Background: an optimization exercise with open tools, aiming at small area and a short achievable clock period. Do not read the settings as production practice. Where RTL was checked, it was by simulation tests only, not by an equivalence proof against the original. Not every run is shown, and edits may drop behaviour that the tests do not exercise. Function not checked in runs 2 to 9: the RTL went through the layout flow alone. No driver is modelled on the clock port, so clocking that relies on it looks cheaper here than on a real chip. Power and IR drop assume default switching activity.

### flow/config.mk
export PLATFORM = sky130hd
export DESIGN_NAME = gelu_lut_module
export DESIGN_NICKNAME = gelu_lut_module
export VERILOG_FILES = /design/flow/design.v
export SDC_FILE = /design/flow/constraint.sdc
export NUM_CORES = 4
export LEC_CHECK = 0
export CAP_MARGIN = 20
export CORE_MARGIN = 2
export CORE_UTILIZATION = 40
export SLEW_MARGIN = 20
export SYNTH_MEMORY_MAX_BITS = 32768
### flow/constraint.sdc
create_clock -name core_clock -period 5.0 [get_ports {clk}]
set_input_delay 1.0000 -clock core_clock [delete_from_list [all_inputs] [get_ports {clk}]]
set_output_delay 1.0000 -clock core_clock [all_outputs]
set_load 0.01 [all_outputs]
### flow/design.v
`timescale 1ns / 1ps
module gelu_lut_module (
    input                       clk,
    input                       rst_n,
    input                       in_valid,     
    input      signed [15:0]    in_data,      
    output reg                  out_valid, 
    output reg signed [10:0]    out_data    
);
    logic signed [10:0] gelu_rom [0:2047];
    initial begin
        $readmemh("gelu_rom.hex", gelu_rom);
    end
    logic [10:0] address_n, address;
    logic [15:0] out_data_n,out_valid_n;
    logic get_address, get_address_n;
    assign address_n = $unsigned(in_data) + 640;
    always_ff @(posedge clk,negedge rst_n) begin
        if(!rst_n)begin
            out_data<=0;
            out_valid<=0;
            address<=0;
            get_address<=0;
        end else begin
            out_data<=out_data_n;
            out_valid<=out_valid_n;
            address<=address_n;
            get_address<=get_address_n;
        end
    end
    always_comb begin 
        out_data_n = gelu_rom[address];
        get_address_n = 0;
        out_valid_n = 0;
        if(in_valid)begin
            get_address_n = 1;
        end
        if (get_address) begin
            out_valid_n = 1;
        end 
    end
endmodule
### flow/gelu_rom.hex
7FC
7FC
7FC
7FC
7FC
7FC
7FC
7FC
7FC
7FC
7FC
7FC
7FC
7FC
7FB
7FB
7FB
7FB
7FB
7FB
7FB
7FB
7FB
7FB
7FB
7FB
7FB
7FB
7FB
7FB
7FB
7FB
7FB
7FB
7FB
7FB
7FA
7FA
7FA
7FA
7FA
7FA
7FA
7FA
7FA
7FA
7FA
7FA
7FA
7FA
7FA
7FA
7FA
7FA
7FA
7F9
7F9
7F9
7F9
7F9
7F9
7F9
7F9
7F9
7F9
7F9
7F9
7F9
7F9
7F9
7F9
7F9
7F8
7F8
7F8
7F8
7F8
7F8
7F8
7F8
7F8
7F8
7F8
7F8
7F8
7F8
7F8
7F7
7F7
7F7
7F7
7F7
7F7
7F7
7F7
7F7
7F7
7F7
7F7
7F7
7F7
7F7
7F6
7F6
7F6
7F6
7F6
7F6
7F6
7F6
7F6
7F6
7F6
7F6
7F6
7F5
7F5
7F5
7F5
7F5
7F5
7F5
7F5
7F5
7F5
7F5
7F5
7F4
7F4
7F4
7F4
7F4
7F4
7F4
7F4
7F4
7F4
7F4
7F3
7F3
7F3
7F3
7F3
7F3
7F3
7F3
7F3
7F3
7F3
7F2
7F2
7F2
7F2
7F2
7F2
7F2
7F2
7F2
7F2
7F2
7F1
7F1
7F1
7F1
7F1
7F1
7F1
7F1
7F1
7F1
7F0
7F0
7F0
7F0
7F0
7F0
7F0
7F0
7F0
7EF
7EF
7EF
7EF
7EF
7EF
7EF
7EF
7EF
7EE
7EE
7EE
7EE
7EE
7EE
7EE
7EE
7EE
7ED
7ED
7ED
7ED
7ED
7ED
7ED
7ED
7ED
7EC
7EC
7EC
7EC
7EC
7EC
7EC
7EC
7EC
7EB
7EB
7EB
7EB
7EB
7EB
7EB
7EB
7EA
7EA
7EA
7EA
7EA
7EA
7EA
7EA
7E9
7E9
7E9
7E9
7E9
7E9
7E9
7E9
7E8
7E8
7E8
7E8
7E8
7E8
7E8
7E8
7E7
7E7
7E7
7E7
7E7
7E7
7E7
7E7
7E6
7E6
7E6
7E6
7E6
7E6
7E6
7E6
7E5
7E5
7E5
7E5
7E5
7E5
7E5
7E5
7E4
7E4
7E4
7E4
7E4
7E4
7E4
7E4
7E3
7E3
7E3
7E3
7E3
7E3
7E3
7E2
7E2
7E2
7E2
7E2
7E2
7E2
7E2
7E1
7E1
7E1
7E1
7E1
7E1
7E1
7E1
7E0
7E0
7E0
7E0
7E0
7E0
7E0
7E0
7DF
7DF
7DF
7DF
7DF
7DF
7DF
7DF
7DE
7DE
7DE
7DE
7DE
7DE
7DE
7DE
7DD
7DD
7DD
7DD
7DD
7DD
7DD
7DD
7DD
7DC
7DC
7DC
7DC
7DC
7DC
7DC
7DC
7DB
7DB
7DB
7DB
7DB
7DB
7DB
7DB
7DB
7DA
7DA
7DA
7DA
7DA
7DA
7DA
7DA
7DA
7DA
7D9
7D9
7D9
7D9
7D9
7D9
7D9
7D9
7D9
7D9
7D8
7D8
7D8
7D8
7D8
7D8
7D8
7D8
7D8
7D8
7D8
7D7
7D7
7D7
7D7
7D7
7D7
7D7
7D7
7D7
7D7
7D7
7D7
7D7
7D6
7D6
7D6
7D6
7D6
7D6
7D6
7D6
7D6
7D6
7D6
7D6
7D6
7D6
7D6
7D6
7D5
7D5
7D5
7D5
7D5
7D5
7D5
7D5
7D5
7D5
7D5
7D5
7D5
7D5
7D5
7D5
7D5
7D5
7D5
7D5
7D5
7D5
7D5
7D5
7D5
7D5
7D5
7D5
7D5
7D5
7D5
7D5
7D4
7D4
7D4
7D4
7D4
7D4
7D4
7D4
7D5
7D5
7D5
7D5
7D5
7D5
7D5
7D5
7D5
7D5
7D5
7D5
7D5
7D5
7D5
7D5
7D5
7D5
7D5
7D5
7D5
7D5
7D5
7D5
7D5
7D5
7D5
7D5
7D5
7D6
7D6
7D6
7D6
7D6
7D6
7D6
7D6
7D6
7D6
7D6
7D6
7D6
7D7
7D7
7D7
7D7
7D7
7D7
7D7
7D7
7D7
7D7
7D8
7D8
7D8
7D8
7D8
7D8
7D8
7D8
7D9
7D9
7D9
7D9
7D9
7D9
7D9
7D9
7DA
7DA
7DA
7DA
7DA
7DA
7DB
7DB
7DB
7DB
7DB
7DB
7DC
7DC
7DC
7DC
7DC
7DD
7DD
7DD
7DD
7DD
7DE
7DE
7DE
7DE
7DE
7DF
7DF
7DF
7DF
7E0
7E0
7E0
7E0
7E1
7E1
7E1
7E1
7E2
7E2
7E2
7E2
7E3
7E3
7E3
7E3
7E4
7E4
7E4
7E5
7E5
7E5
7E5
7E6
7E6
7E6
7E7
7E7
7E7
7E8
7E8
7E8
7E9
7E9
7E9
7EA
7EA
7EA
7EB
7EB
7EB
7EC
7EC
7EC
7ED
7ED
7ED
7EE
7EE
7EE
7EF
7EF
7F0
7F0
7F0
7F1
7F1
7F2
7F2
7F2
7F3
7F3
7F4
7F4
7F4
7F5
7F5
7F6
7F6
7F7
7F7
7F8
7F8
7F8
7F9
7F9
7FA
7FA
7FB
7FB
7FC
7FC
7FD
7FD
7FE
7FE
7FF
7FF
000
000
001
001
002
002
003
003
004
004
005
005
006
006
007
007
008
008
009
00A
00A
00B
00B
00C
00C
00D
00D
00E
00F
00F
010
010
011
012
012
013
013
014
015
015
016
016
017
018
018
019
01A
01A
01B
01C
01C
01D
01E
01E
01F
020
020
021
022
022
023
024
024
025
026
026
027
028
028
029
02A
02B
02B
02C
02D
02D
02E
02F
030
030
031
032
033
033
034
035
036
036
037
038
039
039
03A
03B
03C
03C
03D
03E
03F
040
040
041
042
043
044
044
045
046
047
048
048
049
04A
04B
04C
04D
04D
04E
04F
050
051
052
052
053
054
055
056
057
058
059
059
05A
05B
05C
05D
05E
05F
060
060
061
062
063
064
065
066
067
068
069
069
06A
06B
06C
06D
06E
06F
070
071
072
073
074
075
075
076
077
078
079
07A
07B
07C
07D
07E
07F
080
081
082
083
084
085
086
087
088
089
08A
08B
08C
08D
08E
08F
090
091
091
092
093
094
095
096
097
098
09A
09B
09C
09D
09E
09F
0A0
0A1
0A2
0A3
0A4
0A5
0A6
0A7
0A8
0A9
0AA
0AB
0AC
0AD
0AE
0AF
0B0
0B1
0B2
0B3
0B4
0B5
0B6
0B7
0B8
0B9
0BB
0BC
0BD
0BE
0BF
0C0
0C1
0C2
0C3
0C4
0C5
0C6
0C7
0C8
0C9
0CA
0CC
0CD
0CE
0CF
0D0
0D1
0D2
0D3
0D4
0D5
0D6
0D7
0D8
0DA
0DB
0DC
0DD
0DE
0DF
0E0
0E1
0E2
0E3
0E4
0E6
0E7
0E8
0E9
0EA
0EB
0EC
0ED
0EE
0EF
0F1
0F2
0F3
0F4
0F5
0F6
0F7
0F8
0F9
0FA
0FC
0FD
0FE
0FF
100
101
102
103
104
106
107
108
109
10A
10B
10C
10D
10F
110
111
112
113
114
115
116
117
119
11A
11B
11C
11D
11E
11F
120
122
123
124
125
126
127
128
129
12B
12C
12D
12E
12F
130
131
132
134
135
136
137
138
139
13A
13B
13D
13E
13F
140
141
142
143
144
146
147
148
149
14A
14B
14C
14E
14F
150
151
152
153
154
155
157
158
159
15A
15B
15C
15D
15E
160
161
162
163
164
165
166
167
169
16A
16B
16C
16D
16E
16F
170
172
173
174
175
176
177
178
179
17B
17C
17D
17E
17F
180
181
182
184
185
186
187
188
189
18A
18B
18D
18E
18F
190
191
192
193
194
196
197
198
199
19A
19B
19C
19D
19E
1A0
1A1
1A2
1A3
1A4
1A5
1A6
1A7
1A8
1AA
1AB
1AC
1AD
1AE
1AF
1B0
1B1
1B2
1B4
1B5
1B6
1B7
1B8
1B9
1BA
1BB
1BC
1BE
1BF
1C0
1C1
1C2
1C3
1C4
1C5
1C6
1C8
1C9
1CA
1CB
1CC
1CD
1CE
1CF
1D0
1D1
1D3
1D4
1D5
1D6
1D7
1D8
1D9
1DA
1DB
1DC
1DD
1DF
1E0
1E1
1E2
1E3
1E4
1E5
1E6
1E7
1E8
1E9
1EB
1EC
1ED
1EE
1EF
1F0
1F1
1F2
1F3
1F4
1F5
1F7
1F8
1F9
1FA
1FB
1FC
1FD
1FE
1FF
200
201
202
204
205
206
207
208
209
20A
20B
20C
20D
20E
20F
210
212
213
214
215
216
217
218
219
21A
21B
21C
21D
21E
21F
220
222
223
224
225
226
227
228
229
22A
22B
22C
22D
22E
22F
230
232
233
234
235
236
237
238
239
23A
23B
23C
23D
23E
23F
240
241
242
244
245
246
247
248
249
24A
24B
24C
24D
24E
24F
250
251
252
253
254
255
256
258
259
25A
25B
25C
25D
25E
25F
260
261
262
263
264
265
266
267
268
269
26A
26B
26C
26D
26F
270
271
272
273
274
275
276
277
278
279
27A
27B
000
000
000
000
000
000
000
000
000
000
000
000
000
000
000
000
000
000
000
000
000
000
000
000
000
000
000
000
000
000
000
000
000
000
000
000
000
000
000
000
000
000
000
000
000
000
000
000
000
000
000
000
000
000
000
000
000
000
000
000
000
000
000
000
000
000
000
000
000
000
000
000
000
000
000
000
000
000
000
000
000
000
000
000
000
000
000
000
000
000
000
000
000
000
000
000
000
000
000
000
000
000
000
000
000
000
000
000
000
000
000
000
000
000
000
000
000
000
000
000
000
000
000
000
000
000
000
000
000
000
000
000
000
000
000
000
000
000
000
000
000
000
000
000
000
000
000
000
000
000
000
000
000
000
000
000
000
000
000
000
000
000
000
000
000
000
000
000
000
000
000
000
000
000
000
000
000
000
000
000
000
000
000
000
000
000
000
000
000
000
000
000
000
000
000
000
000
000
000
000
000
000
000
000
000
000
000
000
000
000
000
000
000
000
000
000
000
000
000
000
000
000
000
000
000
000
000
000
000
000
000
000
000
000
000
000
000
000
000
000
000
000
000
000
000
000
000
000
000
000
000
000
000
000
000
000
000
000
000
000
000
000
000
000
000
000
000
000
000
000
000
000
000
000
000
000
000
000
000
000
000
000
000
000
000
000
000
000
000
000
000
000
000
000
000
000
000
000
000
000
000
000
000
000
000
000
000
000
000
000
000
000
000
000
000
000
000
000
000
000
000
000
000
000
000
000
000
000
000
000
000
000
000
000
000
000
000
000
000
000
000
000
000
000
000
000
000
000
000
000
000
000
000
000
000
000
000
000
000
000
000
000
000
000
000
000
000
000
000
000
000
000
000
000
000
000
000
000
000
000
000
000
000
000
000
000
000
000
000
000
000
000
000
000
000
000
000
000
000
000
000
000
000
000
000
000
000
000
000
000
000
000
000
000
000
000
000
000
000
000
000
000
000
000
000
000
000
000
000
000
000
000
000
000
000
000
000
000
000
000
000
000
000
000
000
000
000
000
000
000
000
000
000
000
000
000
000
000
000
000
000
000
000
000
000
000
000
000
000
000
000
000
000
000
000
000
000
000
000
000
000
000
000
000
000
000
000
000
000
000
000
000
000
000
000
000
000
000
000
000
000
000
000
000
000
000
000
000
000
000
000
000
000
000
000
000
000
000
000
000
000
000
000
000
000
000
000
000
000
000
000
000
000
000
000
000
000
000
000
000
000
000
000
000
000
000
000
000
000
000
000
000
000
000
000
000
000
000
000
000
000
000
000
000
000
000
000
000
000
000
000
000
000
000
000
000
000
000
000
000
000
000
000
000
000
000
000
000
000
000
000
000
000
000
000
000
000
000
000
000
000
000
000
000
000
000
000
000
000
000
000
000
000
000
000
000
000
000
000
000
000
000
000
000
000
000
000
000
000
000
000
000
000
000
000
000
000
000
000
000
000
000
000
000
000
000
000
000
000
000
000
000
000
000
000
000
000
000
000
000
000
000
000
000
000
000
000
000
000
000
000
000
000
000
000
000
000
000
000
000
000
000
000
000
000
000
000
000
000
000
000
000
000
000
000
000
000
000
000
000
000
000
000
000
000
000
000
000
000
000
000
000
000
000
000
000
000
000
000
000
000
000
000
000
000
000
000
000
000
000
000
000
000
000
000
000
000
000
000
000
000
000
000
000
000
000
000
000
000
000
000
000
000
000
000
000
000
000
000
000
000
000
000
000
000
000
000
000
### flow/run.sh
#!/bin/bash
# synth_recipe.tcl (not shown) runs the flow's synth.tcl, then flattens the netlist and writes it again
# the make line also repeats each setting of config.mk as NAME=value (left out here)
make -C /OpenROAD-flow-scripts/flow DESIGN_CONFIG=/design/flow/config.mk WORK_HOME=/design/flow/orfs CLKGATE_MAP_FILE= SYNTH_SCRIPT=/design/flow/synth_recipe.tcl finish
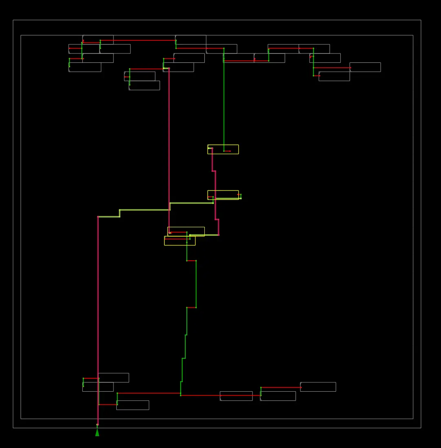
**Above:** run 1 (clock routing).
Seq Cell Count: 24
clock skew: 11.1 ps
clock group power: 0.245 mW
clock buf count: 3
Worst-Skew Late Latency: 280 ps

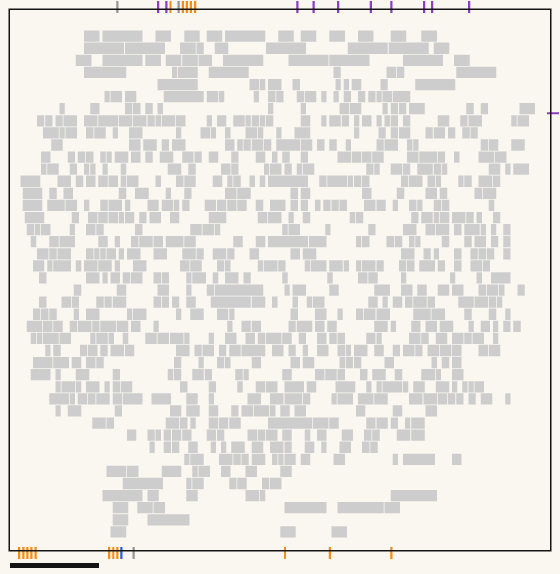
**Above:** run 1 (pin placement).
The bar under the picture is 20 um long. Pins as bars across the die edge, other pins in gray.
| port | color | pins | direction | edge |
|---|---|---|---|---|
| `out_data` | purple | 11 | output | 10 top, 1 right |
| `in_data` | orange | 16 | input | 11 bottom, 5 top |
| `clk` | blue | 1 | input | bottom |
all pins by edge: 17 top, 13 bottom, 1 right
Die W: 121 um
IO Port Bufs: 25

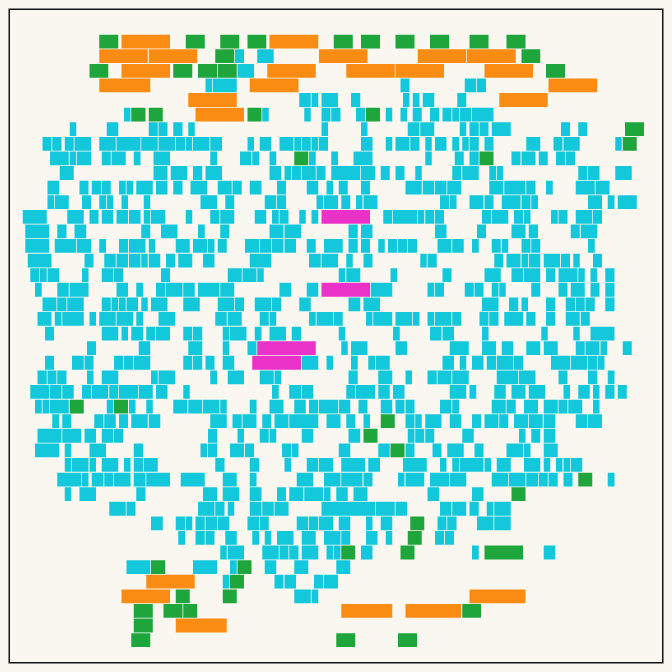
**Above:** run 1 (cells colored by class).
| class | color | cells | share of their area |
|---|---|---|---|
| sequential cells | orange | 24 | 11% |
| remaining logic cells | cyan | 721 | 79% |
| clock drivers and dummy loads | magenta | 4 | 1.9% |
| remaining buffers and delay cells | green | 50 | 8.1% |
Seq area share: 10.5%
core area: 13,300 sq um

==> flow_summary.json, run 1 <==
{
  "outcome": "finished clean",
  "multi_input_area_sq_um": 4380,
  "use_met1_pct": 45.1,
  "dp_hpwl_mm": 16.5,
  "fin_ws_ps": 1500,
  "tightest_slew_ps": 1030,
  "reg2reg_depth": 10,
  "synth-seq-cells": 24,
  "yosys-top-cells-count": "95 x nand2_1, 93 x a21oi_1, 71 x o21ai_0",
  "clock.fmax_ghz": 0.286,
  "grt_pass1_vias": 6408,
  "area_growth_pct": 5.19,
  "synthAdderAreaFrac_pct": 4.44,
  "busiest_layer": "met2",
  "crit_family": "compound AO/OA/AOI/OAI gates",
  "cts.path.max_buffers": 2,
  "synthTopCellsByArea": "dfrtp_1 11%, a21oi_1 8.4%, nand2_1 6.5%",
  "cts_made_buffers": 3,
  "rows": 42,
  "min_path_type": "flip-flop to flip-flop",
  "stdcell_area_sq_um": 5810,
  "first_pass_iters": 7,
  "fillers": 1471,
  "crit_chain": "buf_4 > inv_1 > ha_1 > and2b_1 > a2111oi_4 > or2_2 > a21oi_2 > a221oi_2 > nand4_1 > a221o_1",
  "cts_max_level": 1,
  "grt_max_degree": 68,
  "synth_cell_types": 74,
  "critPathLaunchType": "flip-flop",
  "final_util_pct": 43.5,
  "critPathMaxStageDelay_ps": 550,
  "cts.sinks": 24,
  "postRouteWirelength_mm": 24.5,
  "drt_iter0_markers": 1331,
  "peakVddDrop_v": 0.0000945,
  "slew_headroom_pct": 31.4,
  "path_clk_slew_ps": 80,
  "grt_pass1_wl_mm": 37.9,
  "reg2reg_from": "address[1]",
  "layout_min_cycle_time_ps": 3500,
  "use_met2_pct": 48.2,
  "ys_warn_count": 1,
  "required_ps": 5140,
  "ant_nets": 0,
  "ys_async_sr_fraction_pct": 100,
  "ctsResizeCount": 0,
  "wl_per_cell_um": 25.1,
  "min_from": "get_address",
  "cts_root_buf": "clkbuf_16",
  "fin_nets": 837,
  "crit_arrival_ps": 3640,
  "ctsHoldBuffers": 0,
  "power.density_nw_per_um2": 185,
  "yosysSeqAreaShare_pct": 10.9,
  "timing.hold.ws_ps": 353,
  "synth_edf_count": 0,
  "cts_tree": "yes",
  "yosysMostFrequentCell": "nand2_1",
  "rsz0062_at_grt": "false",
  "num_vias": 7097,
  "syn_area_sq_um": 5520,
  "synth_top_area_cell": "dfrtp_1",
  "p_leak_nw": 2.05,
  "syn_avg_cell_area_sq_um": 6.53,
  "holdPathStages": 0,
  "post-place-ws_ps": 1610,
  "finalMaxSlewViolations": 0,
  "cts_setup_buffers": 0,
  "cp-end-kind": "flip-flop",
  "setup_violations": 0,
  "synthMuxAreaShare_pct": 2.24,
  "syn_inst": 846,
  "crit_start": "address[1]",
  "drive_gt1_share_pct": 7.63,
  "crit_fanout": 18,
  "fin_crit_sh_pct": 70.0,
  "synthXorXnorAreaFrac_pct": 1.43,
  "ios": 31,
  "placed_cells": 971,
  "synthSimpleGateAreaFrac_pct": 26.4,
  "path_buf_inv": 2,
  "ys.flop_type": "dfrtp_1",
  "met3_usage_pct": 6.20,
  "final_cells": 976,
  "crit_slowest_cell": "ha_1",
  "ff_latch_area_sq_um": 612,
  "hold_viol": 0,
  "power_mw": 1.07,
  "fin_setup_tns_ps": 0,
  "maxCapViolCount": 0,
  "vias_per_cell": 7.27,
  "die-area_sq_um": 14800,
  "place_area_sq_um": 5700,
  "layout_commonest_cell": "nand2_1",
  "grt_util_all_layers_pct": 33.0,
  "antenna_found_initial": 0,
  "synth_nets": 883,
  "crit_type": "flip-flop to flip-flop",
  "cp_num_cells": 10,
  "mostFrequentLayoutCells": "95 x nand2_1, 93 x a21oi_1, 71 x o21ai_0",
  "synth_top_family_by_area": "compound AO/OA/AOI/OAI gates",
  "start_util_pct": 41.4,
  "synth-compound-area-share_pct": 44.8,
  "finalWeightedCongestion": 1.06,
  "synth_top_cell_area_share_pct": 10.9,
  "gr-total-overflow": 0,
  "drc": 0
}
## run 1: where the power goes
part | switching (mW) | total (mW) | internal [mW]
logic | 0.360 | 0.569 | 0.209
registers | 0.0425 | 0.260 | 0.217
clock network | 0.0851 | 0.245 | 0.160
## run 1: state kept, by name, summed over array words and instances (netlist names)
name and flops:
get_address 1, out_valid 1, out_data 11, address 11
## run 1: per-layer routing
layer	vias up	wire [um]
met5	-	0
met4	0	1610
met3	142	3030
met2	583	10200
met1	3266	9690
li1	3106	-
## run 1: layout make-up
| cell class | instances | area share, % |
|---|---|---|
| diodes | 1 | 0.0431 |
| clock inverters | 1 | 0.517 |
| clock buffers | 3 | 1.29 |
| inverters | 11 | 0.711 |
| repair buffers | 50 | 7.76 |
| flip-flops and latches | 24 | 10.5 |
| well taps | 176 | 3.79 |
| multi-input cells | 710 | 75.4 |
## run 1: path summary, 6_finish.rpt
kind | endpoint | slack, ps
max reg2reg | out_data[2] | 1500
min in group asynchronous | address[0] | 1080
min reg2reg | out_valid | 350
min | out_valid | 350
max | out_data[2] | 1500
max in group asynchronous | address[6] | 3630
## Run 2: files that changed since run 1, shown whole
removed: flow/gelu_rom.hex
removed: flow/run.sh
==> flow/design.v <==
`timescale 1ns / 1ps
module gelu_lut_module (
    input                       clk,
    input                       rst_n,
    input                       in_valid,
    input      signed [15:0]    in_data,
    output reg                  out_valid,
    output reg signed [10:0]    out_data
);
    reg         v1, s1;
    reg  [9:0]  m1;
    wire [5:0]  c;
    wire        bp;
    wire [9:0]  xa = in_data[9:0];
    wire [9:0]  lowor;
    genvar gi;
    generate for (gi = 0; gi < 10; gi = gi + 1) begin : g_or
        assign lowor[gi] = |xa[gi:0];
    end endgenerate
    wire [5:0]  pos_lo = s1 ? 6'd0 : m1[5:0];
    wire [4:0]  hi     = s1 ? 5'd0 : {1'b0, m1[9:6]};
    wire [5:0]  lo     = pos_lo - c;
    wire        b      = s1 ? (|m1[9:1]) : bp;
    always @(posedge clk or negedge rst_n)
        if (!rst_n) begin v1 <= 1'b0; out_valid <= 1'b0; end
        else begin v1 <= in_valid; out_valid <= v1; end
    always @(posedge clk) begin
        s1 <= in_data[10];
        m1 <= xa ^ ({10{in_data[10]}} & {lowor[8:0], 1'b0});
        out_data <= {b ? hi - 5'd1 : hi, lo};
    end
    gelu_c u_c (.a(m1), .y({bp, c}));
endmodule
module gelu_c (input [9:0] a, output [6:0] y);
  wire n18, n19, n20, n21, n22, n23, n24,
    n25, n26, n27, n28, n29, n30, n31, n32,
    n33, n34, n35, n36, n37, n38, n39, n40,
    n41, n42, n43, n44, n45, n46, n47, n48,
    n49, n50, n51, n52, n53, n54, n55, n56,
    n57, n58, n59, n60, n61, n62, n63, n64,
    n65, n66, n68, n69, n70, n71, n72, n73,
    n74, n75, n76, n77, n78, n79, n80, n81,
    n82, n84, n85, n86, n87, n88, n89, n90,
    n91, n92, n93, n95, n96, n97, n98, n99,
    n100, n101, n102, n103, n104, n105, n106,
    n107, n108, n109, n110, n111, n112, n113,
    n114, n115, n116, n117, n118, n119, n120,
    n121, n122, n123, n124, n125, n126, n127,
    n128, n129, n130, n131, n132, n133, n134,
    n136, n137, n138, n139, n140, n141, n142,
    n143, n144, n145, n146, n147, n148, n149,
    n150, n151, n152, n153, n154, n155, n156,
    n157, n158, n159, n160, n161, n162, n163,
    n164, n165, n166, n167, n168, n169, n170,
    n171, n172, n173, n174, n175, n176, n177,
    n178, n180, n181, n182, n183, n184, n185,
    n186, n187, n188, n189, n190, n191, n192,
    n193, n194, n195, n196, n197, n198, n199,
    n200, n201, n202, n203, n204, n205, n206,
    n207, n208, n209, n210, n211, n212, n213,
    n214, n215, n216, n217, n218, n219, n220,
    n221, n222, n223, n224, n225, n226, n227,
    n228, n229, n230, n231, n232, n233, n234,
    n235, n236, n237, n238, n239, n240, n241,
    n242, n243, n244, n245, n247, n248, n249,
    n250, n251, n252, n253, n254, n255, n256,
    n257, n258, n259, n260, n261, n262, n263,
    n264, n265, n266, n267, n268, n269, n270,
    n271, n272, n273, n274, n275, n276, n277,
    n278, n279, n280, n281, n282, n283, n284,
    n285, n286, n287, n288, n289, n290, n291,
    n292, n293, n294, n295, n296, n297, n298,
    n299, n300, n301, n302, n303, n304, n305,
    n306, n307, n308, n309, n310, n311, n312,
    n313, n314, n315, n316, n317, n318, n319,
    n320, n321, n322, n323, n324, n325, n326,
    n327, n328;
  assign n18 = ~a[5] & ~a[4];
  assign n19 = a[9] & n18;
  assign n20 = ~a[3] & ~a[2];
  assign n21 = a[1] & a[0];
  assign n22 = ~a[3] & ~n21;
  assign n23 = a[6] & ~n22;
  assign n24 = ~a[2] & ~n21;
  assign n25 = a[3] & ~n24;
  assign n26 = ~a[8] & ~a[7];
  assign n27 = ~n23 & n26;
  assign n28 = ~n25 & n27;
  assign n29 = ~n20 & ~n28;
  assign n30 = n19 & ~n29;
  assign n31 = a[8] & a[4];
  assign n32 = a[2] & a[1];
  assign n33 = a[3] & n32;
  assign n34 = n31 & n33;
  assign n35 = ~a[2] & ~a[1];
  assign n36 = ~a[4] & ~a[3];
  assign n37 = n35 & n36;
  assign n38 = ~a[8] & n37;
  assign n39 = a[5] & ~n38;
  assign n40 = a[6] & ~n34;
  assign n41 = ~n39 & n40;
  assign n42 = ~a[1] & ~a[0];
  assign n43 = a[2] & ~n42;
  assign n44 = ~a[3] & ~n43;
  assign n45 = ~a[4] & n44;
  assign n46 = a[5] & ~n45;
  assign n47 = a[8] & ~a[6];
  assign n48 = ~n46 & n47;
  assign n49 = ~a[7] & ~n41;
  assign n50 = ~n48 & n49;
  assign n51 = ~a[6] & n25;
  assign n52 = ~a[4] & ~n51;
  assign n53 = a[5] & ~n52;
  assign n54 = a[3] & ~n35;
  assign n55 = a[5] & n54;
  assign n56 = ~n31 & ~n55;
  assign n57 = a[6] & ~n56;
  assign n58 = ~n20 & ~n22;
  assign n59 = a[4] & n58;
  assign n60 = ~a[5] & ~n59;
  assign n61 = a[8] & ~n60;
  assign n62 = ~n53 & ~n57;
  assign n63 = ~n61 & n62;
  assign n64 = a[7] & ~n63;
  assign n65 = ~a[9] & ~n50;
  assign n66 = ~n64 & n65;
  assign y[6] = n30 | n66;
  assign n68 = a[8] & a[7];
  assign n69 = ~a[8] & ~a[6];
  assign n70 = ~a[3] & ~n32;
  assign n71 = a[4] & ~n70;
  assign n72 = ~a[5] & ~n71;
  assign n73 = ~a[8] & ~n72;
  assign n74 = ~a[2] & n22;
  assign n75 = a[4] & ~n74;
  assign n76 = ~a[5] & ~n75;
  assign n77 = a[8] & n76;
  assign n78 = a[6] & ~n73;
  assign n79 = ~n77 & n78;
  assign n80 = ~n69 & ~n79;
  assign n81 = ~a[7] & ~n80;
  assign n82 = ~a[9] & ~n68;
  assign y[5] = ~n81 & n82;
  assign n84 = ~a[4] & n74;
  assign n85 = a[5] & n69;
  assign n86 = ~n84 & n85;
  assign n87 = ~a[7] & ~n86;
  assign n88 = ~n79 & n87;
  assign n89 = a[8] & n60;
  assign n90 = a[6] & ~n89;
  assign n91 = ~n69 & ~n90;
  assign n92 = a[7] & ~n91;
  assign n93 = ~a[9] & ~n88;
  assign y[4] = ~n92 & n93;
  assign n95 = a[5] & a[4];
  assign n96 = a[3] & a[2];
  assign n97 = ~a[2] & ~n42;
  assign n98 = ~a[1] & ~n97;
  assign n99 = a[3] & ~n98;
  assign n100 = ~n96 & ~n99;
  assign n101 = n95 & ~n100;
  assign n102 = ~a[7] & n69;
  assign n103 = ~n101 & n102;
  assign n104 = a[9] & ~n103;
  assign n105 = ~a[3] & n35;
  assign n106 = a[4] & n105;
  assign n107 = a[5] & ~n106;
  assign n108 = ~n84 & n107;
  assign n109 = ~n54 & n108;
  assign n110 = a[5] & ~n36;
  assign n111 = ~n75 & n110;
  assign n112 = ~n18 & ~n111;
  assign n113 = ~n109 & n112;
  assign n114 = ~a[8] & ~n113;
  assign n115 = a[3] & n43;
  assign n116 = n18 & ~n115;
  assign n117 = a[8] & ~n116;
  assign n118 = ~a[6] & ~n117;
  assign n119 = ~n114 & n118;
  assign n120 = ~n79 & ~n119;
  assign n121 = ~a[7] & ~n120;
  assign n122 = a[4] & ~n105;
  assign n123 = ~a[5] & ~n122;
  assign n124 = a[8] & ~n123;
  assign n125 = ~a[8] & ~a[5];
  assign n126 = n20 & n42;
  assign n127 = ~a[4] & n126;
  assign n128 = n125 & n127;
  assign n129 = ~a[6] & ~n128;
  assign n130 = ~n124 & n129;
  assign n131 = ~n90 & ~n130;
  assign n132 = a[7] & ~n131;
  assign n133 = ~a[9] & ~n132;
  assign n134 = ~n121 & n133;
  assign y[3] = ~n104 & ~n134;
  assign n136 = ~n37 & ~n122;
  assign n137 = n19 & ~n136;
  assign n138 = a[5] & n122;
  assign n139 = n117 & ~n138;
  assign n140 = a[4] & n54;
  assign n141 = ~a[4] & ~n33;
  assign n142 = ~n105 & n141;
  assign n143 = ~n140 & ~n142;
  assign n144 = n108 & ~n143;
  assign n145 = n75 & n100;
  assign n146 = a[3] & ~n145;
  assign n147 = ~a[5] & ~n146;
  assign n148 = ~a[8] & ~n144;
  assign n149 = ~n147 & n148;
  assign n150 = ~n139 & ~n149;
  assign n151 = ~a[6] & ~n150;
  assign n152 = ~n76 & ~n138;
  assign n153 = a[8] & ~n152;
  assign n154 = ~a[4] & ~n58;
  assign n155 = n72 & ~n154;
  assign n156 = ~a[8] & ~n110;
  assign n157 = ~n155 & n156;
  assign n158 = a[6] & ~n157;
  assign n159 = ~n153 & n158;
  assign n160 = ~a[7] & ~n159;
  assign n161 = ~n151 & n160;
  assign n162 = n45 & n125;
  assign n163 = ~n61 & ~n162;
  assign n164 = a[6] & ~n163;
  assign n165 = a[5] & n75;
  assign n166 = ~n123 & ~n165;
  assign n167 = a[8] & ~n166;
  assign n168 = a[4] & n115;
  assign n169 = a[5] & n168;
  assign n170 = ~a[8] & ~n169;
  assign n171 = ~n128 & n170;
  assign n172 = ~a[6] & ~n167;
  assign n173 = ~n171 & n172;
  assign n174 = a[7] & ~n164;
  assign n175 = ~n173 & n174;
  assign n176 = ~a[9] & ~n175;
  assign n177 = ~n161 & n176;
  assign n178 = ~n104 & ~n137;
  assign y[2] = n177 | ~n178;
  assign n180 = ~a[4] & ~n96;
  assign n181 = a[5] & ~n180;
  assign n182 = ~n45 & n60;
  assign n183 = ~n181 & ~n182;
  assign n184 = a[8] & ~n183;
  assign n185 = ~a[5] & ~n45;
  assign n186 = ~a[8] & ~n185;
  assign n187 = a[4] & ~n44;
  assign n188 = a[5] & ~n187;
  assign n189 = n186 & ~n188;
  assign n190 = ~n184 & ~n189;
  assign n191 = a[6] & ~n190;
  assign n192 = a[8] & ~n136;
  assign n193 = ~n111 & n192;
  assign n194 = ~n76 & n170;
  assign n195 = n129 & ~n193;
  assign n196 = ~n194 & n195;
  assign n197 = a[7] & ~n196;
  assign n198 = ~n191 & n197;
  assign n199 = a[5] & ~n122;
  assign n200 = ~n127 & n199;
  assign n201 = n117 & ~n200;
  assign n202 = ~a[3] & ~n24;
  assign n203 = ~n32 & ~n202;
  assign n204 = ~a[4] & ~n203;
  assign n205 = a[4] & n20;
  assign n206 = ~n140 & ~n205;
  assign n207 = ~n204 & n206;
  assign n208 = a[5] & ~n207;
  assign n209 = ~a[4] & a[2];
  assign n210 = ~n32 & ~n100;
  assign n211 = n187 & ~n210;
  assign n212 = ~a[5] & ~n209;
  assign n213 = ~n211 & n212;
  assign n214 = ~a[8] & ~n208;
  assign n215 = ~n213 & n214;
  assign n216 = ~a[6] & ~n201;
  assign n217 = ~n215 & n216;
  assign n218 = ~n76 & ~n199;
  assign n219 = ~n84 & ~n218;
  assign n220 = a[8] & ~n219;
  assign n221 = ~a[0] & n36;
  assign n222 = a[2] & n221;
  assign n223 = ~a[5] & ~n222;
  assign n224 = ~n33 & ~n70;
  assign n225 = n223 & n224;
  assign n226 = ~a[8] & ~n111;
  assign n227 = ~n225 & n226;
  assign n228 = a[6] & ~n227;
  assign n229 = ~n220 & n228;
  assign n230 = ~a[7] & ~n229;
  assign n231 = ~n217 & n230;
  assign n232 = ~n198 & ~n231;
  assign n233 = ~a[9] & ~n232;
  assign n234 = ~a[5] & ~n25;
  assign n235 = ~n74 & n234;
  assign n236 = ~n76 & ~n235;
  assign n237 = ~n37 & ~n236;
  assign n238 = ~a[6] & ~n101;
  assign n239 = ~n237 & n238;
  assign n240 = ~a[5] & ~n168;
  assign n241 = a[6] & ~n240;
  assign n242 = a[9] & ~a[8];
  assign n243 = ~a[7] & n242;
  assign n244 = ~n241 & n243;
  assign n245 = ~n239 & n244;
  assign y[1] = n233 | n245;
  assign n247 = ~a[4] & a[1];
  assign n248 = ~n43 & n145;
  assign n249 = ~n59 & ~n248;
  assign n250 = ~n99 & ~n249;
  assign n251 = ~a[5] & ~n247;
  assign n252 = ~n250 & n251;
  assign n253 = n22 & ~n97;
  assign n254 = ~n43 & n54;
  assign n255 = ~n253 & ~n254;
  assign n256 = a[4] & n255;
  assign n257 = a[3] & n24;
  assign n258 = ~n202 & ~n253;
  assign n259 = ~n32 & ~n258;
  assign n260 = n141 & ~n257;
  assign n261 = ~n259 & n260;
  assign n262 = a[5] & ~n256;
  assign n263 = ~n261 & n262;
  assign n264 = ~a[6] & ~n263;
  assign n265 = ~n252 & n264;
  assign n266 = ~n32 & ~n35;
  assign n267 = ~n221 & n266;
  assign n268 = n223 & ~n267;
  assign n269 = ~a[4] & ~n115;
  assign n270 = ~n202 & n269;
  assign n271 = ~n145 & ~n270;
  assign n272 = a[5] & ~n271;
  assign n273 = a[6] & ~n268;
  assign n274 = ~n272 & n273;
  assign n275 = ~n265 & ~n274;
  assign n276 = ~a[8] & ~n275;
  assign n277 = a[6] & ~n235;
  assign n278 = ~n109 & n277;
  assign n279 = ~n105 & n269;
  assign n280 = n60 & ~n279;
  assign n281 = ~n255 & n270;
  assign n282 = ~n25 & n107;
  assign n283 = ~n281 & n282;
  assign n284 = ~a[6] & ~n280;
  assign n285 = ~n283 & n284;
  assign n286 = a[8] & ~n278;
  assign n287 = ~n285 & n286;
  assign n288 = ~n276 & ~n287;
  assign n289 = ~a[7] & ~n288;
  assign n290 = ~n44 & n141;
  assign n291 = n60 & ~n290;
  assign n292 = ~n126 & n180;
  assign n293 = ~n59 & ~n292;
  assign n294 = a[5] & ~n293;
  assign n295 = ~n291 & ~n294;
  assign n296 = a[8] & ~n295;
  assign n297 = ~n45 & ~n187;
  assign n298 = a[5] & ~n297;
  assign n299 = n186 & ~n298;
  assign n300 = ~n296 & ~n299;
  assign n301 = a[6] & ~n300;
  assign n302 = ~n96 & n165;
  assign n303 = ~n54 & ~n95;
  assign n304 = ~n105 & n303;
  assign n305 = ~n302 & ~n304;
  assign n306 = a[8] & ~n305;
  assign n307 = ~n99 & n292;
  assign n308 = ~n75 & ~n307;
  assign n309 = ~a[5] & ~n308;
  assign n310 = n170 & ~n309;
  assign n311 = ~a[6] & ~n306;
  assign n312 = ~n310 & n311;
  assign n313 = a[7] & ~n301;
  assign n314 = ~n312 & n313;
  assign n315 = ~n289 & ~n314;
  assign n316 = ~a[9] & ~n315;
  assign n317 = ~n142 & ~n236;
  assign n318 = ~a[4] & ~n54;
  assign n319 = a[5] & ~n318;
  assign n320 = ~n101 & n319;
  assign n321 = ~n317 & ~n320;
  assign n322 = ~a[6] & ~n321;
  assign n323 = n240 & ~n318;
  assign n324 = ~n165 & ~n323;
  assign n325 = a[6] & ~n324;
  assign n326 = a[9] & n26;
  assign n327 = ~n325 & n326;
  assign n328 = ~n322 & n327;
  assign y[0] = n316 | n328;
endmodule
==> flow/flow/run.sh <==
#!/bin/bash
set -euo pipefail
bash standard.sh ADDER_MAP_FILE= \
  "BUFFER_PORTS_ARGS=-buffer_cell sky130_fd_sc_hd__buf_1" \
  "CTS_ARGS=-sink_clustering_enable -repair_clock_nets -dont_use_dummy_load" \
  finish > run_make.log 2>&1
==> flow/standard.sh <==
#!/bin/bash
# synth_recipe.tcl (not shown) runs the flow's synth.tcl, then flattens the netlist and writes it again
# the make line also repeats each setting of config.mk as NAME=value (left out here)
make -C /OpenROAD-flow-scripts/flow DESIGN_CONFIG=/design/flow/config.mk WORK_HOME=/design/flow/orfs CLKGATE_MAP_FILE= SYNTH_SCRIPT=/design/flow/synth_recipe.tcl "${@:-finish}"
==> flow/config.mk <==
export PLATFORM = sky130hd
export DESIGN_NAME = gelu_lut_module
export DESIGN_NICKNAME = gelu_lut_module
export VERILOG_FILES = /design/flow/design.v
export SDC_FILE = /design/flow/constraint.sdc
export NUM_CORES = 4
export LEC_CHECK = 0
export ABC_AREA = 1
export CAP_MARGIN = 70
export CORE_MARGIN = 2
export CORE_UTILIZATION = 40
export SLEW_MARGIN = 70
==> run 2 against run 1 <==
Still clean; power fell by 28%; count of clock-buffer cells in the layout unchanged; design area down 56%; sequential cell count unchanged; area after synthesis shrank 57%; register-to-register slack improved by 1100 ps; largest power group unchanged.
==> flow_summary.json, run 2 <==
{
  "buffers": 26,
  "routed.top_layer": "met4",
  "clk_share_pct": 1.62,
  "syn_inst": 419,
  "reg2reg_depth": 18,
  "synthTopCellsByArea": "nand2_1 23%, dfxtp_1 18%, nand3_1 7.7%",
  "reg2reg_slack_ps": 2620,
  "outcome": "finished clean",
  "crit_family": "simple AND/OR/NAND/NOR gates",
  "ios": 31,
  "crit_arrival_ps": 2610,
  "fin_crit_sh_pct": 47.7,
  "use_met2_pct": 35.2,
  "holdPathStages": 0,
  "reg2reg_from": "m1[3]",
  "drt-met1-wl_mm": 3.05,
  "rsz0062_at_grt": "false",
  "yosysMostFrequentCell": "nand2_1",
  "required_ps": 5220,
  "top_register": "out_data",
  "maxCapViolCount": 0,
  "antenna_found_initial": 0,
  "p_leak_nw": 1.30,
  "fillers": 652,
  "path_buf_inv": 2,
  "path_clk_slew_ps": 80,
  "largestClassByArea": "multi-input gates",
  "inv_count": 45,
  "crit_type": "flip-flop to flip-flop",
  "nMultiInputCombCells": 336,
  "grt_util_all_layers_pct": 21.5,
  "drt_iter0_markers": 246,
  "area_growth_pct": 6.80,
  "power.density_nw_per_um2": 303,
  "crit_slowest_cell": "dfxtp_2",
  "grt_pass1_vias": 2407,
  "cts_tree": "yes",
  "grt_max_degree": 24,
  "min_path_type": "flip-flop to flip-flop",
  "met2WireLength_mm": 2.95,
  "die_h_um": 81.3,
  "cts_setup_buffers": 0,
  "syn_area_sq_um": 2390,
  "wl_per_cell_um": 12.9,
  "ys_async_sr_fraction_pct": 8.33,
  "largest_reg_flops": 11,
  "buf_share_pct": 3.97,
  "gr-total-overflow": 0,
  "ctsHoldBuffers": 0,
  "final_cells": 509,
  "first_pass_iters": 5,
  "ant_nets": 0,
  "well_tap_count": 75,
  "multi_input_area_share_pct": 64.4,
  "critPathLaunchType": "flip-flop",
  "portBuffers": 25,
  "r2r-end": "out_data[5]",
  "wl_met3_um": 421,
  "synth_cell_types": 35,
  "ys_warn_count": 1,
  "use_met1_pct": 29.1,
  "critPathMaxStageDelay_ps": 530,
  "synth_nets": 438,
  "crit_fanout": 10,
  "crit_chain": "inv_2 > nand2_1 > nand3_2 > nand2_2 > nand2_1 > o21ai_0 > nand2_1 > nand3_1 > nand2_1 > inv_1 > nand2_2 > nand3_2 > nand2_1 > nor2_1 > nand3_1 > nand3_1 > nand2_1 > nand2_1",
  "yosys-top-cells-count": "149 x nand2_1, 46 x nor2_1, 38 x inv_1",
  "clock.fmax_ghz": 0.419,
  "layout_min_cycle_time_ps": 2380,
  "seq_cell_count": 24,
  "multi_input_area_sq_um": 1650,
  "mostFrequentLayoutCells": "149 x nand2_1, 46 x nor2_1, 38 x inv_1",
  "endpoint": "out_data[5]",
  "dp_hpwl_mm": 5.12,
  "vias_per_cell": 5.23,
  "syn_avg_cell_area_sq_um": 5.71,
  "busiest_layer": "met2",
  "layout_commonest_cell": "nand2_1",
  "fin_setup_tns_ps": 0,
  "placed_cells": 506,
  "crit_top_cell": "nand2_1",
  "synth-seq-cells": 24,
  "start_util_pct": 40.9,
  "die-area_sq_um": 6620,
  "cts_root_buf": "clkbuf_8",
  "timing.hold.ws_ps": 370,
  "finalWeightedCongestion": 0.939,
  "reg.largest.list": "out_data x11, m1 x10",
  "ys.flop_type": "dfxtp_1",
  "synth_top_cell_area_share_pct": 23.4,
  "cts.path.max_buffers": 2,
  "clock_buffers": 3,
  "yosysSeqAreaShare_pct": 20.5,
  "hold_viol": 0,
  "synth_edf_count": 0,
  "drc": 0,
  "slew_headroom_pct": 72.4,
  "setup_violations": 0,
  "n_antenna_cell": 0,
  "die_w_um": 81.3,
  "peakVddDrop_v": 0.000154,
  "grt_pass1_wl_mm": 11.1,
  "finalMaxSlewViolations": 0,
  "cp-end-kind": "flip-flop",
  "fin_nets": 455,
  "synth_top_area_cell": "nand2_1",
  "tightest_slew_ps": 413,
  "crit_start": "m1[3]",
  "ctsResizeCount": 0,
  "drive_gt1_share_pct": 10.4,
  "cp_num_cells": 18,
  "cts_max_level": 1
}
## run 2: cell families after synthesis
family,synth area share (%)
compound gates,13.5
xor+xnor,5.49
buf+inv,10.7
flops,20.5
simple gates,49.8
## run 2: per-stage QoR
stage / worst slack (ps) / power (mW) / cell area, sq um / utilization (%)
final: 2620 / 0.775 / 2550 / 43.7
after global routing: 2330 / 0.851 / 2550 / 43.7
after CTS: 2570 / 0.777 / 2550 / 43.6
after detailed placement: 2550 / 0.665 / 2510 / 42.9
after global placement: 2160 / 0.663 / 2500 / 42.7
after floorplan: 2900 / 0.576 / 2390 / -
## run 2: worst min path at each step
stage                end  slack, ps  startpoint
5_1_grt        out_valid        390          v1
2_1_floorplan  out_valid        330          v1
6_report       out_valid        370          v1
3_3_place_gp   out_valid        330          v1
3_5_place_dp   out_valid        350          v1
4_1_cts        out_valid        380          v1
## run 2: power breakdown
group          leakage [nW]  internal, mW  switching (mW)
logic                  1.07         0.134           0.259
registers             0.209         0.232          0.0414
clock network        0.0216        0.0538          0.0553
total                  1.30         0.420           0.355
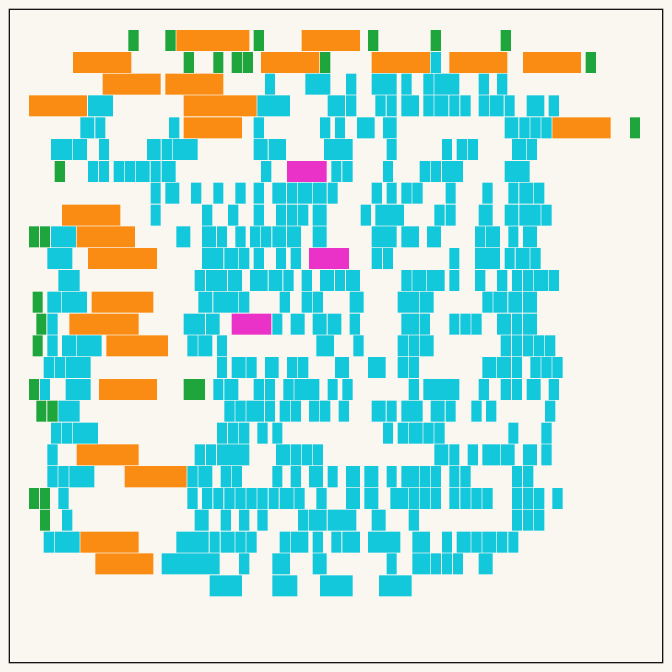
**Above:** run 2 (cells colored by class).
| class | color | cells | share of their area |
|---|---|---|---|
| remaining logic cells | cyan | 381 | 74% |
| sequential cells | orange | 24 | 20% |
| remaining buffers and delay cells | green | 26 | 4.1% |
| clock-net drivers | magenta | 3 | 1.7% |
Final Util: 43.7%
row count: 28
post-route cell area: 2550 sq um
Seq area share: 19.7%
core area: 5850 sq um

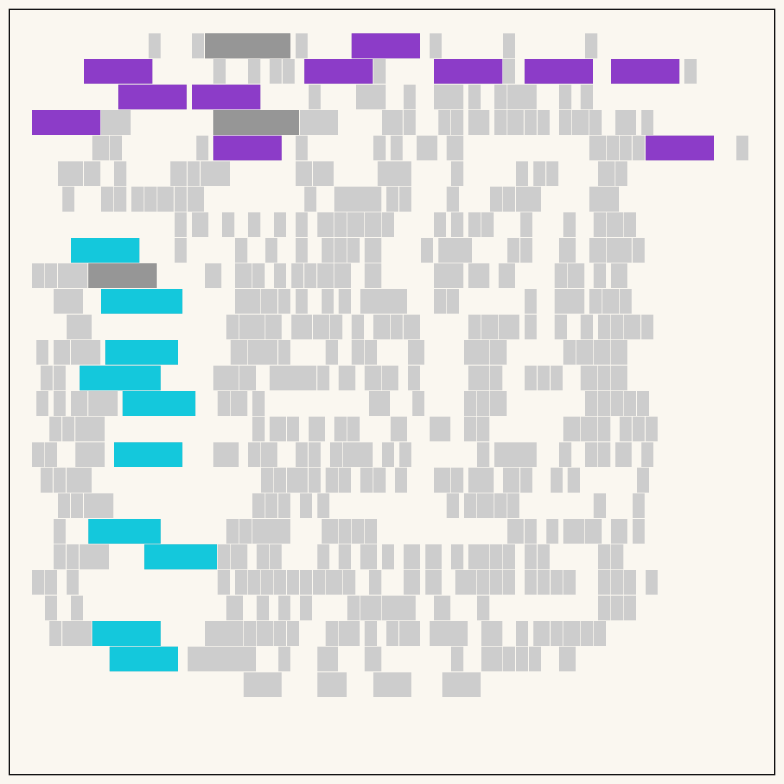
**Above:** run 2 (sequential cells colored by netlist name).
Other sequential cells in the stronger gray, the rest of the logic in the fainter gray.
| netlist name | color | flops |
|---|---|---|
| `m1` | cyan | 10 |
| `out_data` | purple | 11 |
FF/Latch Area: 503 sq um
sequential power: 0.273 mW

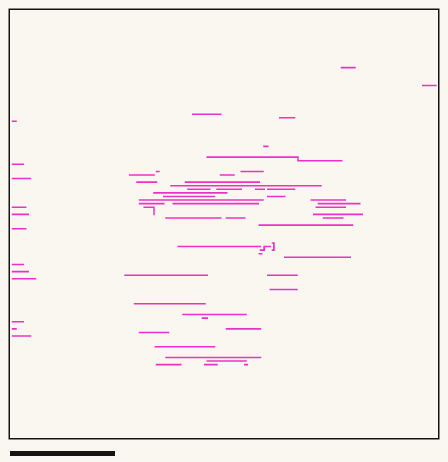
**Above:** run 2 (the metal 3 layer).
The bar under the picture is 20 um long.
wire length on this layer: 422 um
share of all routed wire: 6.5%
longest straight run: 28.5 um
routed wire length: 6.54 mm
GR met3 Demand/Resource: 3.11%
vias post-DR: 2,663

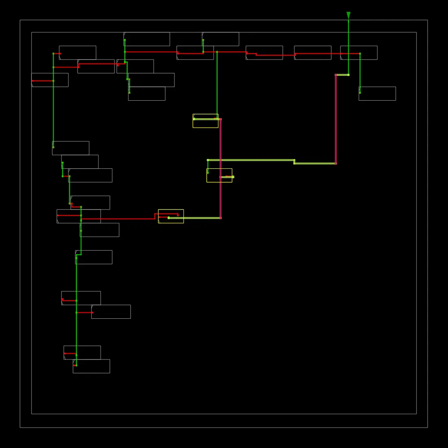
**Above:** run 2 (clock routing).
clock skew: 15.9 ps
Worst-Skew Late Latency: 270 ps
CTS buffer count: 3
clock group power: 0.109 mW
clock sinks: 24

--- run 3 (diff from run 2) ---
--- a/flow/config.mk
+++ b/flow/config.mk
@@ -9,4 +9,5 @@
 export CAP_MARGIN = 70
 export CORE_MARGIN = 2
 export CORE_UTILIZATION = 40
+export SETUP_SLACK_MARGIN = 2.75
 export SLEW_MARGIN = 70
==> run 3 against run 2 <==
Clock skew increased by 0.91 ps; count of clock-buffer cells in the layout unchanged; non-clock buffer count increased by 19; sequential cell count unchanged; synthesized cell count unchanged; first-iteration DRC count decreased by 2.8%; global-route usage increased by 0.12 points; area after synthesis unchanged; maximum frequency increased by 8.9%; setup slack improved by 190 ps; design area increased by 15%; highest routed layer unchanged.
==> flow_summary.json, run 3 <==
{
  "outcome": "finished clean",
  "syn_avg_cell_area_sq_um": 5.71,
  "cts.sinks": 24,
  "reg2reg_from": "m1[3]",
  "finalMaxSlewViolations": 0,
  "wl_met3_um": 632,
  "drt_iter0_markers": 239,
  "ctsResizeCount": 9,
  "synth_top_family_by_area": "simple AND/OR/NAND/NOR gates",
  "fillers": 614,
  "ys_async_sr_fraction_pct": 8.33,
  "layout_min_cycle_time_ps": 2190,
  "hold_viol": 0,
  "area_growth_pct": 22.6,
  "yosysMostFrequentCell": "nand2_1",
  "drc": 0,
  "setup_violations": 0,
  "critPathLaunchType": "flip-flop",
  "grt_pass1_vias": 2439,
  "synth_top_area_cell": "nand2_1",
  "tightest_slew_ps": 386,
  "crit_fanout": 8,
  "critPathMaxStageDelay_ps": 420,
  "p_leak_nw": 1.44,
  "gr-total-overflow": 0,
  "core_sq_um": 5850,
  "combPwrFrac_pct": 55.6,
  "yosysSeqAreaShare_pct": 20.5,
  "synthAdderAreaFrac_pct": 0,
  "die-area_sq_um": 6620,
  "ys_warn_count": 1,
  "syn_inst": 419,
  "grt_max_degree": 24,
  "yosys-top-cells-count": "149 x nand2_1, 46 x nor2_1, 38 x inv_1",
  "rsz0062_at_grt": "true",
  "syn_area_sq_um": 2390,
  "die_h_um": 81.3,
  "crit_chain": "nor2_8 > nand2_8 > nor2_4 > inv_1 > nand2_1 > nand2_1 > a21oi_2 > nand2_1 > nand2_2 > nand2_4 > nand2_2 > nand2_2 > nand2_4 > inv_2 > nand2_2 > nand2_2 > nand2_2 > nand2_1 > nand2_1 > nand2_1",
  "ant_nets": 0,
  "ys.flop_type": "dfxtp_1",
  "synth_cell_types": 35,
  "synth-compound-area-share_pct": 13.5,
  "synthMuxAreaShare_pct": 0,
  "start_util_pct": 40.9,
  "grt_pass1_wl_mm": 11.2,
  "synthXorXnorAreaFrac_pct": 5.49,
  "synth_top_cell_area_share_pct": 23.4,
  "ctsHoldBuffers": 0,
  "synth_edf_count": 0,
  "synthSimpleGateAreaFrac_pct": 49.8,
  "die_w_um": 81.3,
  "dp_hpwl_mm": 5.12,
  "grt_util_all_layers_pct": 21.6,
  "clkPwrFrac_pct": 12.7,
  "crit_type": "flip-flop to flip-flop",
  "cts_setup_buffers": 4,
  "crit_start": "m1[3]",
  "fin_ws_ps": 2810,
  "fin_crit_sh_pct": 43.8,
  "synthTopCellsByArea": "nand2_1 23%, dfxtp_1 18%, nand3_1 7.7%",
  "reg.largest.list": "out_data x11, m1 x10",
  "fin_setup_tns_ps": 0,
  "largest_reg_flops": 11,
  "required_ps": 5180,
  "insertion_delay_ps": 270,
  "vias_per_cell": 5.34,
  "top_register": "out_data",
  "slew_headroom_pct": 74.2,
  "use_met2_pct": 35.2,
  "mostFrequentLayoutCells": "133 x nand2_1, 40 x nor2_1, 34 x inv_1, 34 x nand3_1, 25 x buf_1",
  "timing.hold.ws_ps": 371,
  "path_clk_slew_ps": 90,
  "cp-end-kind": "flip-flop",
  "crit_slowest_cell": "dfxtp_4",
  "rows": 28,
  "largestPowerGroup": "combinational logic",
  "synth-seq-cells": 24,
  "final_cells": 528,
  "post-place-ws_ps": 2550,
  "cts.path.max_buffers": 2,
  "first_pass_iters": 5,
  "power_mw": 0.869,
  "fin_nets": 474,
  "ios": 31,
  "internal_power_mw": 0.467,
  "p_switching_mw": 0.402,
  "synth_nets": 438,
  "cts_tree": "yes",
  "layout_commonest_cell": "nand2_1",
  "switching_share_pct": 46.2,
  "antenna_found_initial": 0,
  "power.density_nw_per_um2": 296,
  "drt-met1-wl_mm": 3.09,
  "peakVddDrop_v": 0.000159,
  "placed_cells": 506,
  "cts_made_buffers": 3,
  "finalWeightedCongestion": 0.939,
  "crit_arrival_ps": 2370,
  "n_antenna_cell": 0,
  "met2WireLength_mm": 3.32,
  "routed.top_layer": "met4",
  "cts_root_buf": "clkbuf_8",
  "maxCapViolCount": 0,
  "min_from": "v1",
  "cts_max_level": 1
}
[run 3: cell counts after synthesis]
Identical to the previous run, type by type.
[run 3: final timing paths]
| check | slack (ps) | depth (start not counted) | end |
|---|---|---|---|
| worst max-delay path | 2810 | 20 | out_data[4] |
| worst min-delay path | 370 | 0 | out_valid |
| worst max register to register | 2810 | 20 | out_data[4] |
| worst min register to register | 370 | 0 | out_valid |
| max in group asynchronous | 4390 | 1 | out_valid |
| min in group asynchronous | 490 | 1 | v1 |
[run 3: worst max-delay path, delay by kind of cell (launching register included)]
kind	cells	cell delay, ps
AOI/OAI and AO/OA	1	120
buffers and inverters	2	110
DFF	1	420
and+or+nand+nor	17	1450
[run 3: layout make-up]
| type | instances | area [sq um] | share of cell area, % |
|---|---|---|---|
| clock buffer | 3 | 41.3 | 1.41 |
| tap | 75 | 93.8 | 3.20 |
| timing repair buffer | 45 | 274 | 9.34 |
| inverter | 45 | 190 | 6.48 |
| sequential | 24 | 517 | 17.6 |
| multi-input combinational | 336 | 1820 | 62.0 |
[run 3: stage by stage]
stage,util (%),area (sq um)
after floorplan,-,2390
after global placement,42.7,2500
after detailed placement,42.9,2510
after CTS,44.4,2600
after global routing,50.1,2930
final,50.1,2930
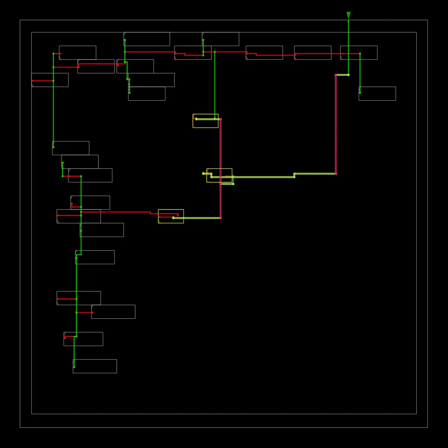
**Above:** run 3 (clock routing).
clock group power: 0.111 mW
clock skew: 16.8 ps

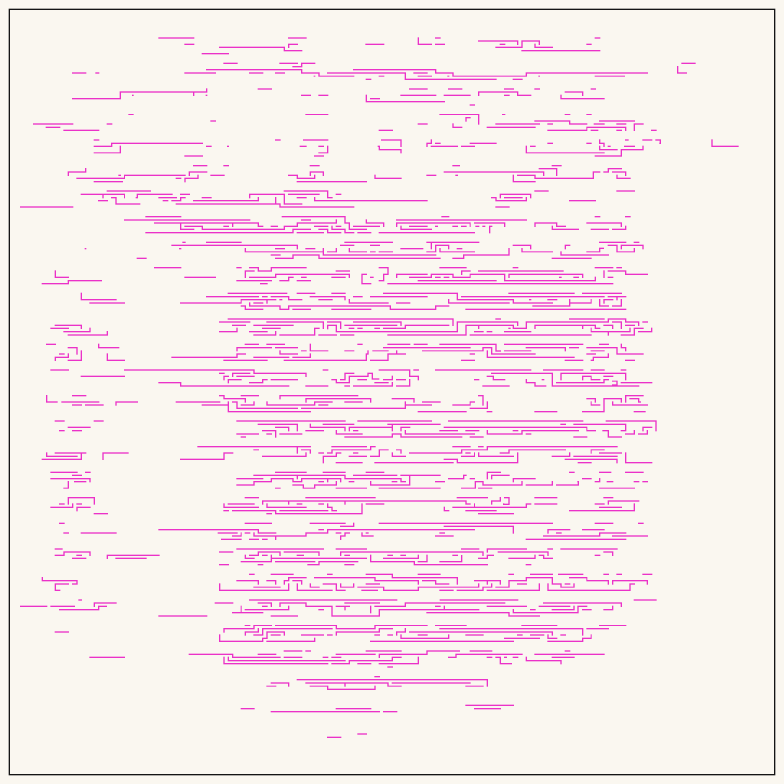
**Above:** run 3 (the metal 1 layer).
wire length on this layer: 3,090 um
longest straight run: 23.9 um
vias post-DR: 2,818
met1 usage: 29.3%
routed wire length: 7.26 mm

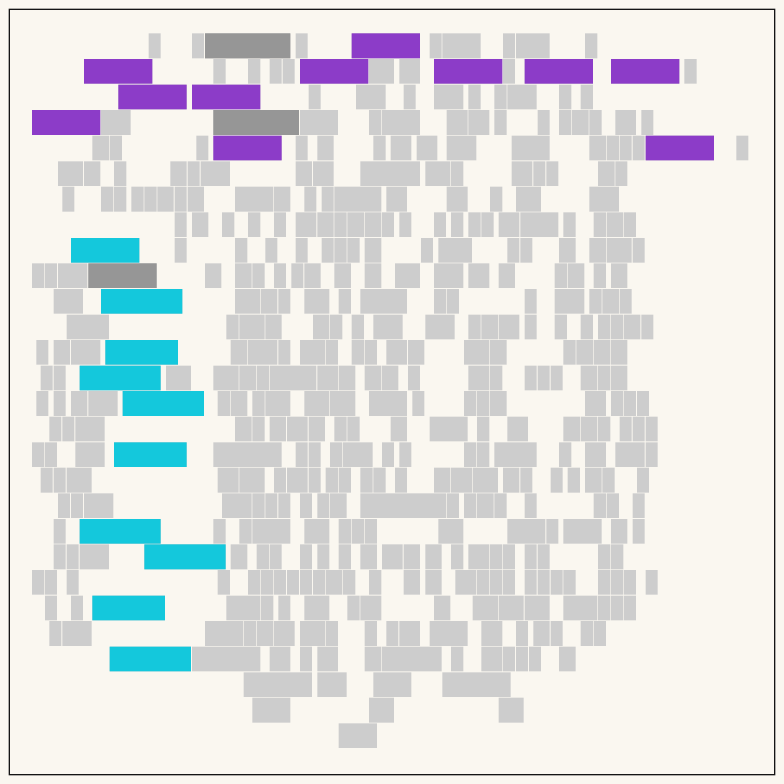
**Above:** run 3 (sequential cells colored by netlist name).
Other sequential cells in the stronger gray, the rest of the logic in the fainter gray.
| netlist name | color | flops |
|---|---|---|
| `m1` | cyan | 10 |
| `out_data` | purple | 11 |
not colored: 3
FF/Latch Area: 517 sq um
Seq area share: 17.6%
Final Util: 50.1%
sequential power: 0.275 mW

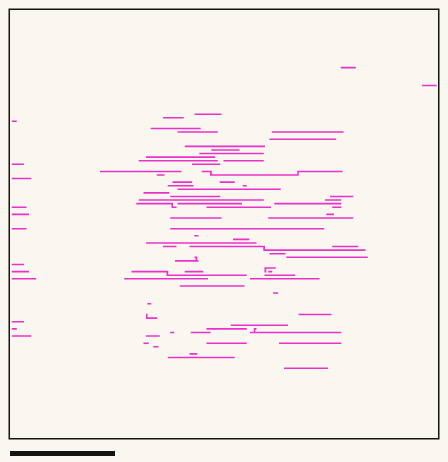
**Above:** run 3 (the metal 3 layer).
The bar under the picture is 20 um long.
main direction: horizontal
longest straight run: 29.0 um
nets with wire on the layer: 59
GR met3 Demand/Resource: 3.00%

--- run 4 (diff from run 3) ---
==> flow/flow/run.sh (replaced) <==
#!/bin/bash
set -euo pipefail
cts_args=$(cat flow/cts_args.txt)
bash standard.sh ADDER_MAP_FILE= \
  "BUFFER_PORTS_ARGS=-buffer_cell sky130_fd_sc_hd__buf_1" \
  "CTS_ARGS=$cts_args" \
  finish > run_make.log 2>&1
==> flow/flow/cts_args.txt (new file) <==
-buf_list sky130_fd_sc_hd__clkbuf_8 -root_buf sky130_fd_sc_hd__clkbuf_8 -dont_use_dummy_load
--- a/flow/config.mk
+++ b/flow/config.mk
@@ -9,5 +9,4 @@
 export CAP_MARGIN = 70
 export CORE_MARGIN = 2
 export CORE_UTILIZATION = 40
-export SETUP_SLACK_MARGIN = 2.75
 export SLEW_MARGIN = 70
==> run 4 against run 3 <==
Clock skew down 0.91 ps; still clean; power shrank 11%; sequential cell count is the same; routed wire length down 9.9%; maximum frequency down 8.1%; hold slack worse by 0.95 ps.
==> flow_summary.json, run 4 <==
{
  "outcome": "finished clean",
  "portBuffers": 25,
  "p_switching_mw": 0.355,
  "cts_made_buffers": 3,
  "yosys-top-cells-count": "149 x nand2_1, 46 x nor2_1, 38 x inv_1",
  "routed.top_layer": "met4",
  "drc": 0,
  "post-place-ws_ps": 2550,
  "pg_comb_mw": 0.393,
  "finalWeightedCongestion": 0.939,
  "ctsHoldBuffers": 0,
  "die_h_um": 81.3,
  "layout_min_cycle_time_ps": 2380,
  "final_cells": 509,
  "synth_nets": 438,
  "ctsResizeCount": 0,
  "crit_type": "flip-flop to flip-flop",
  "fin_setup_tns_ps": 0,
  "cp-end-kind": "flip-flop",
  "switching_share_pct": 45.8,
  "ant_nets": 0,
  "stdcell_area_sq_um": 2550,
  "syn_avg_cell_area_sq_um": 5.71,
  "grt_max_degree": 24,
  "cts.sinks": 24,
  "drt-met1-wl_mm": 3.05,
  "busiest_layer": "met2",
  "syn_area_sq_um": 2390,
  "crit_chain": "inv_2 > nand2_1 > nand3_2 > nand2_2 > nand2_1 > o21ai_0 > nand2_1 > nand3_1 > nand2_1 > inv_1 > nand2_2 > nand3_2 > nand2_1 > nor2_1 > nand3_1 > nand3_1 > nand2_1 > nand2_1",
  "yosysMostFrequentCell": "nand2_1",
  "setup_violations": 0,
  "p_leak_nw": 1.30,
  "crit_arrival_ps": 2610,
  "drive_gt1_share_pct": 10.4,
  "ys.flop_type": "dfxtp_1",
  "rsz0062_at_grt": "false",
  "n_antenna_cell": 0,
  "gr-total-overflow": 0,
  "synth-seq-cells": 24,
  "synth_top_area_cell": "nand2_1",
  "yosysSeqAreaShare_pct": 20.5,
  "critPathLaunchType": "flip-flop",
  "grt_util_all_layers_pct": 21.5,
  "rows": 28,
  "start_util_pct": 40.9,
  "first_pass_iters": 5,
  "peakVddDrop_v": 0.000154,
  "drt_iter0_markers": 246,
  "largest_reg_flops": 11,
  "use_met2_pct": 35.2,
  "placed_cells": 506,
  "timing.hold.ws_ps": 370,
  "crit_fanout": 10,
  "slew_headroom_pct": 72.4,
  "fillers": 652,
  "clock_power_mw": 0.109,
  "internal_power_mw": 0.420,
  "crit_top_cell": "nand2_1",
  "cts_root_buf": "clkbuf_8",
  "synthTopCellsByArea": "nand2_1 23%, dfxtp_1 18%, nand3_1 7.7%",
  "dp_hpwl_mm": 5.12,
  "die-area_sq_um": 6620,
  "fin_nets": 455,
  "fin_ws_ps": 2620,
  "critPathMaxStageDelay_ps": 530,
  "finalMaxSlewViolations": 0,
  "pg_seq_mw": 0.273,
  "die_w_um": 81.3,
  "cts_max_level": 1,
  "finalClockSkew_ps": 15.9,
  "top_register": "out_data",
  "insertion_delay_ps": 270,
  "tightest_slew_ps": 413,
  "layout_commonest_cell": "nand2_1",
  "antenna_found_initial": 0,
  "wl_met3_um": 421,
  "wl_per_cell_um": 12.9,
  "ys_async_sr_fraction_pct": 8.33,
  "hold_viol": 0,
  "clkPwrFrac_pct": 14.1,
  "mostFrequentLayoutCells": "149 x nand2_1, 46 x nor2_1, 38 x inv_1",
  "clock.fmax_ghz": 0.419,
  "synth_cell_types": 35,
  "ios": 31,
  "vias_per_cell": 5.23,
  "synth_edf_count": 0,
  "grt_pass1_vias": 2407,
  "power.density_nw_per_um2": 303,
  "area_growth_pct": 6.80,
  "fin_crit_sh_pct": 47.7,
  "maxCapViolCount": 0,
  "combPwrFrac_pct": 50.7,
  "largestPowerGroup": "combinational logic",
  "reg.largest.list": "out_data x11, m1 x10",
  "synth_top_cell_area_share_pct": 23.4,
  "path_clk_slew_ps": 80,
  "cts_tree": "yes",
  "syn_inst": 419,
  "core_sq_um": 5850,
  "seqPwrFrac_pct": 35.3,
  "met2WireLength_mm": 2.95,
  "required_ps": 5220,
  "met3_usage_pct": 3.11,
  "cts.path.max_buffers": 2,
  "cts_setup_buffers": 0,
  "grt_pass1_wl_mm": 11.1,
  "crit_slowest_cell": "dfxtp_2",
  "place_area_sq_um": 2510
}
==> run 4: cell families (layout without fill, tap and decap cells) <==
group / after synthesis / in the layout / share of synthesized area, %
xor gates and xnor gates: 15 / 15 / 5.49
and+or+nand+nor: 266 / 266 / 49.8
AOI/OAI and AO/OA: 55 / 55 / 13.5
DFF: 24 / 24 / 20.5
buffers and inverters: 59 / 74 / 10.7
==> run 4: critical path, delay by kind of cell, from the launching register on <==
kind	cells	cell delay, ps
compound gates	1	120
buf+inv	2	230
flops	1	530
simple gates	15	1460
==> run 4: final timing paths <==
check	from	to	slack, ps	cells after the start
worst max-delay path	m1[3]	out_data[5]	2620	18
worst min-delay path	v1	out_valid	370	0
worst max register to register	m1[3]	out_data[5]	2620	18
worst min register to register	v1	out_valid	370	0
max in group asynchronous	rst_n	out_valid	4390	1
min in group asynchronous	rst_n	v1	490	1
==> run 4: final cells by class <==
cell class              instances  area (sq um)  share of cell area (%)
well taps                      75          93.8                    3.67
inverters                      45           170                    6.66
multi-input cells             336          1650                    64.4
repair buffers                 26           101                    3.97
flip-flops and latches         24           503                    19.7
clock buffers                   3          41.3                    1.62
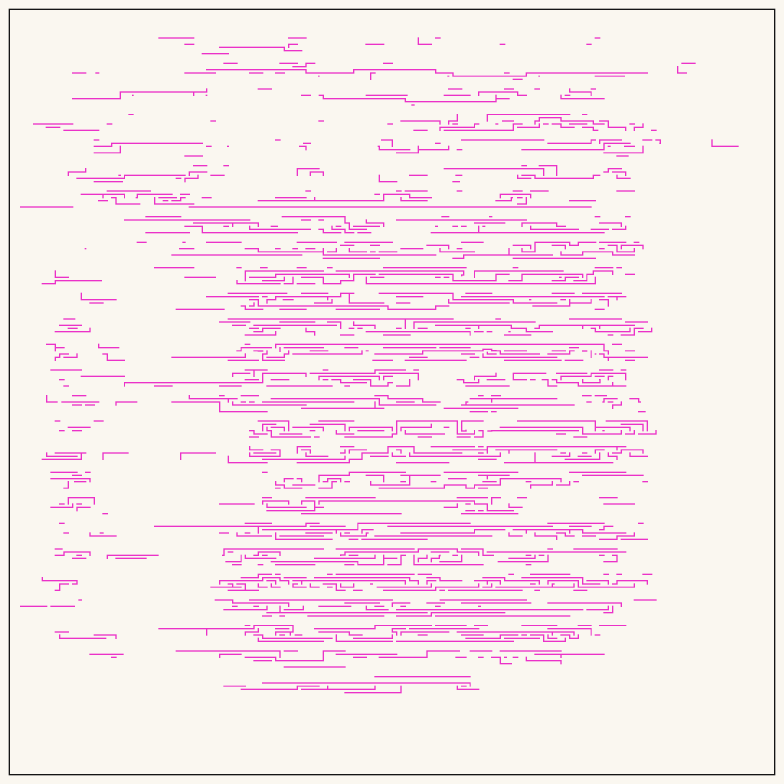
**Above:** run 4 (the metal 1 layer).
nets with wire on the layer: 409
wire length on this layer: 3,050 um
main direction: horizontal
share of all routed wire: 47%
met1 usage: 29.1%
vias post-DR: 2,663
routed wire length: 6.54 mm

--- run 5 (diff from run 4) ---
--- a/flow/design.v
+++ b/flow/design.v
@@ -5,7 +5,7 @@
     input                       in_valid,
     input      signed [15:0]    in_data,
     output reg                  out_valid,
-    output reg signed [10:0]    out_data
+    output     signed [10:0]    out_data
 );
     reg         v1, s1;
     reg  [9:0]  m1;
@@ -21,13 +21,16 @@
     wire [4:0]  hi     = s1 ? 5'd0 : {1'b0, m1[9:6]};
     wire [5:0]  lo     = pos_lo - c;
     wire        b      = s1 ? (|m1[9:1]) : bp;
+    wire [4:0]  y_hi   = b ? hi - 5'd1 : hi;
+    reg  [9:0]  q;
+    assign out_data = {q[9] & q[8], q};
     always @(posedge clk or negedge rst_n)
         if (!rst_n) begin v1 <= 1'b0; out_valid <= 1'b0; end
         else begin v1 <= in_valid; out_valid <= v1; end
     always @(posedge clk) begin
         s1 <= in_data[10];
         m1 <= xa ^ ({10{in_data[10]}} & {lowor[8:0], 1'b0});
-        out_data <= {b ? hi - 5'd1 : hi, lo};
+        q <= {y_hi[3:0], lo};
     end
     gelu_c u_c (.a(m1), .y({bp, c}));
 endmodule
==> flow/flow/run.sh (replaced) <==
#!/bin/bash
set -euo pipefail
bash standard.sh ADDER_MAP_FILE= \
  "BUFFER_PORTS_ARGS=-buffer_cell sky130_fd_sc_hd__buf_1" \
  "CTS_ARGS=-sink_clustering_enable -repair_clock_nets -dont_use_dummy_load" \
  finish > run_make.log 2>&1
removed: flow/flow/cts_args.txt
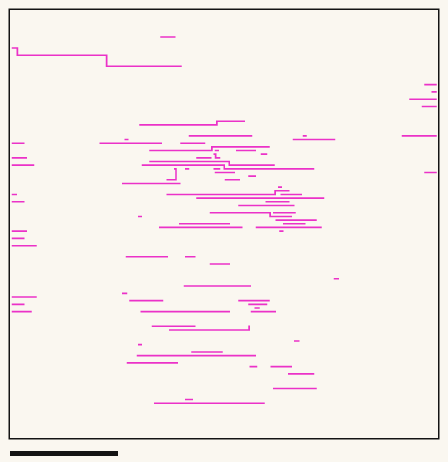
**Above:** run 5 (the metal 3 layer).
The bar under the picture is 20 um long.
nets with wire on the layer: 52
main direction: horizontal
share of all routed wire: 8.3%
wire length on this layer: 545 um
longest straight run: 23.5 um
routed wire length: 6.61 mm
GR met3 Demand/Resource: 3.62%
vias post-DR: 2,686

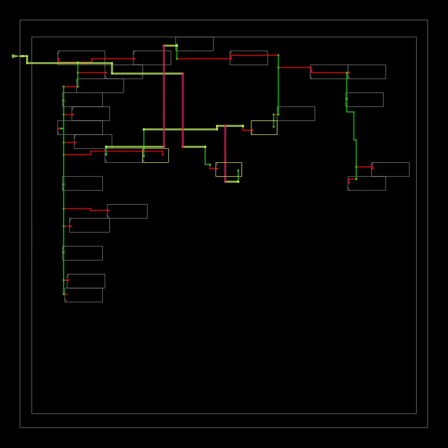
**Above:** run 5 (clock routing).
Seq Cell Count: 23
clock skew: 9.10 ps
clock group power: 0.113 mW
clock sinks: 23

==> run 5 against run 4 <==
Area after synthesis is 4.8% lower; utilization is 0.57 points higher; largest cell class unchanged; synthesized cell count is 0.24% lower; clock skew decreased by 6.8 ps.
==> flow_summary.json, run 5 <==
{
  "outcome": "finished clean",
  "syn_inst": 418,
  "timing.hold.ws_ps": 361,
  "path_buf_inv": 1,
  "grt_util_all_layers_pct": 22.0,
  "r2r-end": "q[4]",
  "grt_max_degree": 25,
  "final_cells": 504,
  "synth-compound-area-share_pct": 14.4,
  "internal_power_mw": 0.404,
  "portBuffers": 25,
  "synth_top_area_cell": "nand2_1",
  "combPwrFrac_pct": 50.0,
  "power.density_nw_per_um2": 309,
  "seqPwrFrac_pct": 35.1,
  "tightest_slew_ps": 403,
  "clock.fmax_ghz": 0.390,
  "dp_hpwl_mm": 5.01,
  "n_antenna_cell": 0,
  "placed_cells": 501,
  "fin_setup_tns_ps": 0,
  "largestPowerGroup": "combinational logic",
  "synth_top_cell_area_share_pct": 26.4,
  "maxCapViolCount": 0,
  "stdcell_area_sq_um": 2440,
  "p_leak_nw": 1.26,
  "ant_nets": 0,
  "syn_area_sq_um": 2280,
  "pg_seq_mw": 0.264,
  "holdPathStages": 0,
  "setup_violations": 0,
  "synthSimpleGateAreaFrac_pct": 48.2,
  "vias_per_cell": 5.33,
  "switching_share_pct": 46.4,
  "critPathMaxStageDelay_ps": 520,
  "drt_iter0_markers": 443,
  "ys.flop_type": "dfxtp_1",
  "cts_max_level": 1,
  "synth_top_family_by_area": "simple AND/OR/NAND/NOR gates",
  "cts_tree": "yes",
  "synth_cell_types": 34,
  "ys_async_sr_fraction_pct": 8.70,
  "synthAdderAreaFrac_pct": 0,
  "wl_met3_um": 545,
  "rsz0062_at_grt": "false",
  "crit_type": "flip-flop to flip-flop",
  "ctsResizeCount": 0,
  "final_util_pct": 44.2,
  "drc": 0,
  "drive_gt1_share_pct": 5.79,
  "yosysSeqAreaShare_pct": 20.6,
  "crit_arrival_ps": 2730,
  "area_growth_pct": 6.92,
  "met2WireLength_mm": 2.90,
  "gr-total-overflow": 0,
  "yosysMostFrequentCell": "nand2_1",
  "reg2reg_depth": 19,
  "crit_top_cell": "nand2_1",
  "required_ps": 5160,
  "pg_comb_mw": 0.377,
  "insertion_delay_ps": 270,
  "routed.top_layer": "met4",
  "cts_made_buffers": 3,
  "synthTopCellsByArea": "nand2_1 26%, dfxtp_1 18%, nand3_1 8.6%",
  "first_pass_iters": 5,
  "reg2reg_slack_ps": 2430,
  "ctsHoldBuffers": 0,
  "reg2reg_from": "m1[3]",
  "rows": 27,
  "min_from": "v1",
  "layout_min_cycle_time_ps": 2570,
  "cts_setup_buffers": 0,
  "slew_headroom_pct": 73.0,
  "synthMuxAreaShare_pct": 0,
  "wl_per_cell_um": 13.1,
  "core_sq_um": 5510,
  "place_area_sq_um": 2390,
  "hold_viol": 0,
  "drt-met1-wl_mm": 2.87,
  "fin_nets": 453,
  "path_clk_slew_ps": 80
}
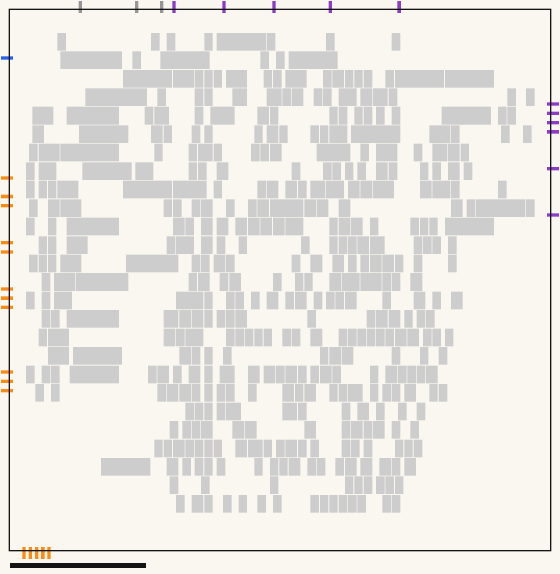
**Above:** run 5 (pin placement).
The bar under the picture is 20 um long. Pins as bars across the die edge, other pins in gray.
| port | color | pins | direction | edge |
|---|---|---|---|---|
| `out_data` | purple | 11 | output | 6 right, 5 top |
| `clk` | blue | 1 | input | left |
| `in_data` | orange | 16 | input | 11 left, 5 bottom |
Die W: 79.5 um
die height: 79.5 um

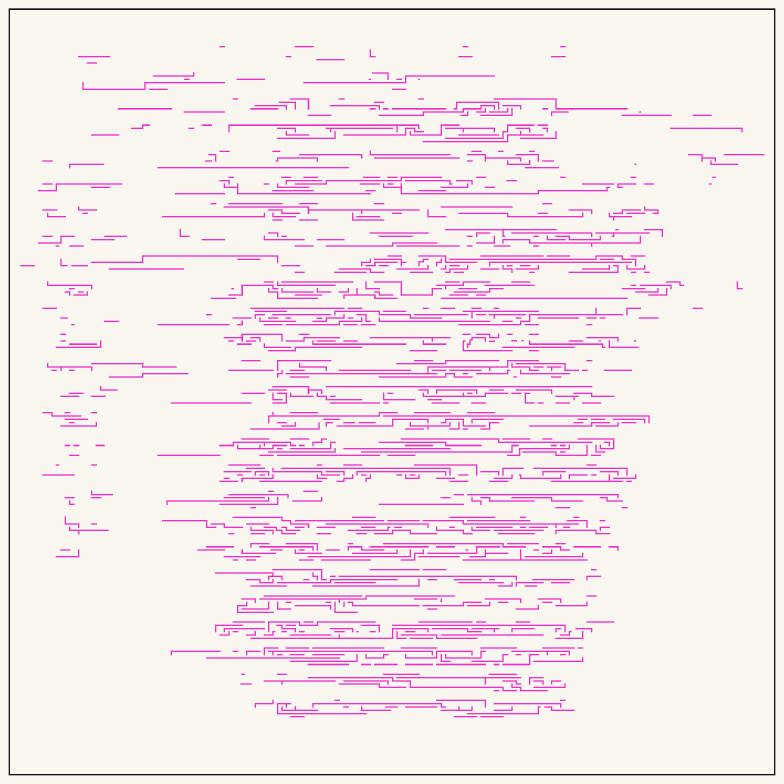
**Above:** run 5 (the metal 1 layer).
share of all routed wire: 43%
wire length on this layer: 2,870 um
longest straight run: 27.6 um
main direction: horizontal
nets with wire on the layer: 406
met1 usage: 29.1%

[run 5: changes by cell type after synthesis, moves of 3 or more]
cell | previous run | this run
nand2_2 | 14 | 5
nor2_1 | 46 | 41
o21ai_0 | 13 | 22
a21oi_1 | 23 | 26
nand2_1 | 149 | 160
nand2_4 | 6 | 0
clkbuf_1 | 2 | 5
[run 5: how the worst max path moves through the flow]
stage / startpoint / end / slack [ps] / depth (start not counted)
2_1_floorplan: in_data[1] / m1[9] / 2900 / 7
3_3_place_gp: m1[4] / q[5] / 2200 / 17
3_5_place_dp: m1[3] / q[4] / 2490 / 19
4_1_cts: m1[3] / q[4] / 2460 / 19
5_1_grt: m1[1] / q[4] / 2110 / 21
6_report: m1[3] / q[4] / 2430 / 19
[run 5: final cells by class]
class / instances / area, sq um
Tap cell: 72 / 90.1
Timing Repair Buffer: 26 / 101
Inverter: 46 / 175
Sequential cell: 23 / 480
Multi-Input combinational cell: 334 / 1550
Fill cell: 587 / 3070
Clock buffer: 3 / 41.3
[run 5: layer usage]
metal | vias up | global-route usage, %
met5 | - | 0
met2 | 119 | 35.3
li1 | 1367 | -
met4 | 0 | 9.31
met3 | 36 | 3.62
met1 | 1164 | 29.1
--- run 6 (diff from run 5) ---
--- a/flow/config.mk
+++ b/flow/config.mk
@@ -9,4 +9,6 @@
 export CAP_MARGIN = 70
 export CORE_MARGIN = 2
 export CORE_UTILIZATION = 40
+export SETUP_SLACK_MARGIN = 2.75
 export SLEW_MARGIN = 70
+export TNS_END_PERCENT = 5
==> run 6 against run 5 <==
Still clean on timing, DRC and antenna; global-route usage rose by 0.40 points; maximum frequency is 15% higher; first-iteration DRC count fell by 4.5%; power up 16%; count of clock-buffer cells in the layout unchanged; die area did not move; area after synthesis stayed put; register-to-register slack gained 330 ps; setup slack better by 330 ps; via count is 5.6% higher.
==> flow_summary.json, run 6 <==
{
  "r2r-end": "q[2]",
  "fin_setup_tns_ps": 0,
  "min_path_type": "flip-flop to flip-flop",
  "power_mw": 0.877,
  "path_buf_inv": 4,
  "cts_tree": "yes",
  "cts_root_buf": "clkbuf_8",
  "finalMaxSlewViolations": 0,
  "cp_num_cells": 19,
  "area_growth_pct": 28.8,
  "min_from": "v1",
  "power.density_nw_per_um2": 299,
  "peakVddDrop_v": 0.000160,
  "cts_max_level": 1,
  "setup_violations": 0,
  "crit_type": "flip-flop to flip-flop",
  "fillers": 538,
  "critPathMaxStageDelay_ps": 420,
  "cts.sinks": 23,
  "finalWeightedCongestion": 0.979,
  "portBuffers": 25,
  "synth_top_cell_area_share_pct": 26.4,
  "path_clk_slew_ps": 80,
  "fin_crit_sh_pct": 44.7,
  "drive_gt1_share_pct": 23.6,
  "grt_util_all_layers_pct": 22.4,
  "post-place-ws_ps": 2490,
  "layout_commonest_cell": "nand2_1",
  "timing.hold.ws_ps": 361,
  "clk_share_pct": 1.41,
  "crit_arrival_ps": 2390,
  "first_pass_iters": 5,
  "crit_top_cell": "nand2_2",
  "reg2reg_from": "m1[2]",
  "die_w_um": 79.5,
  "layout_min_cycle_time_ps": 2230,
  "ys_warn_count": 1,
  "placed_cells": 501,
  "grt_pass1_vias": 2533,
  "yosysMostFrequentCell": "nand2_1",
  "antenna_found_initial": 0,
  "inv_count": 46,
  "insertion_delay_ps": 270,
  "switching_share_pct": 46.7,
  "drc": 0,
  "syn_avg_cell_area_sq_um": 5.45,
  "tightest_slew_ps": 346,
  "p_switching_mw": 0.410,
  "fin_ws_ps": 2770,
  "n_antenna_cell": 0,
  "gr-total-overflow": 0,
  "crit_chain": "nor2_8 > buf_6 > nand3_2 > nor2_2 > nor2_2 > nand3_1 > nand2_1 > inv_1 > nand2_1 > nand2_2 > nand2_4 > nand2_2 > nand2_2 > nand2_2 > inv_1 > nand2_1 > nand2_2 > buf_4 > xnor2_1",
  "ios": 31,
  "grt_max_degree": 25,
  "required_ps": 5160,
  "yosysSeqAreaShare_pct": 20.6,
  "outcome": "finished clean",
  "dp_hpwl_mm": 5.01,
  "rows": 27,
  "internal_power_mw": 0.467,
  "reg.largest.list": "m1 x10, q x10",
  "nMultiInputCombCells": 334,
  "ff_latch_area_sq_um": 495,
  "well_tap_count": 72,
  "cts_made_buffers": 3,
  "start_util_pct": 41.4,
  "sh_seq_area_pct": 16.9,
  "synthTopCellsByArea": "nand2_1 26%, dfxtp_1 18%, nand3_1 8.6%",
  "whs_endpoint": "out_valid",
  "ys_async_sr_fraction_pct": 8.70,
  "synth_nets": 437,
  "hold_viol": 0,
  "place_area_sq_um": 2390,
  "yosys-top-cells-count": "160 x nand2_1, 41 x nor2_1, 39 x nand3_1",
  "synth-seq-cells": 23,
  "rsz0062_at_grt": "true",
  "buf_share_pct": 10.0,
  "final_cells": 526,
  "reg2reg_slack_ps": 2770,
  "fin_nets": 475,
  "seqPwrFrac_pct": 30.1,
  "clock.fmax_ghz": 0.447,
  "core_sq_um": 5510,
  "cp-end-kind": "flip-flop",
  "p_leak_nw": 1.45,
  "crit_start": "m1[2]",
  "multi_input_area_sq_um": 1830,
  "cts.path.max_buffers": 2,
  "crit_slowest_cell": "dfxtp_4",
  "multi_input_area_share_pct": 62.2,
  "drt_iter0_markers": 423,
  "crit_fanout": 6,
  "die-area_sq_um": 6320,
  "clkPwrFrac_pct": 12.8,
  "synth_cell_types": 34,
  "die_h_um": 79.5,
  "endpoint": "q[2]",
  "synth_edf_count": 0,
  "stdcell_area_sq_um": 2940,
  "critPathLaunchType": "flip-flop",
  "syn_area_sq_um": 2280,
  "use_met2_pct": 36.8,
  "slew_headroom_pct": 76.6,
  "vias_per_cell": 5.39,
  "busiest_layer": "met2",
  "syn_inst": 418,
  "mostFrequentLayoutCells": "124 x nand2_1, 36 x inv_1, 33 x nor2_1, 33 x nand3_1, 26 x nand2_2",
  "reg2reg_depth": 19,
  "maxCapViolCount": 0,
  "largestClassByArea": "multi-input gates",
  "final_util_pct": 53.3,
  "combPwrFrac_pct": 57.1,
  "wl_per_cell_um": 13.9,
  "ys.flop_type": "dfxtp_1",
  "seq_cell_count": 23,
  "buffers": 48,
  "clock_buffers": 3
}
run 6: power by group through the flow:
stage	sequential (mW)	combinational (mW)	clock (mW)
global route	0.268	0.555	0.122
CTS	0.261	0.388	0.116
detailed placement	0.268	0.370	0
floorplan	0.254	0.293	0
global placement	0.266	0.371	0
finish	0.264	0.501	0.112
run 6: cells by family after synthesis:
group | after synthesis | synth area share, %
compound gates | 60 | 14.4
xor+xnor | 14 | 5.38
simple gates | 260 | 48.2
buf+inv | 61 | 11.4
flops | 23 | 20.6
run 6: worst reg2reg max path: stages (launching register included):
cell and delay [ps]:
dfxtp_4 420, nor2_8 210, buf_6 140, nand3_2 90
nor2_2 180, nor2_2 60, nand3_1 80, nand2_1 60
inv_1 60, nand2_1 60, nand2_2 90, nand2_4 80
nand2_2 70, nand2_2 50, nand2_2 80, inv_1 40
nand2_1 60, nand2_2 70, buf_4 130, xnor2_1 110
run 6: layer usage:
layer	wire, um	vias up
met1	3000	1241
met2	3440	155
met4	239	0
li1	-	1409
met5	0	-
met3	604	32
run 6: repair_timing:
action                                  CTS  global route
pin swaps                                 1            28
endpoints found under the setup margin    5             5
gates resized for setup                  22            86
hold buffers                              0             0
buffers inserted                          4            18
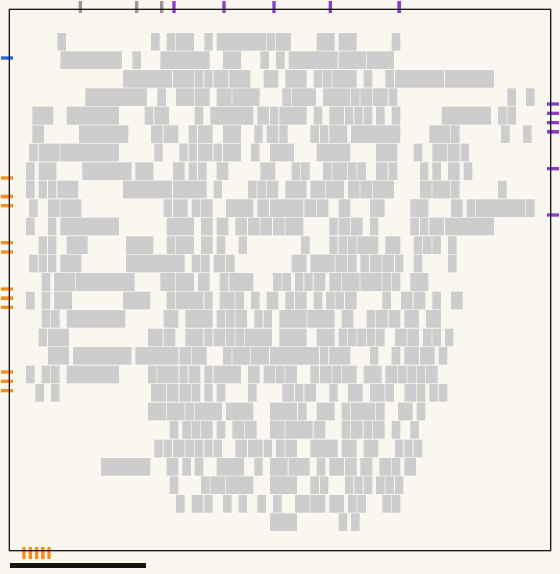
**Above:** run 6 (pin placement).
The bar under the picture is 20 um long. Pins as bars across the die edge, other pins in gray.
| port | color | pins | direction | edge |
|---|---|---|---|---|
| `in_data` | orange | 16 | input | 11 left, 5 bottom |
| `out_data` | purple | 11 | output | 6 right, 5 top |
| `clk` | blue | 1 | input | left |
all pins by edge: 12 left, 8 top, 6 right, 5 bottom

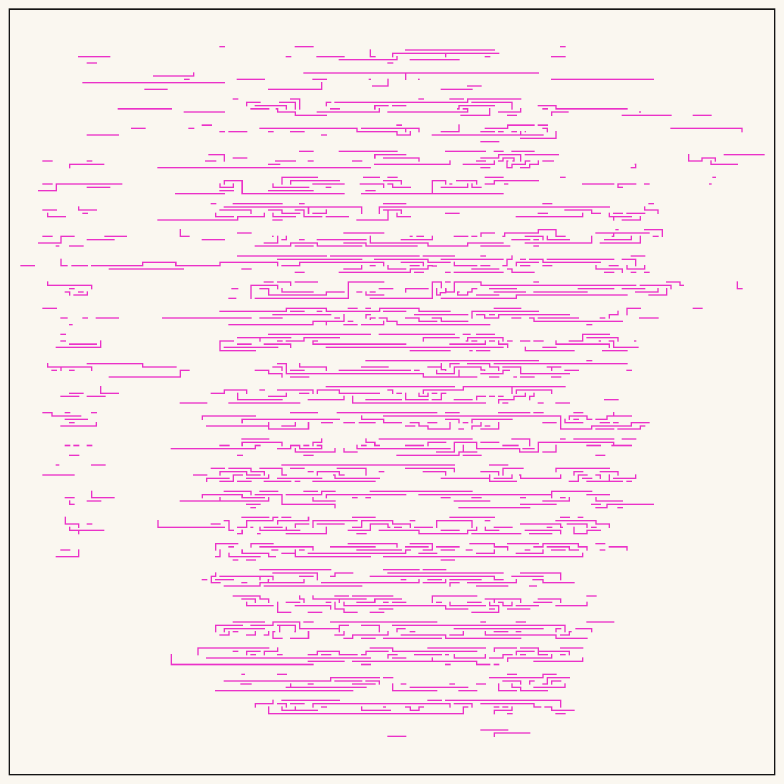
**Above:** run 6 (the metal 1 layer).
nets with wire on the layer: 430
main direction: horizontal
share of all routed wire: 41%
routed wire length: 7.29 mm
met1 usage: 29.0%
vias post-DR: 2,837

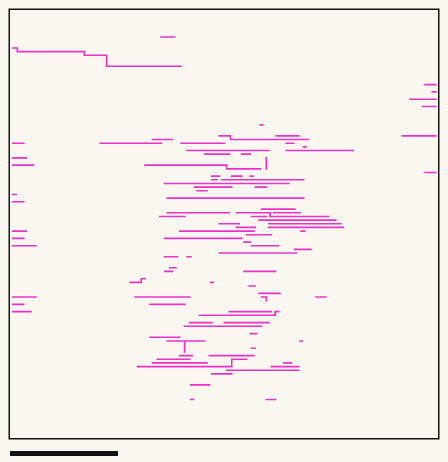
**Above:** run 6 (the metal 3 layer).
The bar under the picture is 20 um long.
nets with wire on the layer: 67
share of all routed wire: 8.3%
longest straight run: 25.3 um
main direction: horizontal
wire length on this layer: 605 um
GR met3 Demand/Resource: 3.73%

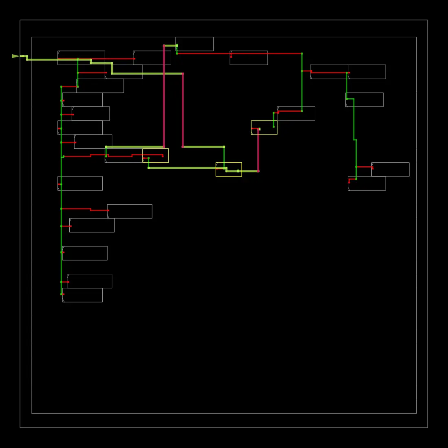
**Above:** run 6 (clock routing).
clock group power: 0.112 mW
clock skew: 6.10 ps

--- run 7 (diff from run 6) ---
--- a/flow/design.v
+++ b/flow/design.v
@@ -5,7 +5,7 @@
     input                       in_valid,
     input      signed [15:0]    in_data,
     output reg                  out_valid,
-    output     signed [10:0]    out_data
+    output reg signed [10:0]    out_data
 );
     reg         v1, s1;
     reg  [9:0]  m1;
@@ -21,16 +21,13 @@
     wire [4:0]  hi     = s1 ? 5'd0 : {1'b0, m1[9:6]};
     wire [5:0]  lo     = pos_lo - c;
     wire        b      = s1 ? (|m1[9:1]) : bp;
-    wire [4:0]  y_hi   = b ? hi - 5'd1 : hi;
-    reg  [9:0]  q;
-    assign out_data = {q[9] & q[8], q};
     always @(posedge clk or negedge rst_n)
         if (!rst_n) begin v1 <= 1'b0; out_valid <= 1'b0; end
         else begin v1 <= in_valid; out_valid <= v1; end
     always @(posedge clk) begin
         s1 <= in_data[10];
         m1 <= xa ^ ({10{in_data[10]}} & {lowor[8:0], 1'b0});
-        q <= {y_hi[3:0], lo};
+        out_data <= {b ? hi - 5'd1 : hi, lo};
     end
     gelu_c u_c (.a(m1), .y({bp, c}));
 endmodule
==> flow/flow/run.sh (replaced) <==
#!/bin/bash
set -euo pipefail
args=()
while IFS= read -r line || [[ -n "$line" ]]; do
  [[ -z "$line" || "$line" == \#* ]] && continue
  args+=("$line")
done < flow/make_args.txt
bash standard.sh "${args[@]}" finish > run_make.log 2>&1
==> flow/flow/make_args.txt (new file) <==
ADDER_MAP_FILE=
BUFFER_PORTS_ARGS=-buffer_cell sky130_fd_sc_hd__buf_1
CTS_ARGS=-sink_clustering_enable -repair_clock_nets -dont_use_dummy_load
--- a/flow/config.mk
+++ b/flow/config.mk
@@ -9,6 +9,6 @@
 export CAP_MARGIN = 70
 export CORE_MARGIN = 2
 export CORE_UTILIZATION = 40
-export SETUP_SLACK_MARGIN = 2.75
+export SETUP_SLACK_MARGIN = 2.6
 export SLEW_MARGIN = 70
 export TNS_END_PERCENT = 5
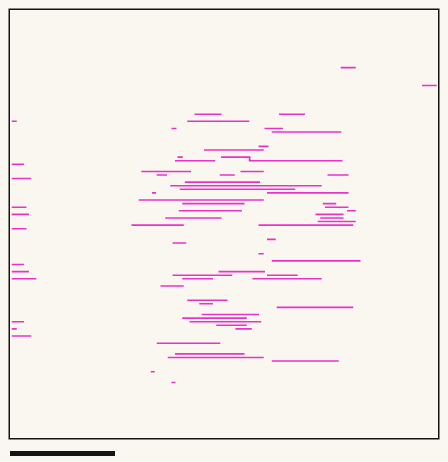
**Above:** run 7 (the metal 3 layer).
The bar under the picture is 20 um long.
nets with wire on the layer: 55
longest straight run: 28.5 um
GR met3 Demand/Resource: 3.11%
vias post-DR: 2,757
routed wire length: 6.79 mm

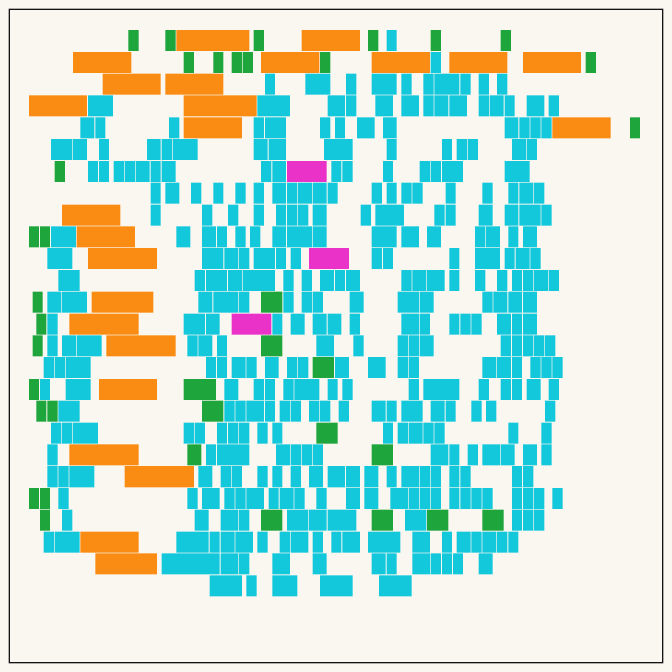
**Above:** run 7 (cells colored by class).
| class | color | cells | share of their area |
|---|---|---|---|
| sequential cells | orange | 24 | 20% |
| remaining buffers and delay cells | green | 37 | 7.1% |
| clock-net drivers | magenta | 3 | 1.6% |
| remaining logic cells | cyan | 381 | 72% |
Seq area share: 19.0%
post-route cell area: 2690 sq um
Final Util: 46.0%

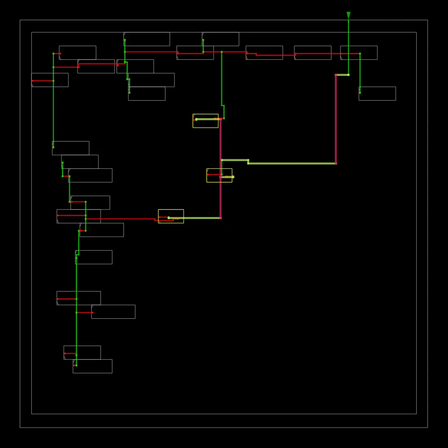
**Above:** run 7 (clock routing).
clock group power: 0.110 mW
clock sinks: 24
Seq Cell Count: 24
clock skew: 16.4 ps

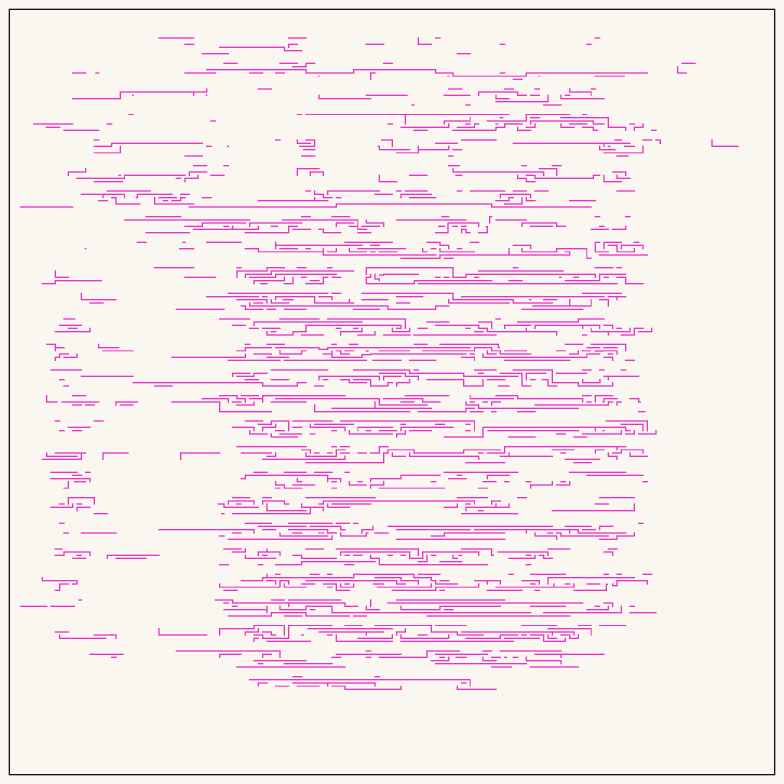
**Above:** run 7 (the metal 1 layer).
nets with wire on the layer: 421
wire length on this layer: 2,980 um
longest straight run: 23.5 um
met1 usage: 29.1%

==> run 7 against run 6 <==
Still clean; hold slack better by 8.9 ps; first-iteration DRC count down 49%; clock power about the same; critical path depth up 1; area after synthesis up 5.0%; utilization down 7.3 points; sequential power up 3%; setup slack better by 20 ps; count of clock-buffer cells in the layout unchanged; die area up 4.7%; sequential share of layout area up 2.1 points; design area down 8.3%.
==> flow_summary.json, run 7 <==
{
  "outcome": "finished clean",
  "drt-met1-wl_mm": 2.98,
  "power_mw": 0.805,
  "mostFrequentLayoutCells": "145 x nand2_1, 43 x nor2_1, 37 x nand3_1",
  "cts_tree": "yes",
  "layout_commonest_cell": "nand2_1",
  "p_leak_nw": 1.35,
  "portBuffers": 25,
  "synth_edf_count": 0,
  "holdPathStages": 0,
  "crit_start": "m1[2]",
  "drt_iter0_markers": 216,
  "finalWeightedCongestion": 0.939,
  "nMultiInputCombCells": 336,
  "fin_crit_sh_pct": 44.3,
  "grt_max_degree": 24,
  "busiest_layer": "met2",
  "start_util_pct": 40.9,
  "tightest_slew_ps": 383,
  "use_met2_pct": 35.2,
  "synth_top_area_cell": "nand2_1",
  "area_growth_pct": 12.6,
  "reg.largest.list": "out_data x11, m1 x10",
  "insertion_delay_ps": 270,
  "internal_power_mw": 0.436,
  "yosys-top-cells-count": "149 x nand2_1, 46 x nor2_1, 38 x inv_1",
  "critPathMaxStageDelay_ps": 390,
  "switching_share_pct": 45.8,
  "timing.hold.ws_ps": 369,
  "fin_setup_tns_ps": 0,
  "drive_gt1_share_pct": 15.7,
  "cts.path.max_buffers": 2,
  "crit_chain": "clkbuf_2 > buf_4 > nand2_4 > nand2_2 > a21oi_1 > o21ai_1 > nand2_1 > nand2_1 > nand2_1 > nand2_1 > nand2_1 > nand3_2 > nand2_2 > inv_1 > nand2_1 > nand2_2 > nand2_2 > nand2_1 > nand2_1 > nand2_1",
  "wl_per_cell_um": 13.1,
  "dp_hpwl_mm": 5.12,
  "reg2reg_depth": 20,
  "fillers": 640,
  "min_path_type": "flip-flop to flip-flop",
  "yosysMostFrequentCell": "nand2_1",
  "cts_root_buf": "clkbuf_8",
  "ys.flop_type": "dfxtp_1",
  "inv_count": 45,
  "ff_latch_area_sq_um": 512,
  "multi_input_area_share_pct": 62.1,
  "synth_top_cell_area_share_pct": 23.4,
  "routed.top_layer": "met4",
  "combPwrFrac_pct": 52.5,
  "ant_nets": 0,
  "top_register": "out_data",
  "first_pass_iters": 5,
  "cts_setup_buffers": 0,
  "required_ps": 5170,
  "grt_pass1_vias": 2407,
  "grt_util_all_layers_pct": 21.5,
  "multi_input_area_sq_um": 1670,
  "clkPwrFrac_pct": 13.6,
  "syn_avg_cell_area_sq_um": 5.71,
  "r2r-end": "out_data[4]",
  "slew_headroom_pct": 74.5,
  "reg2reg_slack_ps": 2790,
  "die_h_um": 81.3,
  "largestClassByArea": "multi-input gates",
  "crit_family": "simple AND/OR/NAND/NOR gates",
  "path_clk_slew_ps": 80,
  "crit_type": "flip-flop to flip-flop",
  "path_buf_inv": 3,
  "maxCapViolCount": 0,
  "drc": 0,
  "cp-end-kind": "flip-flop",
  "die-area_sq_um": 6620,
  "cts_max_level": 1,
  "buffers": 37,
  "cp_num_cells": 20,
  "die_w_um": 81.3,
  "rows": 28,
  "ys_warn_count": 1,
  "hold_viol": 0,
  "power.density_nw_per_um2": 299,
  "n_antenna_cell": 0
}
## run 7: cell count changes after synthesis, sizes merged, moves of 2 or more
cell | previous run | this run
nand2 | 165 | 169
clkbuf | 5 | 2
buf | 10 | 12
nor2 | 44 | 50
nand4 | 6 | 4
inv | 43 | 41
o21ai | 24 | 18
## run 7: power by group through the flow
| stage | Sequential [mW] | Clock [mW] | Combinational (mW) |
|---|---|---|---|
| finish | 0.273 | 0.110 | 0.422 |
| CTS | 0.272 | 0.115 | 0.389 |
| global placement | 0.275 | 0 | 0.387 |
| global route | 0.278 | 0.121 | 0.479 |
| floorplan | 0.264 | 0 | 0.311 |
| detailed placement | 0.277 | 0 | 0.388 |
## run 7: logic make-up (layout without fill, tap and decap cells)
logic type,count (synthesis),after routing,synth area share [%]
buffers and inverters,59,85,10.7
and+or+nand+nor,266,266,49.8
DFF,24,24,20.5
xor gates and xnor gates,15,15,5.49
AOI/OAI and AO/OA,55,55,13.5
## run 7: through the flow
stage / instance area [sq um] / worst slack [ps]
after floorplan: 2390 / 2900
final: 2690 / 2790
after global placement: 2500 / 2160
after detailed placement: 2510 / 2550
after CTS: 2550 / 2640
after global routing: 2690 / 2590
**Run 7: sequential cells colored by netlist name**

Other sequential cells in the stronger gray, the rest of the logic in the fainter gray.
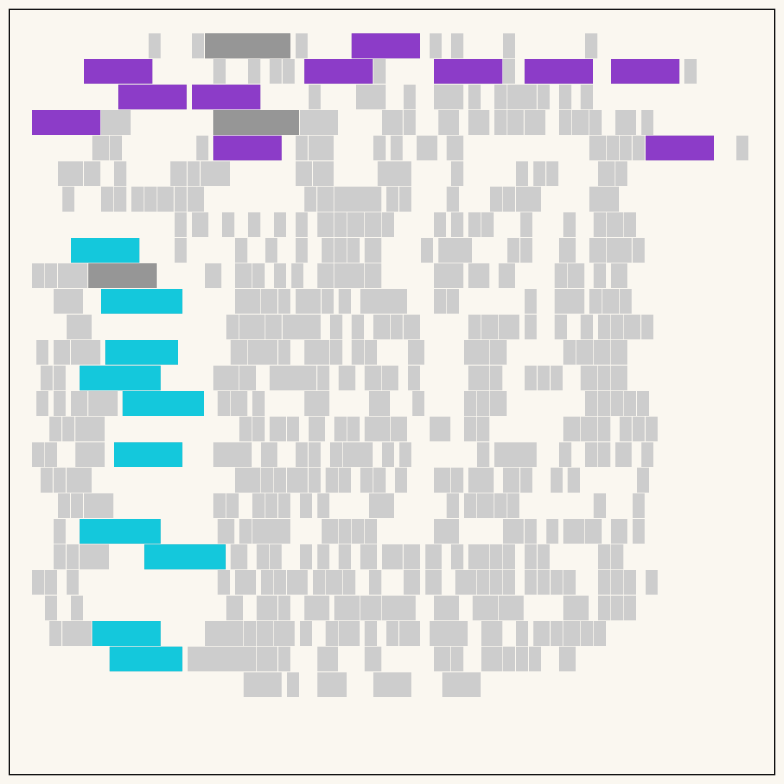

--- run 8 (diff from run 7) ---
--- a/flow/config.mk
+++ b/flow/config.mk
@@ -9,6 +9,6 @@
 export CAP_MARGIN = 70
 export CORE_MARGIN = 2
 export CORE_UTILIZATION = 40
-export SETUP_SLACK_MARGIN = 2.6
+export SETUP_SLACK_MARGIN = 2.7
 export SLEW_MARGIN = 70
 export TNS_END_PERCENT = 5
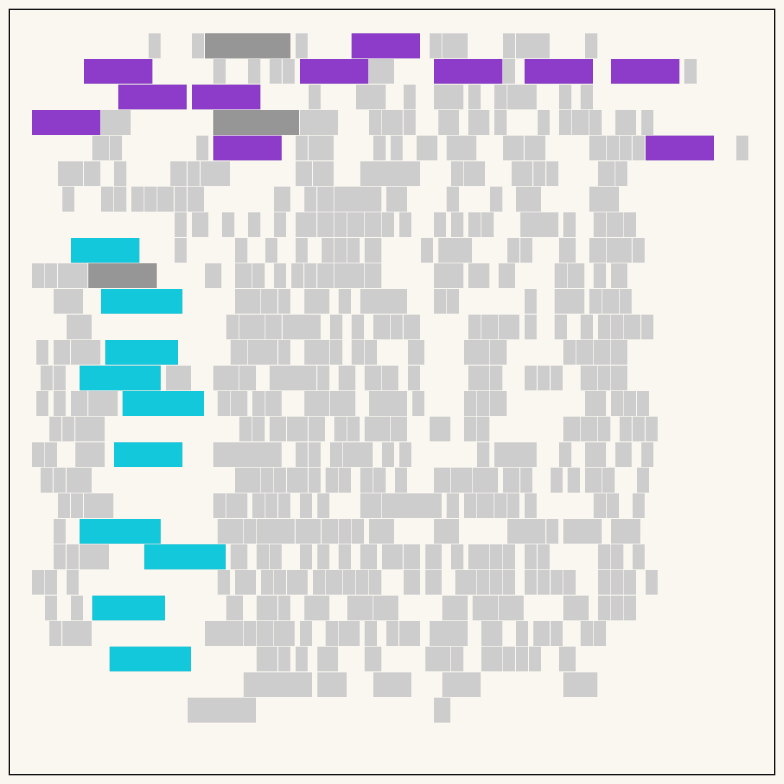
**Above:** run 8 (sequential cells colored by netlist name).
Other sequential cells in the stronger gray, the rest of the logic in the fainter gray.
| netlist name | color | flops |
|---|---|---|
| `m1` | cyan | 10 |
| `out_data` | purple | 11 |
not colored: 3
FF/Latch Area: 515 sq um
Seq area share: 18.1%

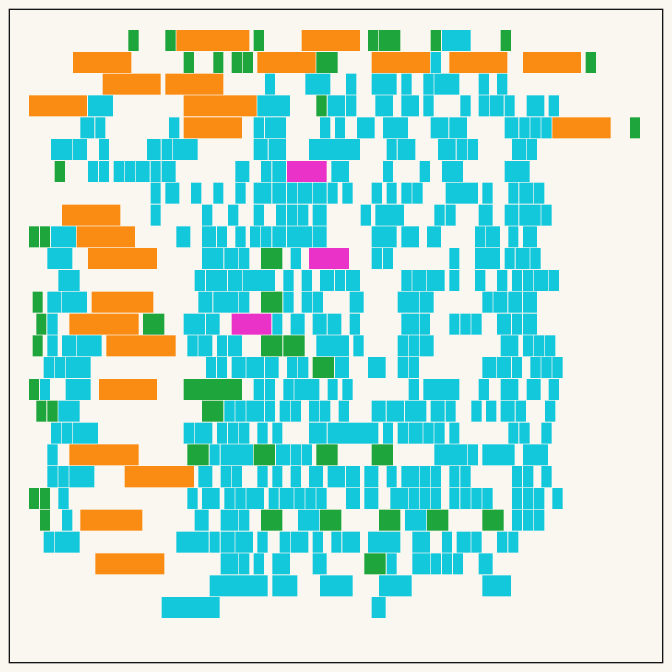
**Above:** run 8 (cells colored by class).
| class | color | cells | share of their area |
|---|---|---|---|
| remaining buffers and delay cells | green | 45 | 9.3% |
| sequential cells | orange | 24 | 19% |
| remaining logic cells | cyan | 381 | 71% |
| clock-net drivers | magenta | 3 | 1.5% |
Final Util: 48.8%
post-route cell area: 2850 sq um

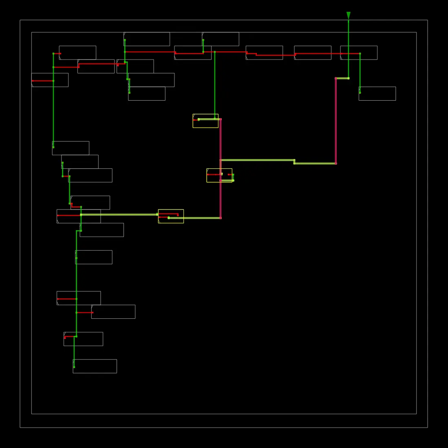
**Above:** run 8 (clock routing).
clock skew: 15.8 ps

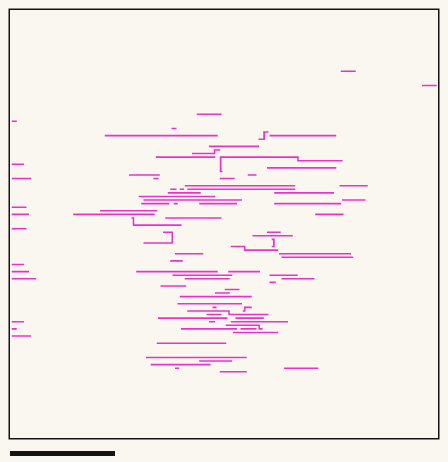
**Above:** run 8 (the metal 3 layer).
The bar under the picture is 20 um long.
longest straight run: 21.2 um
share of all routed wire: 8.6%
routed wire length: 7.24 mm
vias post-DR: 2,848
GR met3 Demand/Resource: 3.22%

==> run 8 against run 7 <==
Synthesized cell count unchanged; non-clock buffer count up 8; die area unchanged; maximum frequency up 0.23%; utilization up 2.8 points; combinational power up about 10%; area after synthesis unchanged; design area up 6.0%; sequential share of layout area down 0.94 points; routed wire length up 6.5%; hold slack better by 0.62 ps; power up 5.3%; largest power group unchanged.
==> flow_summary.json, run 8 <==
{
  "outcome": "finished clean",
  "reg2reg_depth": 18,
  "core_sq_um": 5850,
  "antenna_found_initial": 0,
  "required_ps": 5170,
  "combPwrFrac_pct": 55.0,
  "crit_fanout": 8,
  "synth_top_cell_area_share_pct": 23.4,
  "ios": 31,
  "power.density_nw_per_um2": 297,
  "timing.hold.ws_ps": 370,
  "ys_async_sr_fraction_pct": 8.33,
  "largestClassByArea": "multi-input gates",
  "cts_root_buf": "clkbuf_8",
  "seqPwrFrac_pct": 32.0,
  "multi_input_area_share_pct": 61.5,
  "inv_count": 45,
  "cp-end-kind": "flip-flop",
  "placed_cells": 506,
  "gr-total-overflow": 0,
  "die_w_um": 81.3,
  "largest_reg_flops": 11,
  "critPathMaxStageDelay_ps": 400,
  "rsz0062_at_grt": "true",
  "dp_hpwl_mm": 5.12,
  "syn_avg_cell_area_sq_um": 5.71,
  "fin_crit_sh_pct": 44.2,
  "pg_comb_mw": 0.466,
  "crit_arrival_ps": 2380,
  "endpoint": "out_data[4]",
  "first_pass_iters": 5,
  "switching_share_pct": 46.0,
  "synth_edf_count": 0,
  "mostFrequentLayoutCells": "137 x nand2_1, 40 x nor2_1, 35 x nand3_1, 35 x inv_1, 25 x buf_1",
  "synth-seq-cells": 24,
  "area_growth_pct": 19.3,
  "synthTopCellsByArea": "nand2_1 23%, dfxtp_1 18%, nand3_1 7.7%",
  "cts.sinks": 24,
  "min_from": "v1",
  "crit_type": "flip-flop to flip-flop",
  "cts_made_buffers": 3,
  "final_cells": 528,
  "grt_pass1_wl_mm": 11.2,
  "crit_slowest_cell": "dfxtp_4",
  "crit_family": "simple AND/OR/NAND/NOR gates",
  "crit_chain": "nor2_8 > nand2_8 > nor2_4 > nor2_2 > nand2_1 > nand3_1 > nand2_1 > nor2_1 > a21oi_1 > nand2_1 > nand2_2 > nand2_2 > nand2_4 > nand2_1 > nand2_2 > nand2_2 > nand3_1 > nand2_1",
  "min_path_type": "flip-flop to flip-flop",
  "top_register": "out_data",
  "power_mw": 0.847,
  "crit_start": "m1[3]",
  "slew_headroom_pct": 74.3,
  "clock_buffers": 3,
  "drc": 0,
  "hold_viol": 0,
  "rows": 28,
  "r2r-end": "out_data[4]",
  "ant_nets": 0,
  "start_util_pct": 40.9,
  "n_antenna_cell": 0,
  "synth_cell_types": 35,
  "fillers": 629,
  "synth_nets": 438,
  "reg2reg_slack_ps": 2790,
  "fin_nets": 474,
  "crit_top_cell": "nand2_1",
  "critPathLaunchType": "flip-flop",
  "holdPathStages": 0,
  "drive_gt1_share_pct": 20.8,
  "grt_util_all_layers_pct": 21.5,
  "cts_tree": "yes",
  "pg_seq_mw": 0.272,
  "buf_share_pct": 8.99,
  "path_clk_slew_ps": 80,
  "layout_commonest_cell": "nand2_1",
  "drt_iter0_markers": 232,
  "maxCapViolCount": 0,
  "insertion_delay_ps": 270,
  "finalMaxSlewViolations": 0,
  "synth_top_area_cell": "nand2_1",
  "ys.flop_type": "dfxtp_1",
  "internal_power_mw": 0.457,
  "setup_violations": 0,
  "layout_min_cycle_time_ps": 2210,
  "peakVddDrop_v": 0.000157,
  "portBuffers": 25,
  "syn_area_sq_um": 2390,
  "cp_num_cells": 18,
  "grt_max_degree": 24,
  "yosysMostFrequentCell": "nand2_1",
  "place_area_sq_um": 2510,
  "yosysSeqAreaShare_pct": 20.5,
  "buffers": 45,
  "multi_input_area_sq_um": 1760,
  "syn_inst": 419,
  "p_switching_mw": 0.390,
  "clk_share_pct": 1.45,
  "seq_cell_count": 24,
  "wl_per_cell_um": 13.7,
  "cts_max_level": 1,
  "grt_pass1_vias": 2413,
  "well_tap_count": 75,
  "fin_setup_tns_ps": 0,
  "reg.largest.list": "out_data x11, m1 x10",
  "largestPowerGroup": "combinational logic",
  "die_h_um": 81.3,
  "reg2reg_from": "m1[3]",
  "clock.fmax_ghz": 0.453,
  "cts.path.max_buffers": 2,
  "clkPwrFrac_pct": 12.9,
  "clock_power_mw": 0.110
}
[run 8: cell count changes in the layout (fill, tap and decap cells not counted), sizes merged]
| cell | previous run | this run |
|---|---|---|
| buf | 36 | 44 |
| clkinv | 1 | 2 |
| clkinvlp | 4 | 3 |
[run 8: kinds of logic after synthesis]
group / synth area share, %
AND/OR/NAND/NOR: 49.8
XOR/XNOR: 5.49
flip-flops: 20.5
buffers and inverters: 10.7
AO/OA/AOI/OAI: 13.5
[run 8: what timing repair did]
item / CTS / global route
setup buffers: 0 / 19
pin swaps: 0 / 9
gates resized for setup: 5 / 45
hold buffers: 0 / 0
setup endpoints to repair: 4 / 5
[run 8: metrics by stage]
| stage | setup WS, ps | util (%) |
|---|---|---|
| final | 2790 | 48.8 |
| after floorplan | 2900 | - |
| after global routing | 2650 | 48.8 |
| after global placement | 2160 | 42.7 |
| after CTS | 2710 | 43.8 |
| after detailed placement | 2550 | 42.9 |
[run 8: routing by layer]
layer	wire (um)	global-route usage (%)
met5	0	0
met4	261	6.95
met3	618	3.22
met2	3280	34.8
met1	3070	29.1
--- run 9 (diff from run 8) ---
==> flow/flow/make_args.txt (replaced) <==
ADDER_MAP_FILE=
BUFFER_PORTS_ARGS=-buffer_cell sky130_fd_sc_hd__buf_1
CTS_ARGS=-sink_clustering_enable -repair_clock_nets -dont_use_dummy_load
SETUP_MOVE_SEQUENCE=unbuffer,sizeup,swap
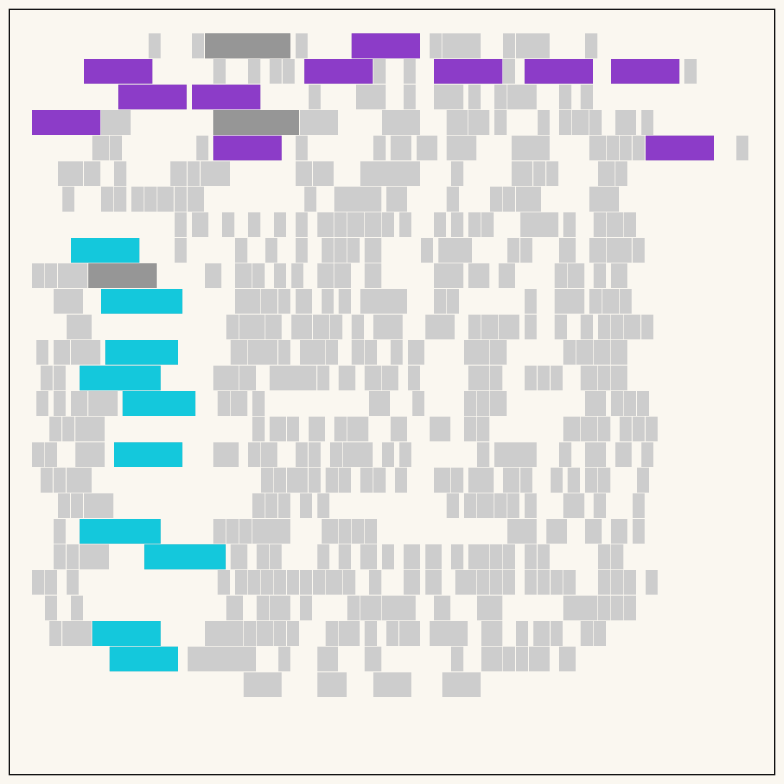
**Above:** run 9 (sequential cells colored by netlist name).
Other sequential cells in the stronger gray, the rest of the logic in the fainter gray.
| netlist name | color | flops |
|---|---|---|
| `out_data` | purple | 11 |
| `m1` | cyan | 10 |
Final Util: 45.4%
FF/Latch Area: 508 sq um

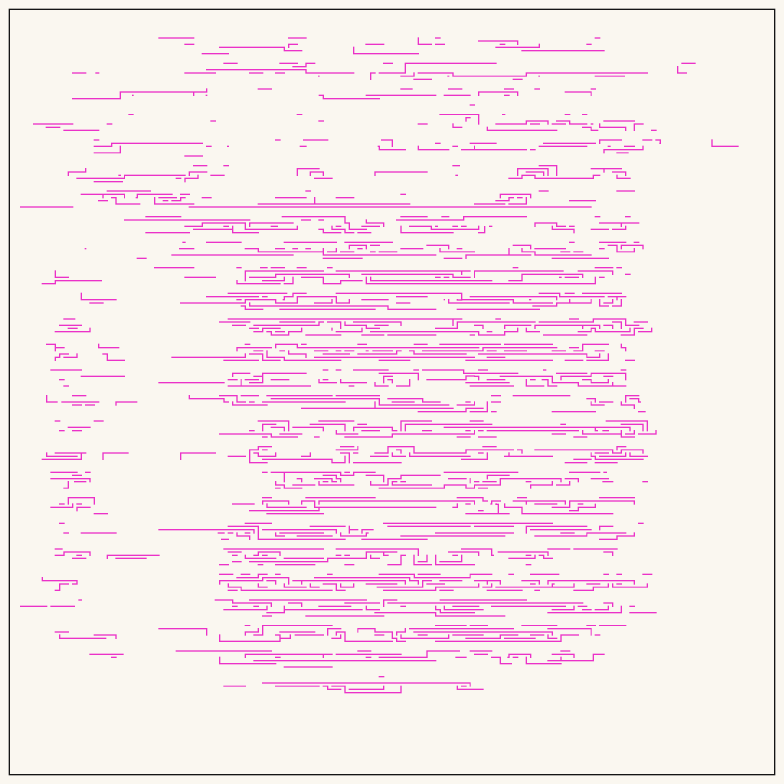
**Above:** run 9 (the metal 1 layer).
nets with wire on the layer: 412
longest straight run: 42.8 um
share of all routed wire: 45%
routed wire length: 6.61 mm
vias post-DR: 2,696

==> run 9 against run 8 <==
Register-to-register slack got worse by 90 ps; power fell by 5.3%; still clean; first-iteration DRC count fell by 9.9%; critical path type unchanged; count of clock-buffer cells in the layout did not move; utilization fell by 3.4 points; synthesized cell count did not move; via count fell by 5.3%; combinational power fell by about 10%; setup slack got worse by 94 ps; global-route usage did not move.
==> flow_summary.json, run 9 <==
{
  "place_area_sq_um": 2510,
  "crit_arrival_ps": 2480,
  "p_leak_nw": 1.31,
  "antenna_found_initial": 0,
  "portBuffers": 25,
  "critPathMaxStageDelay_ps": 510,
  "path_clk_slew_ps": 90,
  "grt_util_all_layers_pct": 21.5,
  "rows": 28,
  "reg2reg_slack_ps": 2700,
  "ios": 31,
  "wl_per_cell_um": 13.0,
  "crit_slowest_cell": "dfxtp_4",
  "setup_violations": 0,
  "crit_top_cell": "nand2_1",
  "clock_power_mw": 0.110,
  "top_register": "out_data",
  "crit_family": "simple AND/OR/NAND/NOR gates",
  "core_sq_um": 5850,
  "reg.largest.list": "out_data x11, m1 x10",
  "cts_made_buffers": 3,
  "layout_commonest_cell": "nand2_1",
  "largestClassByArea": "multi-input gates",
  "multi_input_area_sq_um": 1730,
  "ys_warn_count": 1,
  "peakVddDrop_v": 0.000158,
  "internal_power_mw": 0.430,
  "ys.flop_type": "dfxtp_1",
  "min_from": "v1",
  "fin_setup_tns_ps": 0,
  "slew_headroom_pct": 72.1,
  "holdPathStages": 0,
  "dp_hpwl_mm": 5.12,
  "drive_gt1_share_pct": 15.4,
  "cts.path.max_buffers": 2,
  "yosysMostFrequentCell": "nand2_1",
  "vias_per_cell": 5.30,
  "cp-end-kind": "flip-flop",
  "cts_max_level": 1,
  "switching_share_pct": 46.4,
  "clk_share_pct": 1.56,
  "drc": 0,
  "cts_tree": "yes",
  "seq_cell_count": 24,
  "synth-seq-cells": 24,
  "grt_max_degree": 24,
  "crit_type": "flip-flop to flip-flop",
  "area_growth_pct": 10.9,
  "placed_cells": 506,
  "die_h_um": 81.3,
  "path_buf_inv": 2,
  "timing.hold.ws_ps": 370,
  "fillers": 646,
  "synth_nets": 438,
  "combPwrFrac_pct": 52.1,
  "crit_start": "m1[4]",
  "yosysSeqAreaShare_pct": 20.5,
  "buffers": 26,
  "n_antenna_cell": 0,
  "seqPwrFrac_pct": 34.3,
  "syn_area_sq_um": 2390,
  "power.density_nw_per_um2": 302,
  "critPathLaunchType": "flip-flop",
  "outcome": "finished clean",
  "power_mw": 0.803,
  "grt_pass1_wl_mm": 11.2,
  "pg_seq_mw": 0.275,
  "cts.sinks": 24,
  "syn_inst": 419,
  "reg2reg_from": "m1[4]",
  "fin_nets": 455,
  "synthTopCellsByArea": "nand2_1 23%, dfxtp_1 18%, nand3_1 7.7%",
  "hold_viol": 0,
  "maxCapViolCount": 0,
  "crit_chain": "clkinvlp_4 > nand2_2 > inv_2 > nand2_1 > nand2_1 > nand2_1 > nand2_1 > nand2_1 > nand2_2 > a21oi_2 > nand2_1 > nand2_1 > nand2_2 > nand2_4 > nand2_1 > nand2_2 > nand2_2 > nand3_1 > nand2_1",
  "insertion_delay_ps": 270,
  "die_w_um": 81.3,
  "synth_top_area_cell": "nand2_1",
  "rsz0062_at_grt": "true",
  "synth_cell_types": 35,
  "yosys-top-cells-count": "149 x nand2_1, 46 x nor2_1, 38 x inv_1",
  "syn_avg_cell_area_sq_um": 5.71,
  "buf_share_pct": 3.82,
  "multi_input_area_share_pct": 65.1,
  "p_switching_mw": 0.372,
  "synth_top_cell_area_share_pct": 23.4,
  "die-area_sq_um": 6620,
  "first_pass_iters": 5,
  "pg_comb_mw": 0.418,
  "inv_count": 45,
  "fin_crit_sh_pct": 46.1,
  "grt_pass1_vias": 2413,
  "ys_async_sr_fraction_pct": 8.33,
  "well_tap_count": 75,
  "finalMaxSlewViolations": 0,
  "clock.fmax_ghz": 0.434,
  "reg2reg_depth": 19,
  "clock_buffers": 3
}
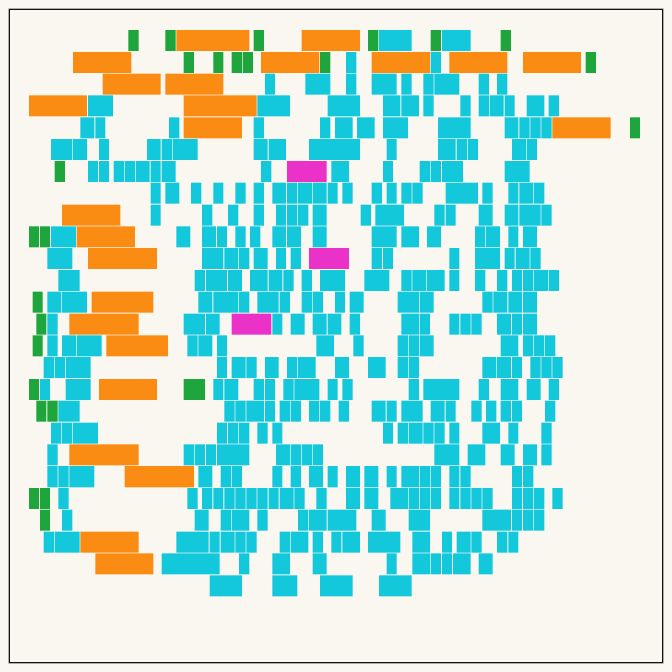
**Above:** run 9 (cells colored by class).
| class | color | cells | share of their area |
|---|---|---|---|
| clock-net drivers | magenta | 3 | 1.6% |
| sequential cells | orange | 24 | 20% |
| remaining logic cells | cyan | 381 | 75% |
| remaining buffers and delay cells | green | 26 | 4.0% |
post-route cell area: 2650 sq um
Seq area share: 19.1%

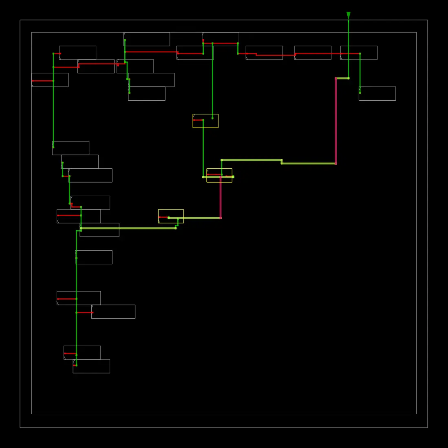
**Above:** run 9 (clock routing).
clock skew: 16.7 ps

run 9: cell counts after synthesis:
Identical to the previous run, type by type.
run 9: kinds of logic after synthesis:
kind of cell	synth area share (%)
flip-flops	20.5
buffers and inverters	10.7
AND/OR/NAND/NOR	49.8
XOR/XNOR	5.49
AO/OA/AOI/OAI	13.5
run 9: what timing repair did:
item	CTS	global route
endpoints found under the setup margin	4	5
setup buffers	0	0
gates resized for setup	5	26
hold buffers	0	0
pin swaps	0	9
run 9: how the worst max path moves through the flow:
| stage | endpoint | slack (ps) | cells after the start |
|---|---|---|---|
| after global placement | out_data[4] | 2160 | 19 |
| after global routing | out_data[4] | 2530 | 19 |
| after CTS | out_data[4] | 2710 | 20 |
| final | out_data[4] | 2700 | 19 |
| after detailed placement | out_data[4] | 2550 | 19 |
| after floorplan | m1[9] | 2900 | 7 |
run 9: metal layers:
layer  wire [um]  global-route usage (%)  vias up
li1            -                       -     1367
met1        2990                    29.1     1209
met2        3020                    34.8      104
met3         459                    3.22       16
met4         132                    6.95        0
met5           0                       0        -

## Gallery

Cells colored by class.
picture 1
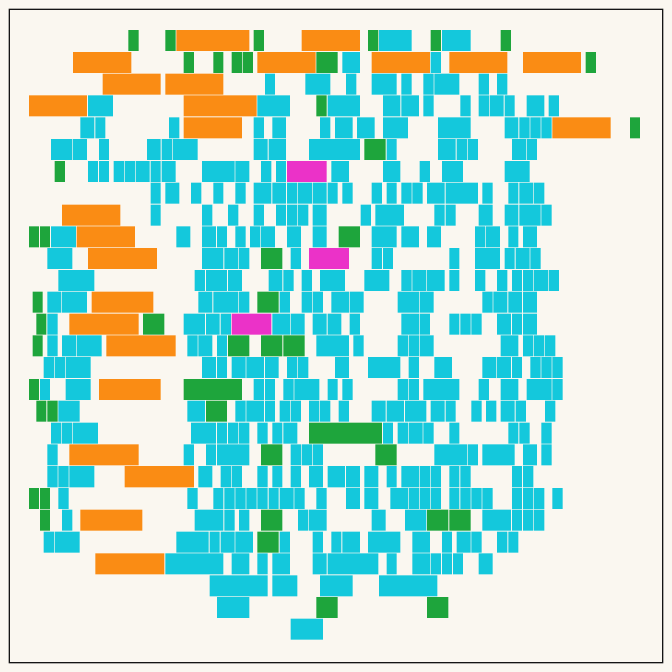
picture 2
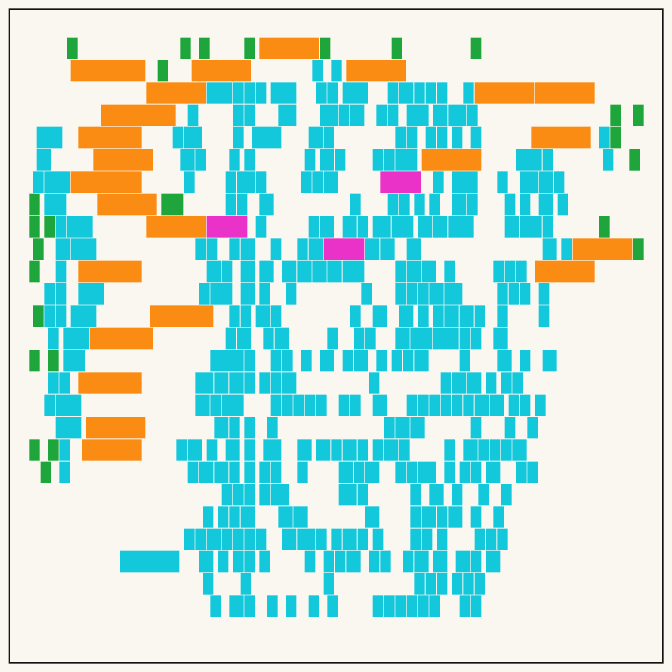
Picture 1 is run 3.
Picture 2 is run 5.

Key to picture 2:
| class | color | cells | share of their area |
|---|---|---|---|
| clock-net drivers | magenta | 3 | 1.8% |
| sequential cells | orange | 23 | 20% |
| remaining logic cells | cyan | 380 | 73% |
| remaining buffers and delay cells | green | 26 | 4.3% |

-- re-timing with driven ports --
In the flow no input, the clock included, has a driving cell. The finished layouts below were timed again as built, in two steps.
Step 1: set_driving_cell puts a clkbuf_16 on clk and a buf_2 on each other input, an assumption about the parent block.
Step 2 times the ports against the registers' clock, not the clock port: input delays grow and output delays shrink by t, the midpoint of the rising clock arrivals with the driver on.
Three values: ideal ports, drivers, drivers and shift; two values: the first two.
run | shift t [ns] | setup slack, ns | worst setup path at the end
run 1 | 0.314 | 1.502 / 1.502 / 1.502 | register to register
run 2 | 0.289 | 2.615 / 2.615 / 2.615 | register to register
run 3 | 0.292 | 2.809 / 2.809 / 2.749 | input to register
run 4 | 0.289 | 2.615 / 2.615 / 2.615 | register to register
run 5 | 0.292 | 2.435 / 2.435 / 2.435 | register to register
run 6 | 0.290 | 2.765 / 2.765 / 2.684 | input to register
run 7 | 0.290 | 2.785 / 2.785 / 2.675 | input to register
run 8 | 0.290 | 2.790 / 2.790 / 2.674 | input to register
run 9 | 0.289 | 2.696 / 2.696 / 2.676 | input to register
After both steps every run listed still meets setup and hold. For run 8, which loses most, drivers alone change the setup slack by 0.000 ns; drivers and shift together by -0.116 ns.
